This design comes from an exercise in tuning for small area and a short achievable clock period on the open sky130 flow, not from production work.
Function was checked by simulation only, so behaviour that the tests miss may differ from the original.
Some runs may be left out. An edit can pass the tests and still lose a function that they never use.

==> run_1/density.png <==
The die is cut into 29 by 29 equal tiles; white is low, dark blue is high, 0 to 100% covered.
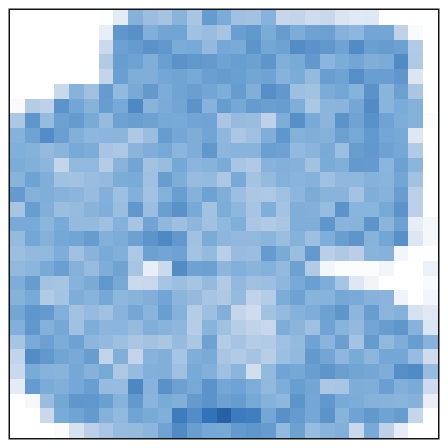
==> run_1/final_all.png <==
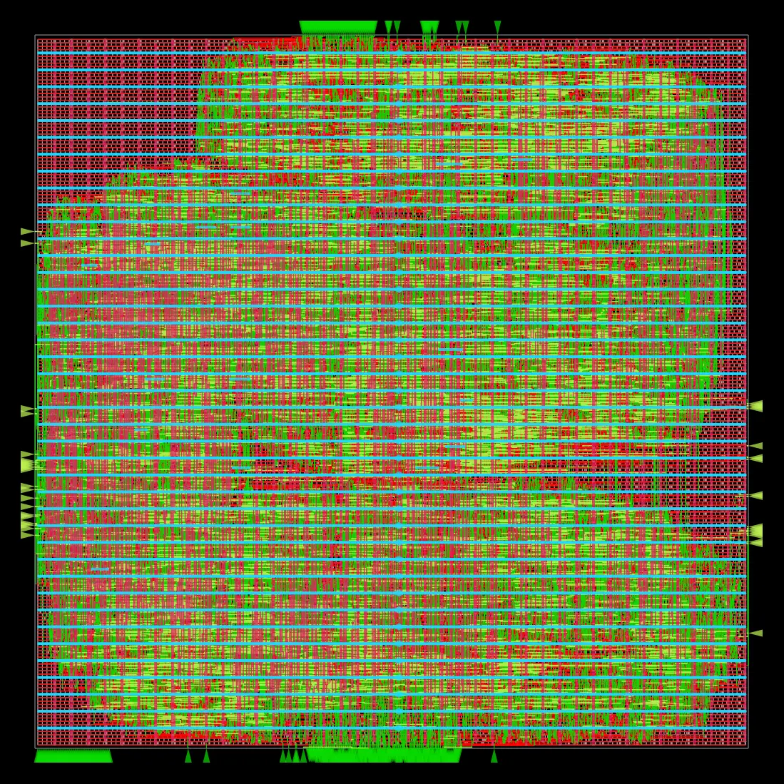
==> run_1/metal_stack.png <==
Only two layers are drawn.
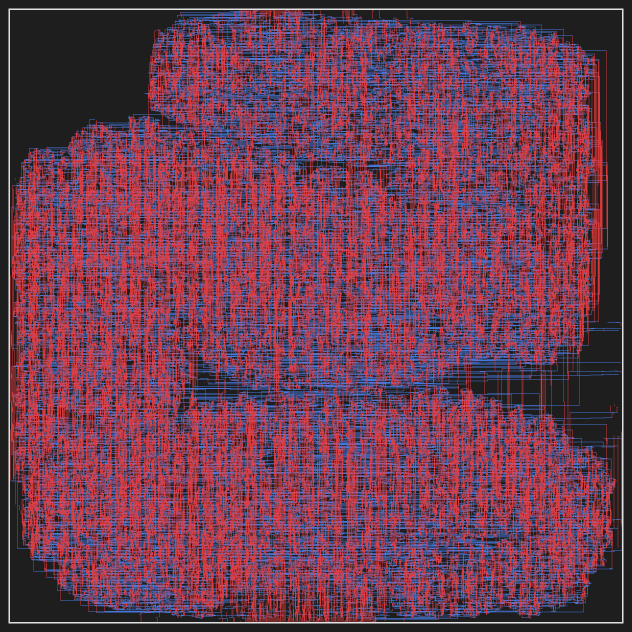
File: flow/constraint.sdc
create_clock -name core_clock -period 350.0 [get_ports {clk}]
set_input_delay 70.0000 -clock core_clock [delete_from_list [all_inputs] [get_ports {clk}]]
set_output_delay 70.0000 -clock core_clock [all_outputs]
set_load 0.01 [all_outputs]
File: flow/config.mk
export PLATFORM = sky130hd
export DESIGN_NAME = circuit6
export DESIGN_NICKNAME = circuit6
export VERILOG_FILES = /design/flow/design.v
export SDC_FILE = /design/flow/constraint.sdc
export NUM_CORES = 4
export LEC_CHECK = 0
export CAP_MARGIN = 40
export CORE_MARGIN = 2
export CORE_UTILIZATION = 40
export SLEW_MARGIN = 20
File: flow/run.sh
#!/bin/bash
# synth_recipe.tcl (not shown) runs the flow's synth.tcl, then flattens the netlist and writes it again
# the make line also repeats each setting of config.mk as NAME=value (left out here)
make -C /OpenROAD-flow-scripts/flow DESIGN_CONFIG=/design/flow/config.mk WORK_HOME=/design/flow/orfs CLKGATE_MAP_FILE= SYNTH_SCRIPT=/design/flow/synth_recipe.tcl finish
File: flow/design.v
`timescale 1ns/1ns
module DEC(a,d);
    parameter DATAWIDTH = 32;
    input [DATAWIDTH-1:0] a;
    output reg [DATAWIDTH-1:0] d;
    always @(a) begin
        d <= a-1;
    end
endmodule
`timescale 1ns/1ns
module INC(a,d);
    parameter DATAWIDTH = 32;
    input [DATAWIDTH-1:0] a;
    output reg [DATAWIDTH-1:0] d;
    always @(a) begin
        d <= a+1;
    end
endmodule
`timescale 1ns/1ns
module MOD(a, b, rem);
    parameter DATAWIDTH = 32;
    input [DATAWIDTH-1:0] a;
    input [DATAWIDTH-1:0] b;
    output reg [DATAWIDTH-1:0] rem;
    always @(a,b) begin
        rem <= a % b;
    end
endmodule
`timescale 1ns/1ns
module COMP(a,b,gt,lt,eq);
    parameter DATAWIDTH = 32;
    input [DATAWIDTH-1:0] a;
    input [DATAWIDTH-1:0] b;
    output reg gt,lt,eq;
    always @(a,b) begin
        gt <= 0; lt <= 0; eq <= 0;
        if (b>a) begin
            gt <= 1;
        end
        else if (b<a) begin
            lt <= 1;
        end
        else begin
            eq <= 1;
        end
    end
endmodule
`timescale 1ns/1ns
module MUX2x1(a,b,sel,d);
    parameter DATAWIDTH = 32;
    input [DATAWIDTH-1:0] a;
    input [DATAWIDTH-1:0] b;
    input sel;
    output reg [DATAWIDTH-1:0] d;
    always @(a,b,sel)
        d = sel ? b : a;
endmodule
`timescale 1ns/1ns
module REG(q, d, Clk, Rst);
    parameter   DATAWIDTH = 32;
    input Clk;
    input Rst;
    input [DATAWIDTH-1:0] d;
    output reg [DATAWIDTH-1:0] q;
    always @(posedge Clk) begin
        if (Rst == 1)
            q <= 0;
        else
            q <= d;
    end
endmodule
`timescale 1ns / 1ns
module circuit6(a, b, c, zero, z, clk, rst);
        input  clk, rst;
        input  [63:0] a, b, c, zero;
        output [63:0] z;
        wire   [63:0] e, f, g, zwire;
        wire   gEQz;
        DEC    #(.DATAWIDTH(64)) DEC_1(a, e);                  
        INC    #(.DATAWIDTH(64)) INC_1(c, f);                  
        MOD    #(.DATAWIDTH(64)) MOD_1(a, c, g);               
        COMP   #(.DATAWIDTH(64)) COMP_1(g, zero, , ,gEQz);     
        MUX2x1 #(.DATAWIDTH(64)) MUX2x1_1(f, e, gEQz, zwire);  
        REG    #(.DATAWIDTH(64)) REG_1(z, zwire, clk, rst);    
endmodule
==> flow_summary_export.csv, run 1 <==
group,metric,value,unit
outcome,status,"timing/DRC/antenna clean",
clock_tree,cts_setup_buffers,0,
layout,inv_count,697,
sta,fin_crit_sh,87.2,%
routing,wl_per_cell,30.6,µm
layout,multi_input_area_share,88.0,%
place,place_inst,24400,
setup_path,slowest_stage,"a2111oi_0",
sta,fin_tns_setup,0,ns
die,rows,209,
setup_path,crit_start,"c[33]",
sta,fmax,3.28,MHz
logic_synthesis,synth_area,130000,µm²
logic_synthesis,yosysTopAreaCellShare,20.6,%
grt,grt_max_degree,90,
die,n_tap_cell,4325,
routing,routed.top_layer,"met5",
sta,rsz0062_at_grt,"false",
die,start_util,40.2,%
setup_path,endpoint_kind,"flip-flop",
setup_path,worst-path-buf-inv,133,
clock_tree,post_cts_resized,0,
place,place_ws,55.18,ns
grt,track_usage,42.8,%
grt,grtUsageMet3,11.7,%
layout,fin_cells,24500,
grt,busiest_layer,"met2",
logic_synthesis,synth_common_cells,"nand2_1 (2483), ha_1 (2148), nor2_1 (2132)",
place,io_buffers,257,
layout,regArea,1280,µm²
layout,multiInputGateArea,125000,µm²
die,die_w,575,µm
die,dieArea,330000,µm²
logic_synthesis,synth_xor_area_share,11.6,%
routing,num_vias,164000,
logic_synthesis,ys_ff_latch,64,
sta,worst_slew_pin_slew,1.08,ns
logic_synthesis,synthDistinctLibCells,105,
routing,drc_errors,0,
layout,drive_gt1_share,6.08,%
hold_path,hp-start,"rst",
logic_synthesis,syn_avg_cell_area,6.55,µm²
layout,buf_share,5.13,%
routing,vias_per_cell,6.70,
clock_tree,cts_tree,"built",
place,hpwl,607000,µm
logic_synthesis,synth-edff-count,0,
grt,grt_use_met1,55.4,%
About density.png:
8.4% of the tiles are nearly empty. 0.10% of the tiles are over 75% full. The fullest tile reaches 80%. The mean over all tiles is 41%. The emptiest ninth of the die: upper left.

About final_all.png:
IO Count: 322
Die Ht: 575 µm

About metal_stack.png:
Blue marks met1, wire length 296 mm. Red marks met2, wire length 290 mm.

==> run 2, diff against run 1 <==
==> flow/design.v (replaced) <==
`timescale 1ns/1ns
module DEC(a,d);
    parameter DATAWIDTH = 32;
    input  [DATAWIDTH-1:0] a;
    output [DATAWIDTH-1:0] d;
    assign d = a - 1'b1;
endmodule
`timescale 1ns/1ns
module INC(a,d);
    parameter DATAWIDTH = 32;
    input  [DATAWIDTH-1:0] a;
    output [DATAWIDTH-1:0] d;
    assign d = a + 1'b1;
endmodule
`timescale 1ns/1ns
module MOD(a, c, zero, eq);
    parameter DATAWIDTH = 32;
    localparam N = DATAWIDTH;
    input  [N-1:0] a;
    input  [N-1:0] c;
    input  [N-1:0] zero;
    output eq;
    genvar i, j;
    wire [N:0]   sc;
    wire [N-1:0] x;
    assign sc[0] = 1'b1;
    generate for (j = 0; j < N; j = j + 1) begin : g_sub
        wire nz = ~zero[j];
        assign x[j]    = a[j] ^ nz ^ sc[j];
        assign sc[j+1] = (a[j] & nz) | (a[j] & sc[j]) | (nz & sc[j]);
    end endgenerate
    wire ge = sc[N];
    wire [N:0] lt;
    assign lt[0] = 1'b0;
    generate for (j = 0; j < N; j = j + 1) begin : g_lt
        assign lt[j+1] = (~zero[j] & c[j]) | (~(zero[j] ^ c[j]) & lt[j]);
    end endgenerate
    wire zlt = lt[N];
    wire [N-1:0] cz;    
    assign cz[0] = ~c[0];
    generate for (j = 1; j < N; j = j + 1) begin : g_cz
        assign cz[j] = cz[j-1] & ~c[j];
    end endgenerate
    wire lowok = ~|((a ^ zero) & cz);
    localparam L = (N > 32) ? 6 : (N > 16) ? 5 : (N > 8) ? 4 : (N > 4) ? 3 : (N > 2) ? 2 : (N > 1) ? 1 : 0;
    wire [N-1:0] v [0:L];
    assign v[L] = c;
    generate for (i = 0; i < L; i = i + 1) begin : g_norm
        localparam integer S = 1 << i;
        wire lowz = ~|v[i+1][S-1:0];
        assign v[i] = lowz ? (v[i+1] >> S) : v[i+1];
    end endgenerate
    wire [N-1:0] m = v[0];
    wire [N-1:0] ho;
    assign ho[N-1] = m[N-1];
    generate for (j = 0; j < N - 1; j = j + 1) begin : g_ho
        assign ho[j] = ho[j+1] | m[j];
    end endgenerate
    wire [N+1:0] r [0:N+1];
    wire [N+1:0] mx = {2'b00, m};
    assign r[0] = {2'b00, x};
    generate for (i = 0; i <= N; i = i + 1) begin : g_step
        localparam integer W = N + 2 - i;
        wire q = r[i][0];
        wire [W-1:0] nm;             
        wire [W:0]   cy;
        wire [W-1:0] s;
        assign cy[1] = 1'b1;
        assign s[0]  = 1'b0;
        for (j = 1; j < W; j = j + 1) begin : g_bit
            assign nm[j]   = ~(q & mx[j]);
            assign s[j]    = r[i][j] ^ nm[j] ^ cy[j];
            assign cy[j+1] = (r[i][j] & nm[j]) | (r[i][j] & cy[j]) | (nm[j] & cy[j]);
        end
        assign r[i+1] = {{(N+2-W+1){1'b0}}, s[W-1:1]};
    end endgenerate
    wire [N+1:0] bad;
    assign bad[0] = 1'b0;
    generate for (j = 1; j <= N; j = j + 1) begin : g_bad
        assign bad[j] = r[j][0] & ho[N-j];
    end endgenerate
    assign bad[N+1] = r[N+1][0];
    wire div = ~|bad;
    assign eq = zlt & ge & lowok & div;
endmodule
`timescale 1ns/1ns
module COMP(a,b,gt,lt,eq);
    parameter DATAWIDTH = 32;
    input [DATAWIDTH-1:0] a;
    input [DATAWIDTH-1:0] b;
    output reg gt,lt,eq;
    always @(a,b) begin
        gt <= 0; lt <= 0; eq <= 0;
        if (b>a) begin
            gt <= 1;
        end
        else if (b<a) begin
            lt <= 1;
        end
        else begin
            eq <= 1;
        end
    end
endmodule
`timescale 1ns/1ns
module MUX2x1(a,b,sel,d);
    parameter DATAWIDTH = 32;
    input [DATAWIDTH-1:0] a;
    input [DATAWIDTH-1:0] b;
    input sel;
    output [DATAWIDTH-1:0] d;
    assign d = sel ? b : a;
endmodule
`timescale 1ns/1ns
module REG(q, d, Clk, Rst);
    parameter   DATAWIDTH = 32;
    input Clk;
    input Rst;
    input [DATAWIDTH-1:0] d;
    output reg [DATAWIDTH-1:0] q;
    always @(posedge Clk) begin
        if (Rst == 1)
            q <= 0;
        else
            q <= d;
    end
endmodule
`timescale 1ns / 1ns
module circuit6(a, b, c, zero, z, clk, rst);
        input  clk, rst;
        input  [63:0] a, b, c, zero;
        output [63:0] z;
        wire   [63:0] e, f, zwire;
        wire   gEQz;
        DEC    #(.DATAWIDTH(64)) DEC_1(a, e);                   
        INC    #(.DATAWIDTH(64)) INC_1(c, f);                   
        MOD    #(.DATAWIDTH(64)) MOD_1(a, c, zero, gEQz);       
        MUX2x1 #(.DATAWIDTH(64)) MUX2x1_1(f, e, gEQz, zwire);   
        REG    #(.DATAWIDTH(64)) REG_1(z, zwire, clk, rst);     
endmodule
==> run_2/metal_stack.png <==
Only two layers are drawn.
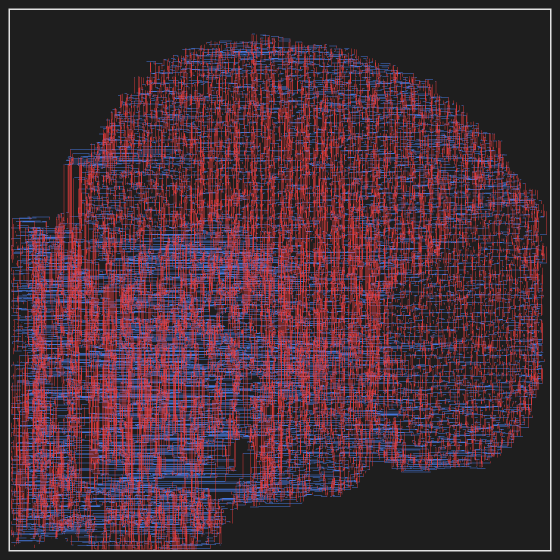
Blue marks met1, wire length 77.1 mm. Red marks met2, wire length 102 mm.

==> run_2/density.png <==
The die is cut into 21 by 21 equal tiles; white is low, dark blue is high, 0 to 100% covered.
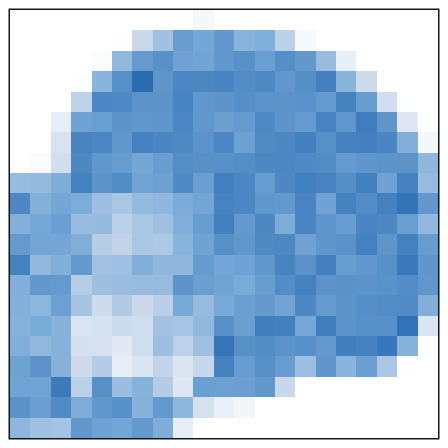
0.20% of the tiles are over 75% full. The mean over all tiles is 41%. The emptiest ninth of the die: upper left.

==> run_2/cell_classes.png <==
Fill, decap, tap and diode cells in gray.
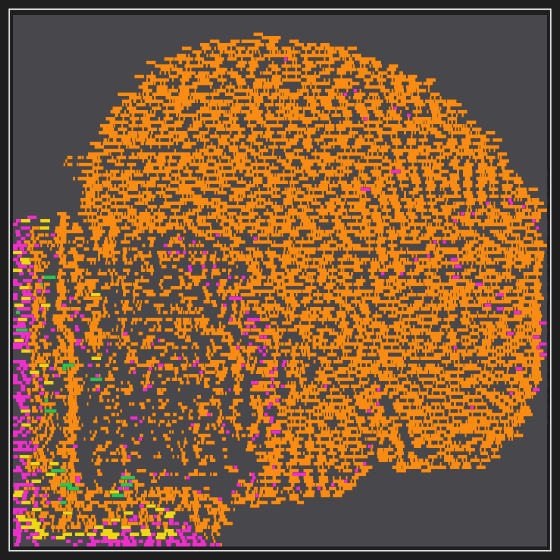
Yellow marks flip-flops, cells 64, share of their area 1.8%. Orange marks all other logic, cells 6231, share of their area 92%. Magenta marks other buffers and delay cells, cells 438, share of their area 5.8%. Green marks clock drivers and dummy loads, cells 16, share of their area 0.47%.

==> run 2 against run 1 <==
Against the previous run:
- still clean
- sequential share of layout area rose by 0.84 points
- area after synthesis fell by 48%
- design area fell by 48%
- non-clock buffer count fell by 436
- count of clock-buffer cells in the layout did not move
- worst setup slack improved by 170 ns
- synthesized cell count fell by 65%
- maximum frequency rose by 120%
- global-route usage fell by 20 points
- critical path type unchanged
==> flow_summary_export.csv, run 2 <==
group,metric,value,unit
layout,fin_cells,8974,
logic_synthesis,synth-edff-count,0,
logic_synthesis,synth_xor_area_share,3.20,%
outcome,status,"timing/DRC/antenna clean",
setup_path,worst-path-buf-inv,17,
layout,regArea,1280,µm²
grt,track_usage,23.1,%
layout,multi_input_area_share,87.5,%
clock_tree,cts_tree,"built",
routing,num_vias,50600,
routing,routed.top_layer,"met5",
clock_tree,post_cts_resized,0,
sta,finalWorstSetupSlack,210.56,ns
logic_synthesis,ys_ff_latch,64,
die,die_w,417,µm
place,place_inst,8942,
sta,fmax,7.17,MHz
setup_path,crit_start,"c[26]",
grt,grtUsageMet3,2.92,%
layout,multiInputGateArea,64200,µm²
layout,inv_count,179,
place,hpwl,162000,µm
sta,fin_tns_setup,0,ns
die,start_util,40.3,%
logic_synthesis,synthArstFlopShare,0,%
hold_path,hp-start,"a[0]",
die,die_y,417,µm
sta,fin_crit_sh,39.8,%
routing,wl_per_cell,21.9,µm
die,io_pins,322,
setup_path,endpoint_kind,"flip-flop",
place,place_ws,209.41,ns
layout,drive_gt1_share,5.25,%
grt,grt_max_degree,65,
layout,top_regs,"REG_1.q (64)",
grt,busiest_layer,"met2",
setup_path,slowest_stage,"or4_1",
sta,rsz0062_at_grt,"false",
die,n_tap_cell,2218,
clock_tree,cts_setup_buffers,0,
sta,worst_slew_pin_slew,0.984,ns
die,dieArea,174000,µm²
layout,buf_share,5.61,%
logic_synthesis,yosysTopAreaCellShare,60.9,%
place,io_buffers,257,
clock_tree,cts_max_path_buffers,2,
logic_synthesis,syn_avg_cell_area,9.89,µm²
routing,drc_errors,0,
==> run 3, diff against run 2 <==
--- a/flow/design.v
+++ b/flow/design.v
@@ -53,31 +53,54 @@
     wire [N-1:0] m = v[0];
-    wire [N-1:0] ho;
-    assign ho[N-1] = m[N-1];
-    generate for (j = 0; j < N - 1; j = j + 1) begin : g_ho
+    wire [N:0] ho;
+    assign ho[N] = 1'b0;
+    generate for (j = 0; j < N; j = j + 1) begin : g_ho
         assign ho[j] = ho[j+1] | m[j];
     end endgenerate
-    wire [N+1:0] r [0:N+1];
-    wire [N+1:0] mx = {2'b00, m};
+    wire [N-1:0] par;
+    generate for (j = 0; j < N; j = j + 1) begin : g_par
+        if (((j + 1) % 2) == (N % 2)) begin : g_y
+            assign par[j] = ho[j] & ~ho[j+1];
+        end else begin : g_n
+            assign par[j] = 1'b0;
+        end
+    end endgenerate
+    wire P = |par;
+    wire [N+2:0] M1 = {3'b000, m};
+    wire [N+2:0] M2 = {2'b00, m, 1'b0};
+    wire [N+2:0] M3;
+    wire [N+3:0] c3;
+    assign c3[0] = 1'b0;
+    generate for (j = 0; j < N + 3; j = j + 1) begin : g_m3
+        assign M3[j]   = M1[j] ^ M2[j] ^ c3[j];
+        assign c3[j+1] = (M1[j] & M2[j]) | (M1[j] & c3[j]) | (M2[j] & c3[j]);
+    end endgenerate
+    localparam K = (N + 1) / 2;
+    wire [N+1:0] r [0:K];
     assign r[0] = {2'b00, x};
-    generate for (i = 0; i <= N; i = i + 1) begin : g_step
-        localparam integer W = N + 2 - i;
-        wire q = r[i][0];
-        wire [W-1:0] nm;             
+    generate for (i = 0; i < K; i = i + 1) begin : g_step
+        localparam integer W = N + 2 - 2 * i;
+        wire q0 = r[i][0];
+        wire q1 = r[i][1] ^ (r[i][0] & M1[1]);
+        wire s1 = q0 & ~q1;
+        wire s2 = ~q0 & q1;
+        wire s3 = q0 & q1;
+        wire [W-1:0] y;              
         wire [W:0]   cy;
         wire [W-1:0] s;
-        assign cy[1] = 1'b1;
-        assign s[0]  = 1'b0;
-        for (j = 1; j < W; j = j + 1) begin : g_bit
-            assign nm[j]   = ~(q & mx[j]);
-            assign s[j]    = r[i][j] ^ nm[j] ^ cy[j];
-            assign cy[j+1] = (r[i][j] & nm[j]) | (r[i][j] & cy[j]) | (nm[j] & cy[j]);
+        assign cy[2] = 1'b1;
+        for (j = 2; j < W; j = j + 1) begin : g_bit
+            assign y[j]    = ~((s1 & M1[j]) | (s2 & M2[j]) | (s3 & M3[j]));
+            assign s[j]    = r[i][j] ^ y[j] ^ cy[j];
+            assign cy[j+1] = (r[i][j] & y[j]) | (r[i][j] & cy[j]) | (y[j] & cy[j]);
         end
-        assign r[i+1] = {{(N+2-W+1){1'b0}}, s[W-1:1]};
+        assign r[i+1] = {{(N+2-W+2){1'b0}}, s[W-1:2]};
     end endgenerate
-    wire [N+1:0] bad;
-    assign bad[0] = 1'b0;
-    generate for (j = 1; j <= N; j = j + 1) begin : g_bad
-        assign bad[j] = r[j][0] & ho[N-j];
+    wire [2*K+1:0] bad;
+    generate for (i = 0; i <= K; i = i + 1) begin : g_bad
+        wire act = (N - 2 * i < 0) ? 1'b1 : ho[(N - 2 * i < 0) ? 0 : N - 2 * i];
+        wire n0  = (2 * i < N + 1) ? 1'b1 : (2 * i < N + 2) ? P : 1'b0;
+        wire n1  = (2 * i + 1 < N + 1) ? 1'b1 : (2 * i + 1 < N + 2) ? P : 1'b0;
+        assign bad[2*i]   = act & n0 & r[i][0];
+        assign bad[2*i+1] = act & n1 & r[i][1];
     end endgenerate
-    assign bad[N+1] = r[N+1][0];
     wire div = ~|bad;
==> run_3/cell_classes.png <==
Fill, decap, tap and diode cells in gray.
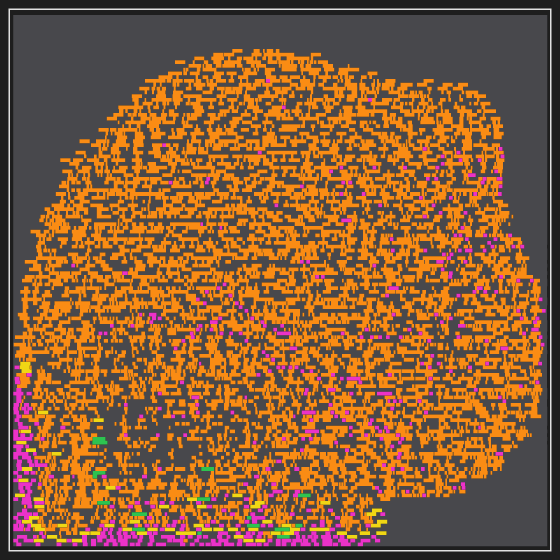
Orange marks all other logic, cells 6766, share of their area 89%. Green marks clock drivers and dummy loads, cells 16, share of their area 0.57%. Magenta marks other buffers and delay cells, cells 564, share of their area 8.1%. Yellow marks flip-flops, cells 64, share of their area 2.1%.

==> run_3/final_all.png <==
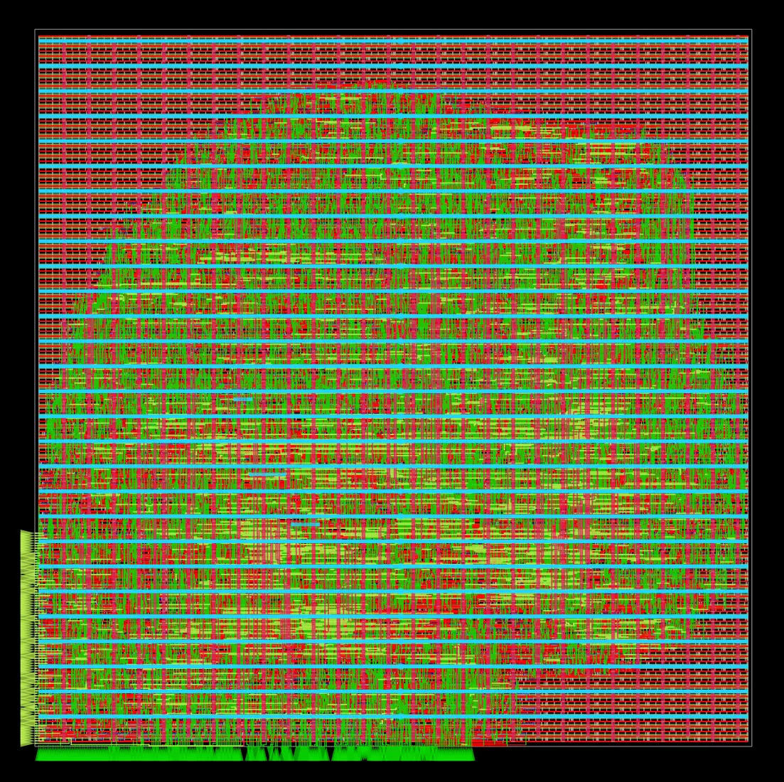
Die Ht: 390 µm
Final Core Density: 43.8%
final instance area: 64700 µm²
Rows: 141
Die ar.: 152000 µm²

==> run_3/metal_stack.png <==
Only two layers are drawn.
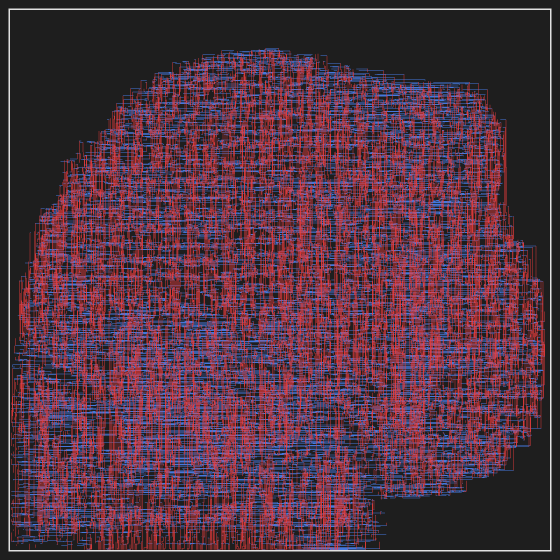
Blue marks met1, wire length 98.1 mm. Red marks met2, wire length 111 mm.

==> run 3 against run 2 <==
Against the previous run:
- count of clock-buffer cells in the layout is the same
- utilization grew 0.44 points
- critical path depth up 21
- first-iteration DRC count is 110% higher
- final cell count is 4.1% higher
- synthesized cell count up 11%
- flip-flop and latch count unchanged
- die area decreased by 13%
- design area down 12%
- global-route usage increased by 7.8 points
- critical path type unchanged
==> flow_summary_export.csv, run 3 <==
group,metric,value,unit
logic_synthesis,synthArstFlopShare,0,%
sta,fmax,7.70,MHz
clock_tree,cts_setup_buffers,0,
sta,worst_slew_pin_slew,0.983,ns
routing,num_vias,58200,
logic_synthesis,synth_xor_area_share,3.57,%
layout,regArea,1280,µm²
hold_path,hp-start,"rst",
sta,fin_crit_sh,37.1,%
setup_path,crit_start,"c[4]",
place,place_ws,220.82,ns
grt,track_usage,31.0,%
setup_path,slowest_stage,"fa_1",
logic_synthesis,synth-edff-count,0,
sta,fin_tns_setup,0,ns
routing,drc_errors,0,
die,io_pins,322,
routing,wl_per_cell,25.6,µm
clock_tree,cts_max_path_buffers,2,
setup_path,worst-path-buf-inv,38,
place,hpwl,192000,µm
clock_tree,post_cts_resized,0,
logic_synthesis,ys_ff_latch,64,
logic_synthesis,syn_avg_cell_area,7.75,µm²
layout,fin_cells,9343,
setup_path,endpoint_kind,"flip-flop",
clock_tree,cts_tree,"built",
layout,multiInputGateArea,54100,µm²
die,start_util,40.3,%
place,io_buffers,257,
layout,multi_input_area_share,83.7,%
routing,routed.top_layer,"met5",
outcome,status,"timing/DRC/antenna clean",
sta,finalWorstSetupSlack,220.06,ns
layout,buf_share,7.77,%
layout,drive_gt1_share,6.88,%
==> run 4, diff against run 3 <==
--- a/flow/design.v
+++ b/flow/design.v
@@ -91,3 +91,3 @@
         for (j = 2; j < W; j = j + 1) begin : g_bit
-            assign y[j]    = ~((s1 & M1[j]) | (s2 & M2[j]) | (s3 & M3[j]));
+            SEL3 u_sel(.s1(s1), .s2(s2), .s3(s3), .a(M1[j]), .b(M2[j]), .c(M3[j]), .y(y[j]));
             assign s[j]    = r[i][j] ^ y[j] ^ cy[j];
@@ -107,2 +107,7 @@
     assign eq = zlt & ge & lowok & div;
+endmodule
+module SEL3(s1, s2, s3, a, b, c, y);
+    input  s1, s2, s3, a, b, c;
+    output y;
+    assign y = ~((s1 & a) | (s2 & b) | (s3 & c));
 endmodule
--- a/flow/config.mk
+++ b/flow/config.mk
@@ -11 +11,3 @@
 export SLEW_MARGIN = 20
+export SYNTH_HIERARCHICAL = 1
+export SYNTH_MINIMUM_KEEP_SIZE = 0
==> run_4/cell_classes.png <==
Fill, decap, tap and diode cells in gray.
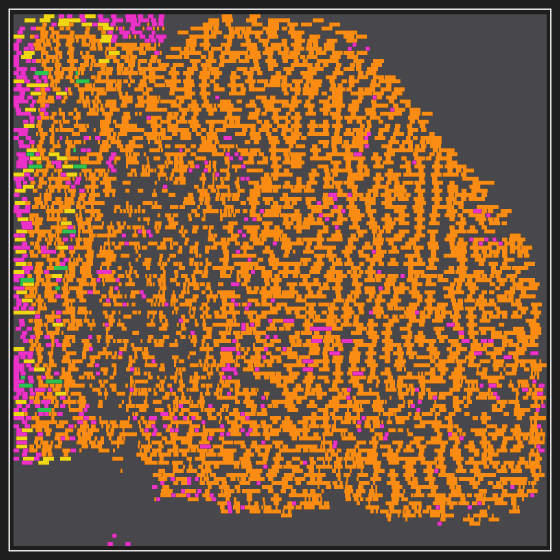
Magenta marks other buffers and delay cells, cells 518, share of their area 8.6%. Yellow marks flip-flops, cells 64, share of their area 2.3%. Orange marks all other logic, cells 4481, share of their area 89%. Green marks clock drivers and dummy loads, cells 16, share of their area 0.53%.

==> run_4/density.png <==
The die is cut into 36 by 36 equal tiles; white is low, dark blue is high, 0 to 100% covered.
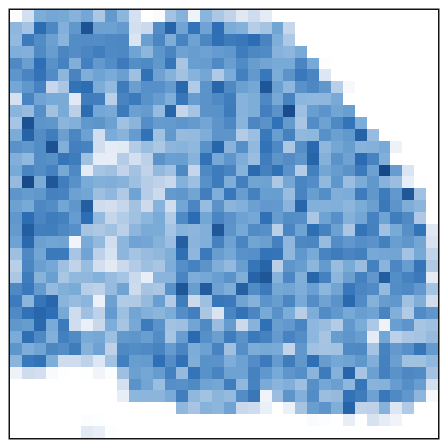
The emptiest ninth of the die: upper right. The fullest tile reaches 91%. The mean over all tiles is 43%. 17% of the tiles are nearly empty.

==> run_4/metal_stack.png <==
Only two layers are drawn.
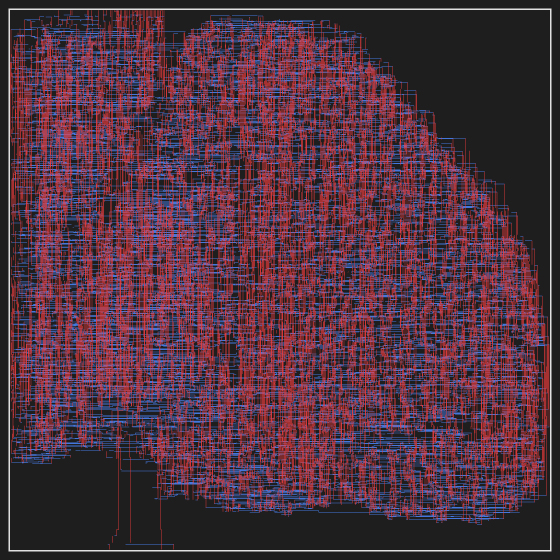
Blue marks met1, wire length 81.7 mm. Red marks met2, wire length 99.8 mm.

==> run 4 against run 3 <==
Against the previous run:
- highest routed layer unchanged
- non-clock buffer count down 46
- still clean
- area after synthesis down 14%
- routed wire length down 11%
- die area down 14%
- critical endpoint is now REG_1.q[61]
- utilization up 1.9 points
- sequential share of layout area up 0.22 points
==> flow_summary_export.csv, run 4 <==
group,metric,value,unit
logic_synthesis,synth_top_area_cell,"fa_1",
logic_synthesis,synth_compound_area_share,28.8,%
routing,wl_per_cell,31.6,µm
layout,largest_register,"REG_1.q",
routing,routed.top_layer,"met5",
hold_path,hp-start,"rst",
die,die_y,362,µm
layout,fin_cells,6743,
die,dieArea,131000,µm²
layout,multi_input_area_share,83.4,%
grt,track_usage,31.6,%
die,n_tap_cell,1662,
logic_synthesis,syn_avg_cell_area,10.9,µm²
setup_path,worstPathRequired,350.24,ns
setup_path,worst-path-buf-inv,89,
layout,mostFrequentLayoutCell,"fa_1",
sta,fin_tns_setup,0,ns
place,io_buffers,257,
clock_tree,post_cts_resized,0,
clock_tree,cts_setup_buffers,0,
clock_tree,cts_buffers,9,
layout,fin_area,58100,µm²
grt,grt_use_met1,41.1,%
layout,buf_share,8.25,%
grt,grt_overflow,0,
place,hpwl,162000,µm
logic_synthesis,synthArstFlopShare,0,%
clock_tree,postCtsHoldBufs,0,
routing,drt_wl_total,213000,µm
logic_synthesis,synth_xor_area_share,3.74,%
clock_tree,cts_tree,"built",
sta,worst_slew_pin_slew,1.01,ns
sta,finalWorstSetupSlack,211.40,ns
outcome,status,"timing/DRC/antenna clean",
logic_synthesis,ys_ff_latch,64,
routing,drc_errors,0,
die,die_w,362,µm
die,io_pins,322,
routing,num_vias,50100,
die,rows,131,
layout,fin_util,45.6,%
setup_path,crit_start,"c[12]",
layout,regArea,1280,µm²
place,place_ws,211.51,ns
clock_tree,cts_max_path_buffers,2,
setup_path,endpoint_kind,"flip-flop",
sta,fmax,7.21,MHz
setup_path,slowest_stage,"fa_1",
layout,multiInputGateArea,48500,µm²
sta,fin_crit_sh,39.6,%
layout,drive_gt1_share,11.8,%
==> run 5, diff against run 4 <==
--- a/flow/design.v
+++ b/flow/design.v
@@ -80,16 +80,17 @@
     generate for (i = 0; i < K; i = i + 1) begin : g_step
-        localparam integer W = N + 2 - 2 * i;
-        wire q0 = r[i][0];
-        wire q1 = r[i][1] ^ (r[i][0] & M1[1]);
-        wire s1 = q0 & ~q1;
-        wire s2 = ~q0 & q1;
-        wire s3 = q0 & q1;
-        wire [W-1:0] y;              
+        localparam integer W  = N + 2 - 2 * i;
+        localparam integer NB = (W - 2 < 4) ? W - 2 : 4;    
+        wire [W-1:0] s;
         wire [W:0]   cy;
-        wire [W-1:0] s;
-        assign cy[2] = 1'b1;
-        for (j = 2; j < W; j = j + 1) begin : g_bit
-            SEL3 u_sel(.s1(s1), .s2(s2), .s3(s3), .a(M1[j]), .b(M2[j]), .c(M3[j]), .y(y[j]));
-            assign s[j]    = r[i][j] ^ y[j] ^ cy[j];
-            assign cy[j+1] = (r[i][j] & y[j]) | (r[i][j] & cy[j]) | (y[j] & cy[j]);
+        wire s1, s2, s3;
+        assign s[1:0] = 2'b00;
+        ROWLO #(.NB(NB)) u_lo(.r(r[i][NB+1:0]), .m1(M1[1]),
+            .a(M1[NB+1:2]), .b(M2[NB+1:2]), .c(M3[NB+1:2]),
+            .d(s[NB+1:2]), .co(cy[NB+2]));
+        ROWSEL u_sel(.r0(r[i][0]), .r1(r[i][1]), .m1(M1[1]), .s1(s1), .s2(s2), .s3(s3));
+        for (j = NB + 2; j < W; j = j + 1) begin : g_bit
+            wire y;                  
+            SEL3 u_y(.s1(s1), .s2(s2), .s3(s3), .a(M1[j]), .b(M2[j]), .c(M3[j]), .y(y));
+            assign s[j]    = r[i][j] ^ y ^ cy[j];
+            assign cy[j+1] = (r[i][j] & y) | (r[i][j] & cy[j]) | (y & cy[j]);
         end
@@ -112,2 +113,33 @@
     assign y = ~((s1 & a) | (s2 & b) | (s3 & c));
+endmodule
+module ROWSEL(r0, r1, m1, s1, s2, s3);
+    input  r0, r1, m1;
+    output s1, s2, s3;
+    wire q0 = r0;
+    wire q1 = r1 ^ (r0 & m1);
+    assign s1 = q0 & ~q1;
+    assign s2 = ~q0 & q1;
+    assign s3 = q0 & q1;
+endmodule
+module ROWLO(r, m1, a, b, c, d, co);
+    parameter NB = 4;
+    input  [NB+1:0] r;
+    input  m1;
+    input  [NB+1:2] a, b, c;     
+    output [NB+1:2] d;
+    output co;
+    genvar j;
+    wire q0 = r[0];
+    wire q1 = r[1] ^ (r[0] & m1);
+    wire s1 = q0 & ~q1;
+    wire s2 = ~q0 & q1;
+    wire s3 = q0 & q1;
+    wire [NB+2:2] cy;
+    assign cy[2] = 1'b1;         
+    generate for (j = 2; j < NB + 2; j = j + 1) begin : g_bit
+        wire y = ~((s1 & a[j]) | (s2 & b[j]) | (s3 & c[j]));
+        assign d[j]    = r[j] ^ y ^ cy[j];
+        assign cy[j+1] = (r[j] & y) | (r[j] & cy[j]) | (y & cy[j]);
+    end endgenerate
+    assign co = cy[NB+2];
 endmodule
==> run_5/metal_stack.png <==
Only two layers are drawn.
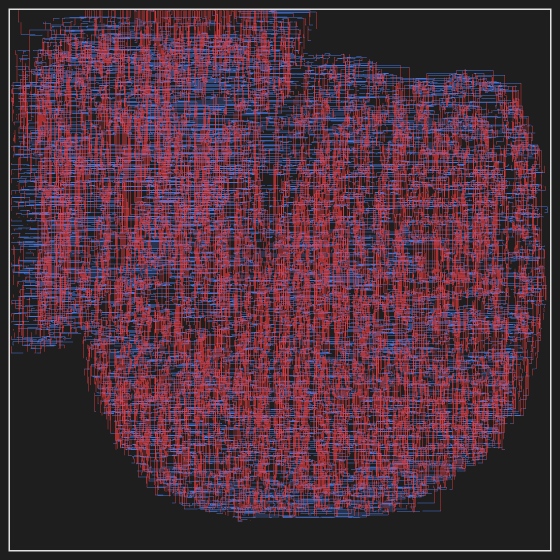
Blue marks met1, wire length 80.2 mm. Red marks met2, wire length 102 mm.

==> run_5/cell_classes.png <==
Fill, decap, tap and diode cells in gray.
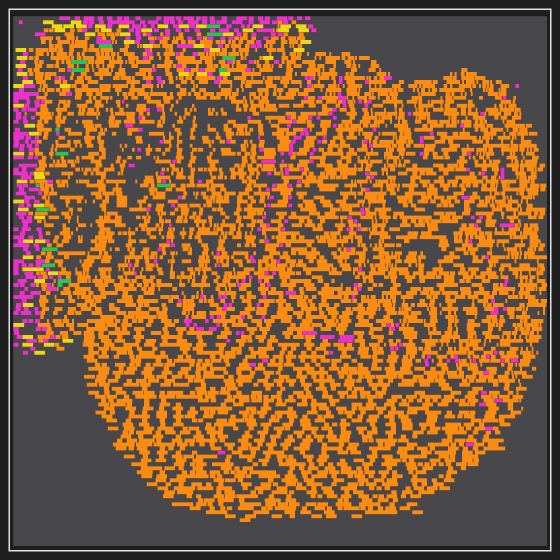
Green marks clock drivers and dummy loads, cells 16, share of their area 0.61%. Magenta marks other buffers and delay cells, cells 507, share of their area 8.1%. Orange marks all other logic, cells 4869, share of their area 89%. Yellow marks flip-flops, cells 64, share of their area 2.2%.

==> run_5/final_all.png <==
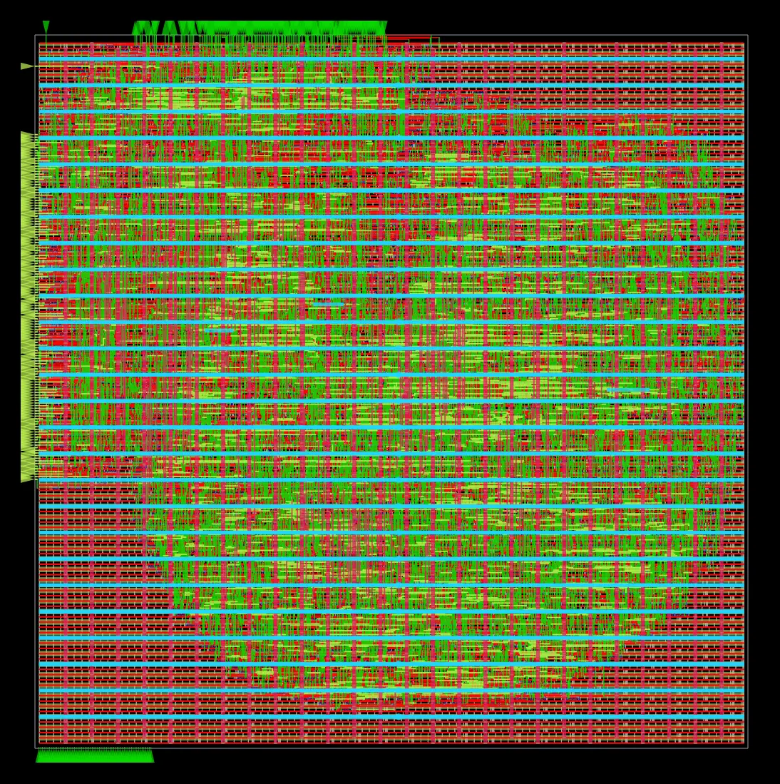
Rows: 133
total wire length: 213000 µm

==> run 5 against run 4 <==
Against the previous run:
- flip-flop and latch count did not move
- worst setup slack improved by 9.8 ns
- non-clock buffer count fell by 11
- utilization barely moved
- largest cell class unchanged
- final cell count rose by 7.0%
- hold slack improved by 0.059 ns
- highest routed layer unchanged
- still clean
- count of clock-buffer cells in the layout fell by 1
- sequential share of layout area fell by 0.076 points
- critical path depth fell by 59
==> flow_summary_export.csv, run 5 <==
group,metric,value,unit
routing,dr_wl_met2,102000,µm
layout,drive_gt1_share,11.7,%
hold_path,hp-start,"rst",
sta,fmax,7.76,MHz
hold_path,hold_path_class,"in2reg",
grt,use_met2,51.3,%
layout,largest_register,"REG_1.q",
clock_tree,cts_max_path_buffers,2,
die,dieArea,136000,µm²
routing,vias_per_cell,7.06,
layout,buf_share,7.77,%
layout,fin_util,45.7,%
clock_tree,cts_setup_buffers,0,
routing,num_vias,50900,
routing,drc_errors,0,
die,die_y,369,µm
clock_tree,clkSinkCount,64,
place,place_ws,221.24,ns
layout,mostFrequentLayoutCell,"fa_1",
grt,grt_use_met1,40.2,%
setup_path,slowest_stage,"or4_4",
clock_tree,cts_tree,"built",
sta,finalWorstSetupSlack,221.19,ns
outcome,status,"timing/DRC/antenna clean",
layout,regArea,1280,µm²
routing,routed.top_layer,"met5",
layout,multi_input_area_share,82.5,%
place,io_buffers,257,
clock_tree,post_cts_resized,0,
setup_path,endpoint_kind,"flip-flop",
place,hpwl,158000,µm
layout,fin_area,60200,µm²
die,n_tap_cell,1755,
die,die_w,369,µm
layout,fin_cells,7212,
logic_synthesis,syn_avg_cell_area,10.5,µm²
clock_tree,cts_buffers,9,
layout,multiInputGateArea,49700,µm²
setup_path,crit_start,"c[10]",
setup_path,worst-path-buf-inv,38,
sta,fin_tns_setup,0,ns
routing,wl_per_cell,29.6,µm
sta,fin_crit_sh,36.8,%
die,io_pins,322,
clock_tree,postCtsHoldBufs,0,
hold_path,min_to,"REG_1.q[31]",
setup_path,worstPathRequired,350.26,ns
layout,nClkBuffers,10,
==> run 6, diff against run 5 <==
--- a/flow/design.v
+++ b/flow/design.v
@@ -81,3 +81,3 @@
         localparam integer W  = N + 2 - 2 * i;
-        localparam integer NB = (W - 2 < 4) ? W - 2 : 4;    
+        localparam integer NB = (W - 2 < 2) ? W - 2 : 2;    
         wire [W-1:0] s;
@@ -194,7 +194,22 @@
         wire   gEQz;
-        DEC    #(.DATAWIDTH(64)) DEC_1(a, e);                   
-        INC    #(.DATAWIDTH(64)) INC_1(c, f);                   
         MOD    #(.DATAWIDTH(64)) MOD_1(a, c, zero, gEQz);       
-        MUX2x1 #(.DATAWIDTH(64)) MUX2x1_1(f, e, gEQz, zwire);   
-        REG    #(.DATAWIDTH(64)) REG_1(z, zwire, clk, rst);     
-endmodule
+        wire   [64:0] az, c1;
+        assign az[0] = 1'b1;
+        assign c1[0] = 1'b1;
+        genvar j;
+        generate for (j = 0; j < 64; j = j + 1) begin : g_incdec
+            assign az[j+1] = az[j] & ~a[j];
+            assign c1[j+1] = c1[j] & c[j];
+        end endgenerate
+        assign e = a ^ az[63:0];
+        assign f = c ^ c1[63:0];
+        assign zwire = gEQz ? e : f;                            
+        reg    [63:0] z_q;                                      
+        always @(posedge clk) begin
+            if (rst == 1)
+                z_q <= 0;
+            else
+                z_q <= zwire;
+        end
+        assign z = z_q;
+endmodule
==> run_6/metal_stack.png <==
Only two layers are drawn.
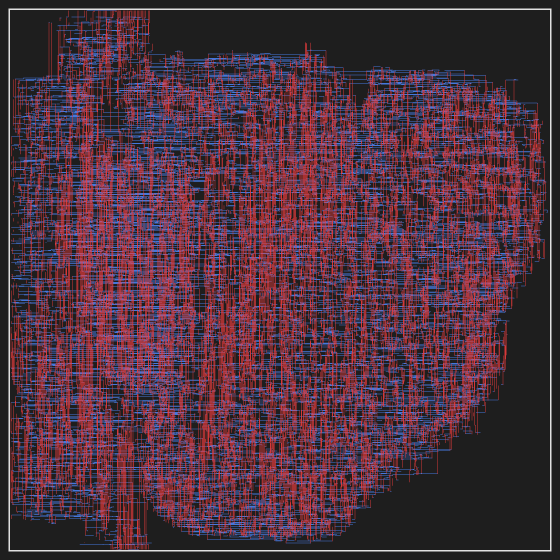
Red marks met2, wire length 94.0 mm. Blue marks met1, wire length 77.3 mm.

==> run_6/density.png <==
The die is cut into 36 by 36 equal tiles; white is low, dark blue is high, 0 to 100% covered.
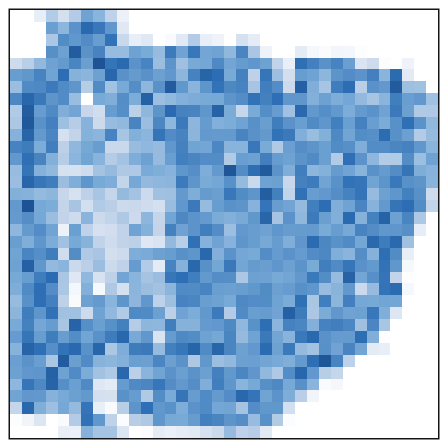
The mean over all tiles is 43%. 16% of the tiles are nearly empty. 4.6% of the tiles are over 75% full. The fullest tile reaches 86%. The emptiest ninth of the die: lower right.

==> run_6/cell_classes.png <==
Fill, decap, tap and diode cells in gray.
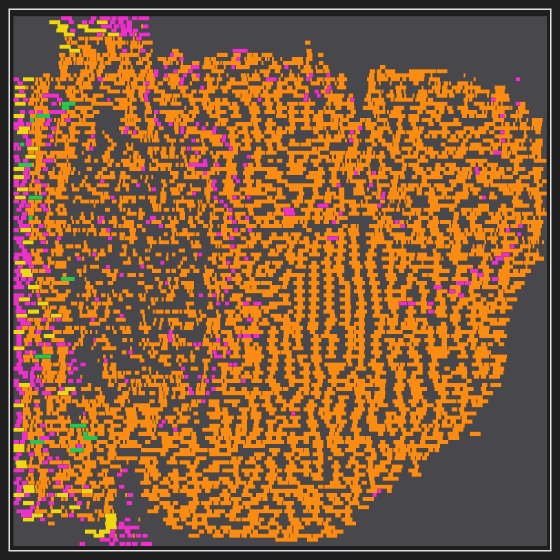
Green marks clock drivers and dummy loads, cells 16, share of their area 0.55%. Orange marks all other logic, cells 4558, share of their area 89%. Yellow marks flip-flops, cells 64, share of their area 2.3%. Magenta marks other buffers and delay cells, cells 490, share of their area 8.1%.

==> run 6 against run 5 <==
Against the previous run:
- hold slack improved by 0.20 ns
- non-clock buffer count fell by 17
- worst setup slack improved by 0.63 ns
- sequential share of layout area rose by 0.093 points
- count of clock-buffer cells in the layout did not move
- synthesized cell count fell by 6.4%
- maximum frequency rose by 0.49%
- area after synthesis fell by 4.5%
- final cell count fell by 6.0%
- highest routed layer unchanged
==> flow_summary_export.csv, run 6 <==
group,metric,value,unit
routing,dr.pass1.iters,22,
job,maxCapViolCount,0,
setup_path,cp-start-kind,"primary input",
clock_tree,post_cts_resized,0,
sta,fin_crit_sh,36.6,%
setup_path,crit_start,"c[42]",
layout,multiInputGateArea,47700,µm²
setup_path,path_common_cell,"mux2i_1",
clock_tree,postCtsHoldBufs,0,
routing,wl_per_cell,29.6,µm
layout,multi_input_area_share,82.8,%
clock_tree,cts_max_level,3,
clock_tree,clkTransAtPathRegs,0.06,ns
hold_path,hp-start,"rst",
routing,drt_wl_total,201000,µm
die,start_util,40.4,%
routing,drc_errors,0,
grt,grt_pass1_wl,313000,µm
die,rows,130,
grt,grt_max_degree,91,
hold_path,min_to,"z_q[1]",
die,die_w,360,µm
layout,regArea,1280,µm²
routing,drtIter0Drc,9990,
grt,grt_use_met1,39.4,%
layout,largest_register_ffs,64,
setup_path,worst-setup-path-type,"in2reg",
setup_path,endpoint_kind,"flip-flop",
layout,num_antenna_cells,1,
layout,inv_count,469,
setup_path,crit_fanout,90,
routing,m1WireLength,77300,µm
setup_path,worst-path-buf-inv,42,
clock_tree,cts_max_path_buffers,2,
logic_synthesis,syn_avg_cell_area,10.7,µm²
clock_tree,root_buffer,"clkbuf_16",
routing,num_vias,48800,
die,io_pins,322,
setup_path,crit_path_max_incr_delay,0.84,ns
layout,clock_cell_area_share,0.531,%
layout,areaGrowthSynthToFinish,13.5,%
sta,maxSlewViolCount,0,
layout,layout.nets,6785,
grt,grtUsageMet3,5.40,%
sta,fin_tns_setup,0,ns
sta,rsz0062_at_grt,"false",
layout,drive_gt1_share,7.96,%
logic_synthesis,synthCells,4747,
layout,fin_cells,6779,
layout,fin_area,57700,µm²
routing,routed.top_layer,"met5",
layout,top_regs,"z_q (64)",
routing,wl_met3,19300,µm
clock_tree,cts_tree,"built",
grt,use_met2,49.6,%
layout,nClkBuffers,10,
die,dieArea,130000,µm²
setup_path,crit_family,"adder cells",
clock_tree,cts_buffers,9,
sta,slew_headroom,31.5,%
layout,multi_input_gates,4089,
die,die_y,360,µm
place,hpwl,154000,µm
sta,hold_ws,70.29,ns
clock_tree,clkSinkCount,64,
sta,finalCriticalPeriod,128.18,ns
hold_path,hold_depth,3,
sta,worst_slew_pin_slew,1.03,ns
sta,setup-violations-final,0,
setup_path,crit_end,"z_q[56]",
setup_path,worstPathRequired,350.26,ns
place,gp_congestion,0.977,
grt,track_usage,30.4,%
clock_tree,cts_setup_buffers,0,
layout,mostFrequentLayoutCell,"fa_1",
sta,fmax,7.80,MHz
layout,fin_util,45.8,%
layout,buf_share,7.83,%
place,place_ws,221.74,ns
setup_path,slowest_stage,"nor4_1",
hold_path,hold_path_class,"in2reg",
place,io_buffers,257,
layout,buffers,490,
place,place_area,57300,µm²
grt,grt_overflow,0,
outcome,status,"timing/DRC/antenna clean",
die,fp.coreArea,126000,µm²
routing,dr_wl_met2,94000,µm
layout,seq_share,2.22,%
die,n_tap_cell,1650,
setup_path,cp.depth,217,
layout,largest_register,"z_q",
sta,finalWorstSetupSlack,221.82,ns
routing,vias_per_cell,7.19,
==> run 7, diff against run 6 <==
==> flow/flow/run.sh (new file) <==
#!/bin/bash
# Layout flow: the standard synthesis and layout (standard.sh) with one
# change in how the layout is made: every input and output port still gets its
# own buffer, but a plain buf_1 (BUFFER_PORTS_ARGS) instead of the delay buffer
# that buffer_ports picks by default. The clock and constraints are the standard flow's.
set -euo pipefail
PORTS="BUFFER_PORTS_ARGS=-buffer_cell sky130_fd_sc_hd__buf_1"
bash standard.sh synth > synth.log 2>&1
bash standard.sh "$PORTS" finish > layout.log 2>&1
==> flow/standard.sh (new file) <==
#!/bin/bash
# synth_recipe.tcl (not shown) runs the flow's synth.tcl, then flattens the netlist and writes it again
# the make line also repeats each setting of config.mk as NAME=value (left out here)
make -C /OpenROAD-flow-scripts/flow DESIGN_CONFIG=/design/flow/config.mk WORK_HOME=/design/flow/orfs CLKGATE_MAP_FILE= SYNTH_SCRIPT=/design/flow/synth_recipe.tcl "${@:-finish}"
removed: flow/run.sh
==> run_7/final_all.png <==
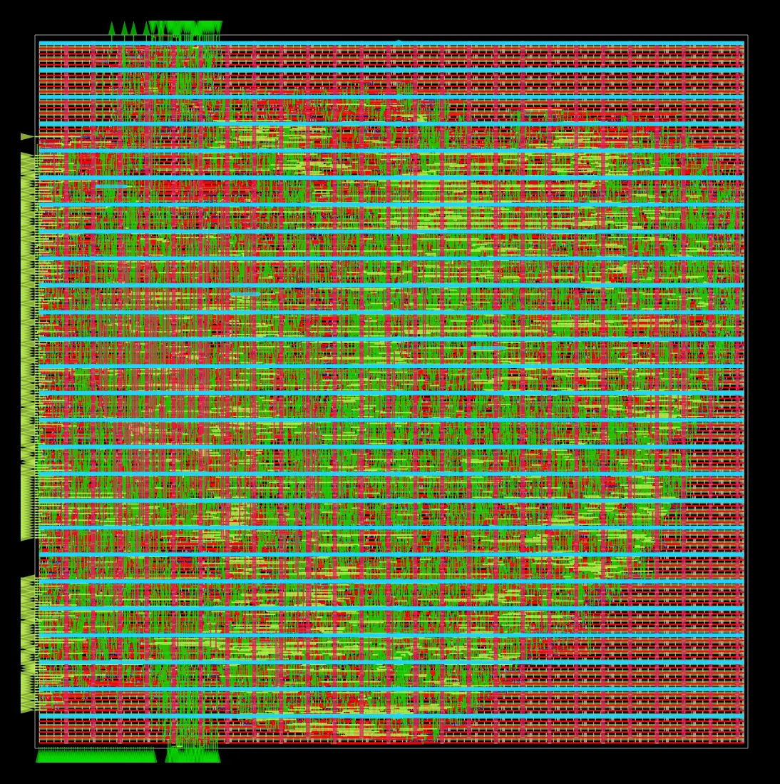
Rows: 130
total wire length: 201000 µm
Die Ht: 360 µm
Die W: 360 µm

==> run_7/metal_stack.png <==
Only two layers are drawn.
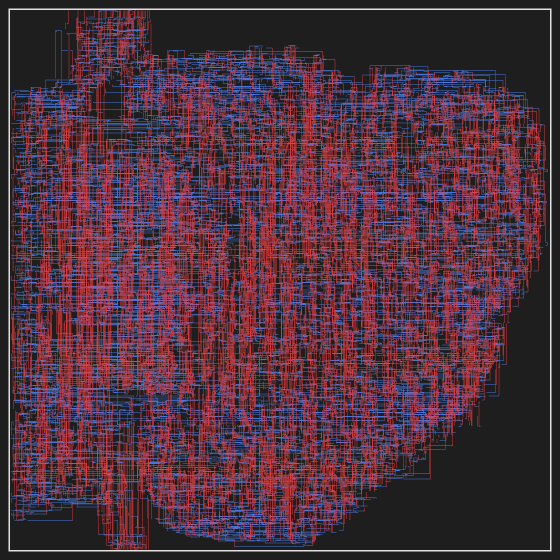
Blue marks met1, wire length 76.7 mm. Red marks met2, wire length 95.9 mm.

==> run_7/density.png <==
The die is cut into 36 by 36 equal tiles; white is low, dark blue is high, 0 to 100% covered.
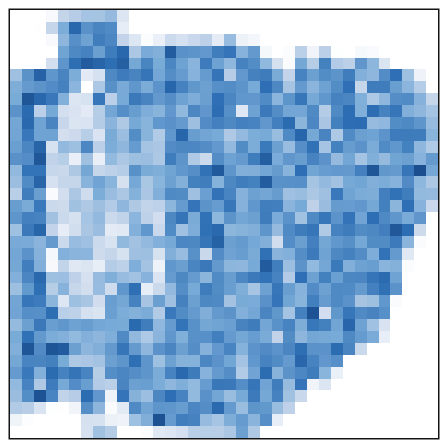
17% of the tiles are nearly empty. 4.0% of the tiles are over 75% full. The mean over all tiles is 42%. The fullest tile reaches 88%. The emptiest ninth of the die: lower right.

==> run 7 against run 6 <==
Against the previous run:
- first-iteration DRC count down 0.85%
- worst setup slack better by 1.0 ns
- count of clock-buffer cells in the layout up 2
- still clean
- non-clock buffer count up 19
- largest cell class unchanged
- synthesized cell count unchanged
- routed wire length up 0.20%
==> flow_summary_export.csv, run 7 <==
group,metric,value,unit
layout,seq_share,2.28,%
layout,inv_count,469,
sta,finalWorstSetupSlack,222.84,ns
logic_synthesis,synthCells,4747,
outcome,status,"timing/DRC/antenna clean",
sta,maxSlewViolCount,0,
setup_path,worst-setup-path-type,"in2reg",
layout,layout.nets,6804,
clock_tree,cts_max_level,3,
setup_path,crit_path_max_incr_delay,0.67,ns
grt,grt_pass1_wl,311000,µm
hold_path,hold_depth,2,
routing,m1WireLength,76700,µm
layout,regArea,1280,µm²
setup_path,crit_end,"z_q[35]",
place,hpwl,154000,µm
setup_path,slowest_stage,"nand4_1",
sta,fmax,7.86,MHz
layout,multi_input_gates,4089,
layout,top_regs,"z_q (64)",
hold_path,hold_path_class,"in2reg",
routing,wl_per_cell,29.6,µm
clock_tree,cts_buffers,9,
routing,drc_errors,0,
clock_tree,cts_tree,"built",
place,place_area,55800,µm²
logic_synthesis,syn_avg_cell_area,10.7,µm²
layout,fin_area,56300,µm²
die,start_util,40.4,%
grt,track_usage,30.3,%
routing,wl_met3,19700,µm
setup_path,crit_family,"adder cells",
sta,setup-violations-final,0,
setup_path,worst-path-buf-inv,44,
layout,mostFrequentLayoutCell,"fa_1",
sta,fin_crit_sh,36.3,%
grt,grtUsageMet3,4.93,%
setup_path,cp-start-kind,"primary input",
layout,drive_gt1_share,8.32,%
hold_path,hp-start,"a[0]",
grt,grt_max_degree,91,
==> run 8, diff against run 7 <==
==> flow/flow/run.sh (replaced) <==
#!/bin/bash
# Layout flow: the standard synthesis and layout (standard.sh) with two
# changes in how the layout is made:
#  - every input and output port still gets its own buffer, but a plain
#    buf_1 (BUFFER_PORTS_ARGS) instead of the delay buffer buffer_ports picks;
#  - the timing repair after clock tree synthesis aims at a setup slack above
#    zero (SETUP_SLACK_MARGIN), so that it upsizes the long combinational path.
# Routing and the rest run as standard; the clock and constraints are the standard flow's.
set -euo pipefail
PORTS="BUFFER_PORTS_ARGS=-buffer_cell sky130_fd_sc_hd__buf_1"
bash standard.sh synth > synth.log 2>&1
bash standard.sh "$PORTS" SETUP_SLACK_MARGIN=228 cts > cts.log 2>&1
bash standard.sh "$PORTS" finish > finish.log 2>&1
==> run_8/metal_stack.png <==
Only two layers are drawn.
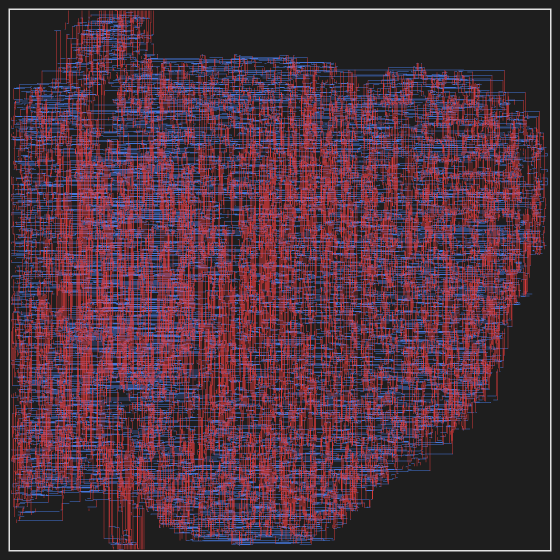
Red marks met2, wire length 96.8 mm. Blue marks met1, wire length 78.6 mm.

==> run_8/density.png <==
The die is cut into 36 by 36 equal tiles; white is low, dark blue is high, 0 to 100% covered.
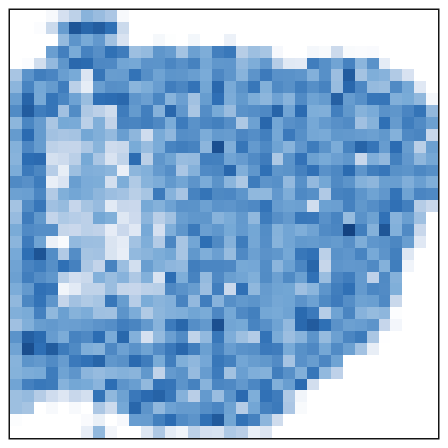
The fullest tile reaches 93%. The mean over all tiles is 42%. 3.9% of the tiles are over 75% full. The emptiest ninth of the die: lower right. 18% of the tiles are nearly empty.

==> run_8/final_all.png <==
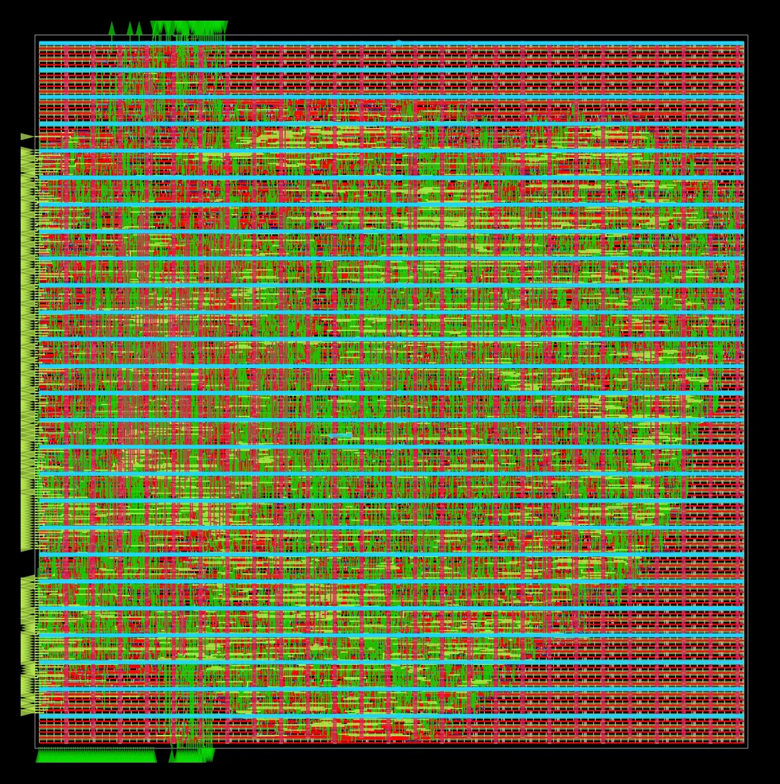
Post-Layout Cell Count: 6829
Die ar.: 130000 µm²
Final Core Density: 45.4%
final instance area: 57100 µm²

==> run 8 against run 7 <==
Against the previous run:
- still clean
- maximum frequency rose by 4.0%
- hold slack got worse by 0.0022 ns
- via count rose by 0.50%
- utilization rose by 0.69 points
- critical path type unchanged
- largest cell class unchanged
==> flow_summary_export.csv, run 8 <==
group,metric,value,unit
setup_path,cp-start-kind,"primary input",
layout,seq_share,2.24,%
layout,mostFrequentLayoutCells,"fa_1 (1092), a222oi_1 (995), inv_1 (458)",
grt,grtUsageMet3,5.01,%
grt,grt_pass1_vias,49800,
setup_path,crit_end,"z_q[22]",
die,rows,130,
layout,top_regs,"z_q (64)",
grt,track_usage,30.8,%
setup_path,worst-setup-path-type,"in2reg",
clock_tree,post_cts_resized,148,
hold_path,min_to,"z_q[0]",
routing,wl_per_cell,30.0,µm
layout,clock_cell_area_share,0.493,%
layout,fillCellCount,12200,
die,die_y,360,µm
sta,setup-violations-final,0,
sta,fin_crit_sh,34.9,%
routing,wl_met3,19900,µm
setup_path,crit_path_max_incr_delay,0.68,ns
layout,num_antenna_cells,3,
layout,drive_gt1_share,10.4,%
sta,maxSlewViolCount,0,
die,start_util,40.4,%
sta,hold_violations,0,
hold_path,hp-start,"a[0]",
setup_path,crit_family,"adder cells",
layout,largest_register_ffs,64,
layout,layout.nets,6833,
sta,fmax,8.18,MHz
grt,grt_pass1_wl,316000,µm
layout,areaGrowthSynthToFinish,12.4,%
clock_tree,clkTransAtPathRegs,0.06,ns
routing,drtIter0Drc,10100,
routing,drt_wl_total,205000,µm
layout,multi_input_gates,4090,
hold_path,hold_path_class,"in2reg",
grt,grt_use_met1,40.1,%
place,hpwl,154000,µm
grt,grt_overflow,0,
layout,regArea,1280,µm²
hold_path,hold_depth,2,
die,fp.coreArea,126000,µm²
grt,grt_max_degree,66,
routing,routed.top_layer,"met5",
logic_synthesis,synth_area,50800,µm²
clock_tree,cts_max_level,3,
place,gp_congestion,0.999,
outcome,status,"timing/DRC/antenna clean",
die,die_w,360,µm
setup_path,slowest_stage,"nor2_1",
routing,drc_errors,0,
setup_path,crit_start,"c[7]",
sta,finalWorstSetupSlack,227.75,ns
clock_tree,cts_tree,"built",
layout,mostFrequentLayoutCell,"fa_1",
place,place_area,55800,µm²
logic_synthesis,syn_avg_cell_area,10.7,µm²
setup_path,worst-path-buf-inv,40,
setup_path,path_common_cell,"mux2i_1",
layout,inv_count,469,
clock_tree,clkSinkCount,64,
logic_synthesis,synthCells,4747,
layout,largest_class,"multi-input gates",
layout,nClkBuffers,10,
grt,antenna_found_initial,2,
sta,worst_slew_pin_slew,0.999,ns
routing,m1WireLength,78600,µm
clock_tree,cts_buffers,9,
clock_tree,postCtsHoldBufs,0,
==> run 9, diff against run 8 <==
--- a/flow/flow/run.sh
+++ b/flow/flow/run.sh
@@ -6,4 +6,6 @@
 #  - the timing repair after clock tree synthesis aims at a setup slack above
-#    zero (SETUP_SLACK_MARGIN), so that it upsizes the long combinational path.
-# Routing and the rest run as standard; the clock and constraints are the standard flow's.
+#    zero (SETUP_SLACK_MARGIN),
+#    so that it sizes and buffers the long combinational path for speed.
+# Floorplan, placement, routing and the rest run as standard; the clock and
+# constraints are the standard flow's.
 set -euo pipefail
@@ -11,2 +13,3 @@
 bash standard.sh synth > synth.log 2>&1
+bash standard.sh "$PORTS" place > place.log 2>&1
 bash standard.sh "$PORTS" SETUP_SLACK_MARGIN=228 cts > cts.log 2>&1
==> run_9/density.png <==
The die is cut into 36 by 36 equal tiles; white is low, dark blue is high, 0 to 100% covered.
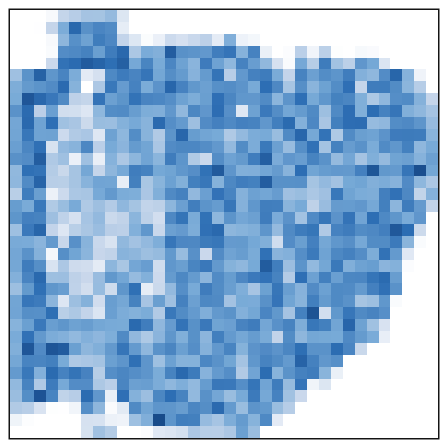
The emptiest ninth of the die: lower right. The mean over all tiles is 43%. 4.2% of the tiles are over 75% full. The fullest tile reaches 89%. 17% of the tiles are nearly empty.

==> run_9/metal_stack.png <==
Only two layers are drawn.
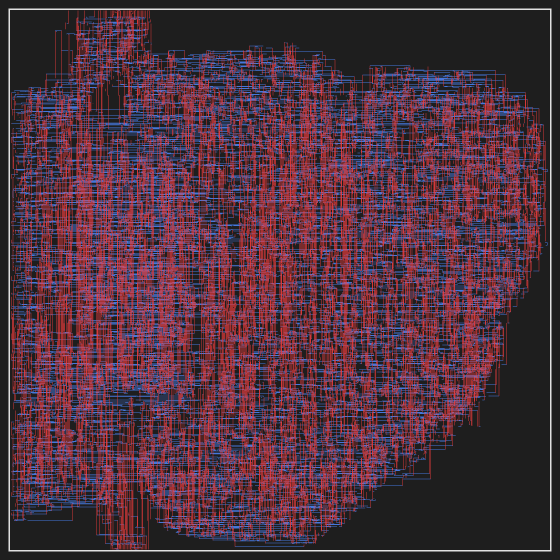
Blue marks met1, wire length 77.4 mm. Red marks met2, wire length 97.2 mm.

==> run_9/cell_classes.png <==
Fill, decap, tap and diode cells in gray.
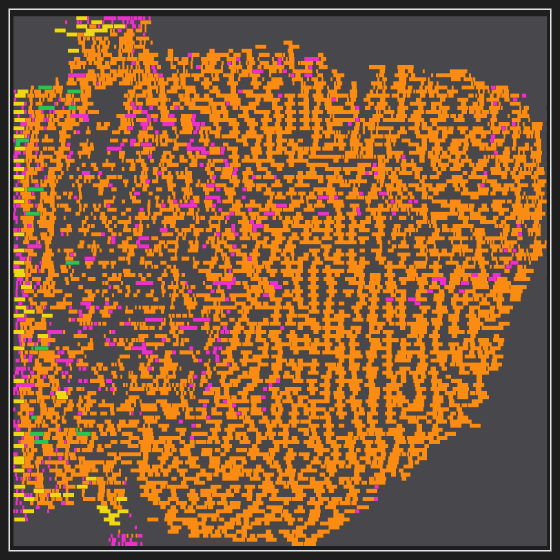
Magenta marks other buffers and delay cells, cells 549, share of their area 6.8%. Orange marks all other logic, cells 4558, share of their area 90%. Yellow marks flip-flops, cells 64, share of their area 2.3%. Green marks clock drivers and dummy loads, cells 16, share of their area 0.59%.

==> run 9 against run 8 <==
Against the previous run:
- worst setup slack improved by 0.24 ns
- hold slack got worse by 0.0016 ns
- die area unchanged
- design area is 0.46% higher
- via count is essentially flat
- non-clock buffer count rose by 12
- largest cell class unchanged
- first-iteration DRC count increased by 1.7%
- sequential share of layout area about the same
- flip-flop and latch count stayed put
==> flow_summary_export.csv, run 9 <==
group,metric,value,unit
hold_path,hold_path_class,"in2reg",
sta,hold_violations,0,
grt,grt_use_met1,39.5,%
layout,inv_count,469,
routing,wl_met3,20200,µm
place,hpwl,154000,µm
die,fp.coreArea,126000,µm²
logic_synthesis,synth_area,50800,µm²
layout,largest_class,"multi-input gates",
layout,seq_share,2.23,%
layout,layout.nets,6844,
layout,mostFrequentLayoutCells,"fa_1 (1093), a222oi_1 (995), inv_1 (456)",
layout,largest_register_ffs,64,
outcome,status,"timing/DRC/antenna clean",
layout,areaGrowthSynthToFinish,12.9,%
die,dieArea,130000,µm²
grt,grt_overflow,0,
setup_path,crit_path_max_incr_delay,0.57,ns
layout,regArea,1280,µm²
clock_tree,cts_max_level,3,
hold_path,hp-start,"a[0]",
setup_path,slowest_stage,"a222oi_1",
sta,fin_crit_sh,34.9,%
place,place_area,55800,µm²
routing,drtIter0Drc,10300,
clock_tree,postCtsHoldBufs,0,
grt,track_usage,30.8,%
layout,fin_area,57400,µm²
logic_synthesis,syn_avg_cell_area,10.7,µm²
place,gp_congestion,0.961,
layout,fin_util,45.6,%
grt,grt_pass1_wl,316000,µm
clock_tree,post_cts_resized,155,
setup_path,crit_start,"c[3]",
grt,grt_max_degree,66,
layout,clock_cell_area_share,0.565,%
die,rows,130,
sta,maxSlewViolCount,0,
layout,multi_input_gates,4089,
layout,fin_cells,6837,
clock_tree,clkTransAtPathRegs,0.06,ns
layout,fillCellCount,12100,
routing,wl_per_cell,29.9,µm
sta,worst_slew_pin_slew,1.09,ns
sta,finalWorstSetupSlack,227.99,ns
clock_tree,clkSinkCount,64,
die,die_y,360,µm
clock_tree,cts_buffers,9,
layout,drive_gt1_share,10.7,%
clock_tree,cts_tree,"built",
grt,grt_pass1_vias,49800,
hold_path,min_to,"z_q[0]",
routing,m1WireLength,77400,µm
setup_path,worst-path-buf-inv,44,
setup_path,worst-setup-path-type,"in2reg",
==> run 10, diff against run 9 <==
--- a/flow/flow/run.sh
+++ b/flow/flow/run.sh
@@ -6,4 +6,5 @@
 #  - the timing repair after clock tree synthesis aims at a setup slack above
-#    zero (SETUP_SLACK_MARGIN),
-#    so that it sizes and buffers the long combinational path for speed.
+#    zero (SETUP_SLACK_MARGIN), using gate upsizing only (SETUP_MOVE_SEQUENCE),
+#    so that the long combinational path gets faster cells without any change
+#    to the netlist's structure.
 # Floorplan, placement, routing and the rest run as standard; the clock and
@@ -14,3 +15,3 @@
 bash standard.sh "$PORTS" place > place.log 2>&1
-bash standard.sh "$PORTS" SETUP_SLACK_MARGIN=228 cts > cts.log 2>&1
+bash standard.sh "$PORTS" SETUP_SLACK_MARGIN=228 SETUP_MOVE_SEQUENCE=sizeup cts > cts.log 2>&1
 bash standard.sh "$PORTS" finish > finish.log 2>&1
==> run_10/metal_stack.png <==
Only two layers are drawn.
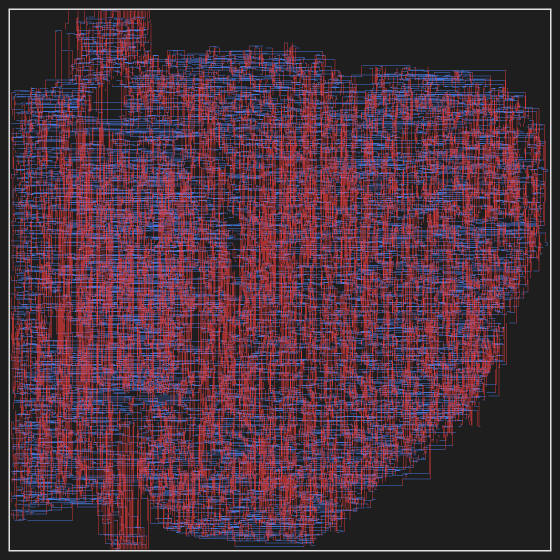
Blue marks met1, wire length 77.0 mm. Red marks met2, wire length 96.2 mm.

==> run_10/density.png <==
The die is cut into 36 by 36 equal tiles; white is low, dark blue is high, 0 to 100% covered.
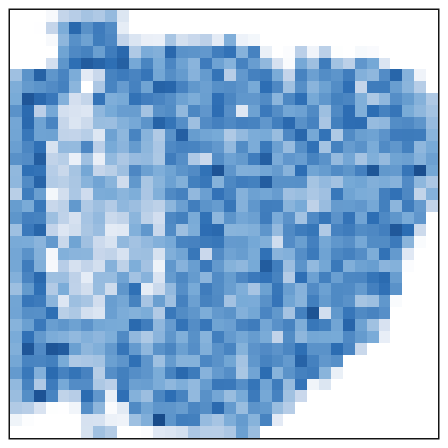
The mean over all tiles is 42%. The fullest tile reaches 89%. 17% of the tiles are nearly empty. The emptiest ninth of the die: lower right. 4.2% of the tiles are over 75% full.

==> run_10/final_all.png <==
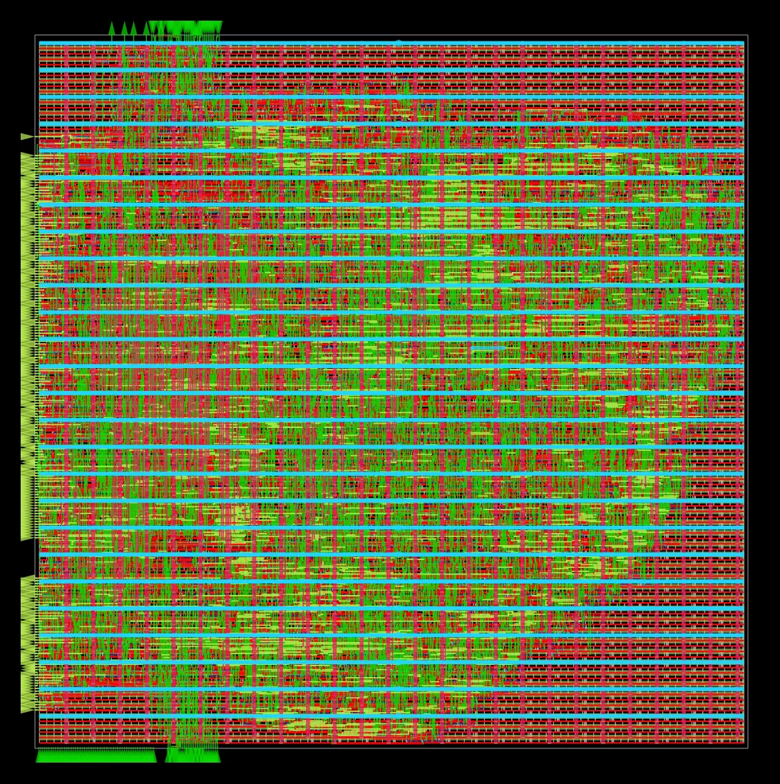
Final Core Density: 45.2%
Post-Layout Cell Count: 6790
final instance area: 56900 µm²

==> run 10 against run 9 <==
Against the previous run:
- design area down 0.79%
- hold slack worse by 0.0012 ns
- via count down 0.87%
- synthesized cell count unchanged
- flip-flop and latch count unchanged
- critical path type unchanged
==> flow_summary_export.csv, run 10 <==
group,metric,value,unit
hold_path,hold_path_class,"in2reg",
layout,drive_gt1_share,10.6,%
sta,worst_slew_pin_slew,1.09,ns
place,gp_congestion,0.961,
sta,maxSlewViolCount,0,
grt,grt_pass1_vias,49300,
clock_tree,postCtsHoldBufs,0,
clock_tree,cts_buffers,9,
setup_path,slowest_stage,"o31ai_4",
logic_synthesis,synth_area,50800,µm²
layout,largest_register_ffs,64,
die,fp.coreArea,126000,µm²
clock_tree,clkSinkCount,64,
outcome,status,"timing/DRC/antenna clean",
routing,wl_met3,19600,µm
die,rows,130,
place,hpwl,154000,µm
grt,track_usage,30.4,%
sta,finalWorstSetupSlack,227.90,ns
grt,grt_max_degree,91,
layout,clock_cell_area_share,0.569,%
grt,grt_overflow,0,
sta,hold_violations,0,
layout,fillCellCount,12100,
layout,mostFrequentLayoutCells,"fa_1 (1067), a222oi_1 (995), inv_1 (449)",
layout,largest_class,"multi-input gates",
place,place_area,55800,µm²
layout,seq_share,2.25,%
grt,grt_pass1_wl,312000,µm
routing,wl_per_cell,29.7,µm
layout,inv_count,469,
sta,fin_crit_sh,34.9,%
hold_path,min_to,"z_q[0]",
setup_path,crit_path_max_incr_delay,0.73,ns
layout,regArea,1280,µm²
setup_path,worst-path-buf-inv,41,
hold_path,hp-start,"a[0]",
routing,drtIter0Drc,10300,
setup_path,crit_start,"c[39]",
clock_tree,post_cts_resized,206,
die,die_y,360,µm
layout,multi_input_gates,4089,
die,dieArea,130000,µm²
==> run 11, diff against run 10 <==
--- a/flow/flow/run.sh
+++ b/flow/flow/run.sh
@@ -15,3 +15,3 @@
 bash standard.sh "$PORTS" place > place.log 2>&1
-bash standard.sh "$PORTS" SETUP_SLACK_MARGIN=228 SETUP_MOVE_SEQUENCE=sizeup cts > cts.log 2>&1
+bash standard.sh "$PORTS" SETUP_SLACK_MARGIN=231 SETUP_MOVE_SEQUENCE=sizeup cts > cts.log 2>&1
 bash standard.sh "$PORTS" finish > finish.log 2>&1
==> run_11/density.png <==
The die is cut into 36 by 36 equal tiles; white is low, dark blue is high, 0 to 100% covered.
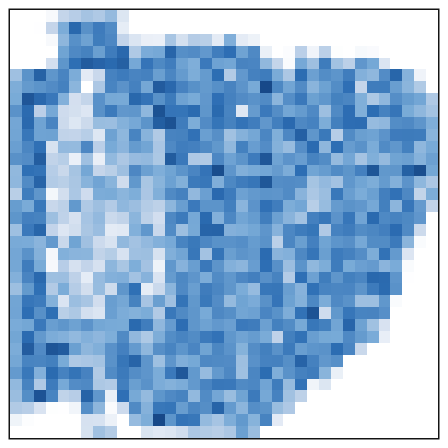
The fullest tile reaches 90%. 17% of the tiles are nearly empty. 5.6% of the tiles are over 75% full.

==> run_11/cell_classes.png <==
Fill, decap, tap and diode cells in gray.
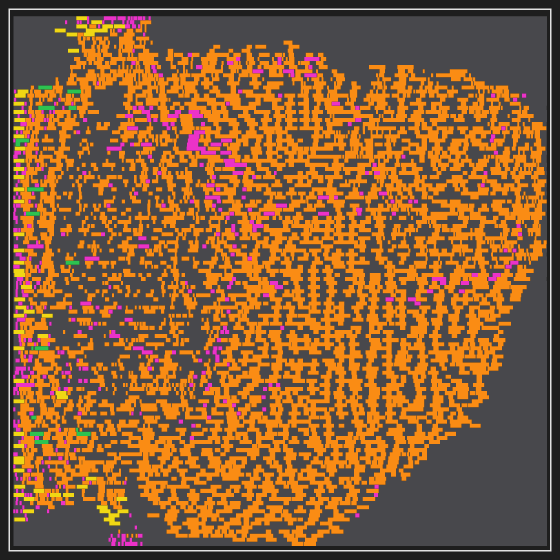
Yellow marks flip-flops, cells 64, share of their area 2.3%. Magenta marks other buffers and delay cells, cells 501, share of their area 6.1%. Green marks clock drivers and dummy loads, cells 16, share of their area 0.58%. Orange marks all other logic, cells 4558, share of their area 91%.

==> run_11/final_all.png <==
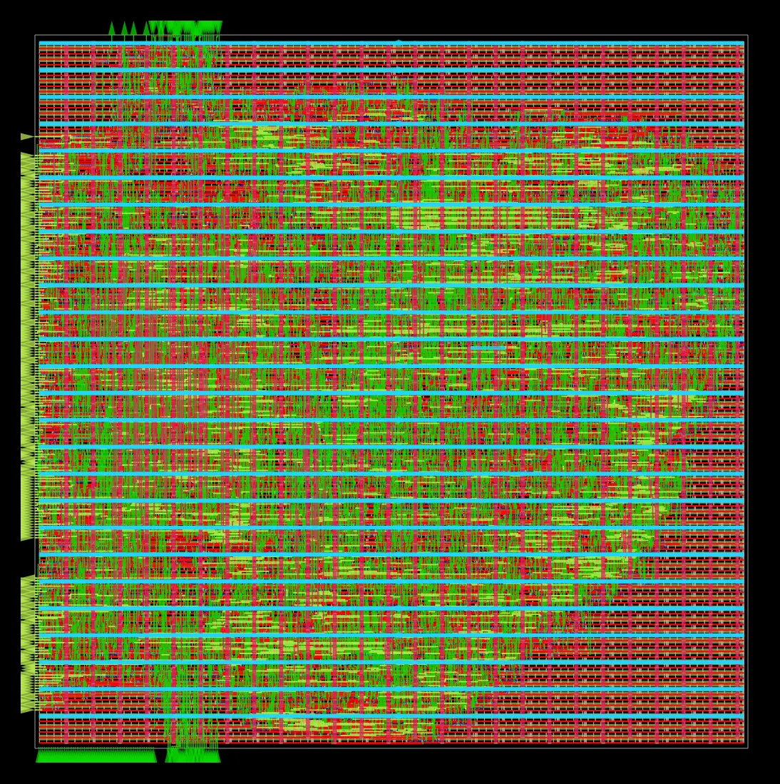
Final Core Density: 46.2%
final instance area: 58200 µm²
total wire length: 202000 µm
Post-Layout Cell Count: 6789

==> run 11 against run 10 <==
Against the previous run:
- still clean on timing, DRC and antenna
- design area up 2.2%
- die area unchanged
- critical path depth down 28
- highest routed layer unchanged
==> flow_summary_export.csv, run 11 <==
group,metric,value,unit
grt,grt_pass1_vias,49700,
clock_tree,clkSinkCount,64,
layout,regArea,1280,µm²
layout,inv_count,469,
routing,drtIter0Drc,10100,
routing,wl_per_cell,29.8,µm
clock_tree,post_cts_resized,649,
clock_tree,postCtsHoldBufs,0,
die,die_w,360,µm
grt,grt_max_degree,91,
layout,mostFrequentLayoutCells,"a222oi_1 (995), fa_1 (729), inv_1 (432)",
grt,antenna_found_initial,2,
grt,grt_overflow,0,
hold_path,min_to,"z_q[0]",
sta,maxSlewViolCount,0,
sta,rsz0062_at_grt,"false",
place,hpwl,154000,µm
routing,drc_errors,0,
layout,largest_register_ffs,64,
grt,track_usage,30.5,%
layout,drive_gt1_share,18.1,%
die,rows,130,
sta,hold_violations,0,
layout,multi_input_gates,4089,
place,place_area,55800,µm²
layout,layout.nets,6796,
setup_path,slowest_stage,"nand4_1",
layout,multi_input_area_share,84.7,%
layout,seq_share,2.20,%
die,fp.coreArea,126000,µm²
setup_path,crit_family,"adder cells",
sta,setup-violations-final,0,
outcome,status,"timing/DRC/antenna clean",
die,die_y,360,µm
routing,wl_met3,19100,µm
logic_synthesis,synth_area,50800,µm²
grt,busiest_layer,"met2",
layout,largest_class,"multi-input gates",
clock_tree,clkTransAtPathRegs,0.06,ns
hold_path,hold_path_class,"in2reg",
place,gp_congestion,0.961,
die,n_tap_cell,1650,
logic_synthesis,ys_warn_count,8,
sta,fin_crit_sh,34.4,%
setup_path,worst-path-buf-inv,42,
logic_synthesis,syn_avg_cell_area,10.7,µm²
setup_path,crit_end,"z_q[56]",
grt,grt_pass1_wl,313000,µm
layout,fillCellCount,12000,
layout,clock_cell_area_share,0.557,%
clock_tree,cts_buffers,9,
clock_tree,cts_tree,"built",
layout,buffers,501,
setup_path,cp.arrival,120.70,ns
job,maxCapViolCount,0,
setup_path,crit_start,"c[1]",
setup_path,crit_path_max_incr_delay,0.71,ns
sta,finalWorstSetupSlack,229.51,ns
die,dieArea,130000,µm²
sta,worst_slew_pin_slew,1.10,ns
clock_tree,cts_max_path_buffers,2,
hold_path,hp-start,"a[0]",
layout,areaGrowthSynthToFinish,14.5,%
setup_path,endpoint_kind,"flip-flop",

## static timing again, ports no longer ideal
The flow's constraints put no driver on any port. The routed layouts listed below were extracted and timed again, unchanged, in two steps.
Step 1 sets driving cells, clkbuf_16 on the clock port and buf_2 on the other inputs (assumed; they add their load-dependent delay and slew).
Step 2, shift: input delay + t, output delay - t, t = (earliest + latest rising clock arrival at the registers) / 2. This alone moves slack from input paths to output paths.
Slacks: ideal / step 1 / step 2; pairs: ideal / step 1.
run	t (ns)	setup slack, ns	worst hold slack (ns)	clock arrival spread, ns	worst register clock-pin slew, ns
run 1	0.355	44.954 / 44.958 / 44.603	70.344 / 70.340 / 70.695	0.008 / 0.008	0.06 / 0.06
run 2	0.414	210.562 / 210.592 / 210.177	70.356 / 70.321 / 70.735	0.015 / 0.015	0.07 / 0.07
run 3	0.409	220.062 / 220.090 / 219.681	70.275 / 70.244 / 70.653	0.019 / 0.018	0.07 / 0.07
run 4	0.417	211.398 / 211.419 / 211.001	70.026 / 69.999 / 70.417	0.019 / 0.019	0.07 / 0.07
run 5	0.441	221.194 / 221.232 / 220.791	70.084 / 70.045 / 70.486	0.016 / 0.016	0.07 / 0.07
run 6	0.414	221.822 / 221.824 / 221.409	70.286 / 70.257 / 70.671	0.019 / 0.019	0.07 / 0.07
run 7	0.410	222.844 / 222.844 / 222.434	69.918 / 69.892 / 70.302	0.014 / 0.014	0.06 / 0.06
run 8	0.412	227.752 / 227.762 / 227.349	69.916 / 69.892 / 70.305	0.014 / 0.013	0.06 / 0.06
run 9	0.412	227.992 / 227.995 / 227.583	69.914 / 69.887 / 70.299	0.015 / 0.014	0.06 / 0.06
run 10	0.409	227.903 / 227.912 / 227.503	69.913 / 69.885 / 70.294	0.015 / 0.014	0.06 / 0.06
run 11	0.408	229.511 / 229.538 / 229.130	69.921 / 69.894 / 70.302	0.014 / 0.014	0.06 / 0.06
After both steps every run listed still meets setup and hold. The setup slack of run 6, which loses most, moves by +0.002 ns with the drivers and by -0.413 ns with both steps.
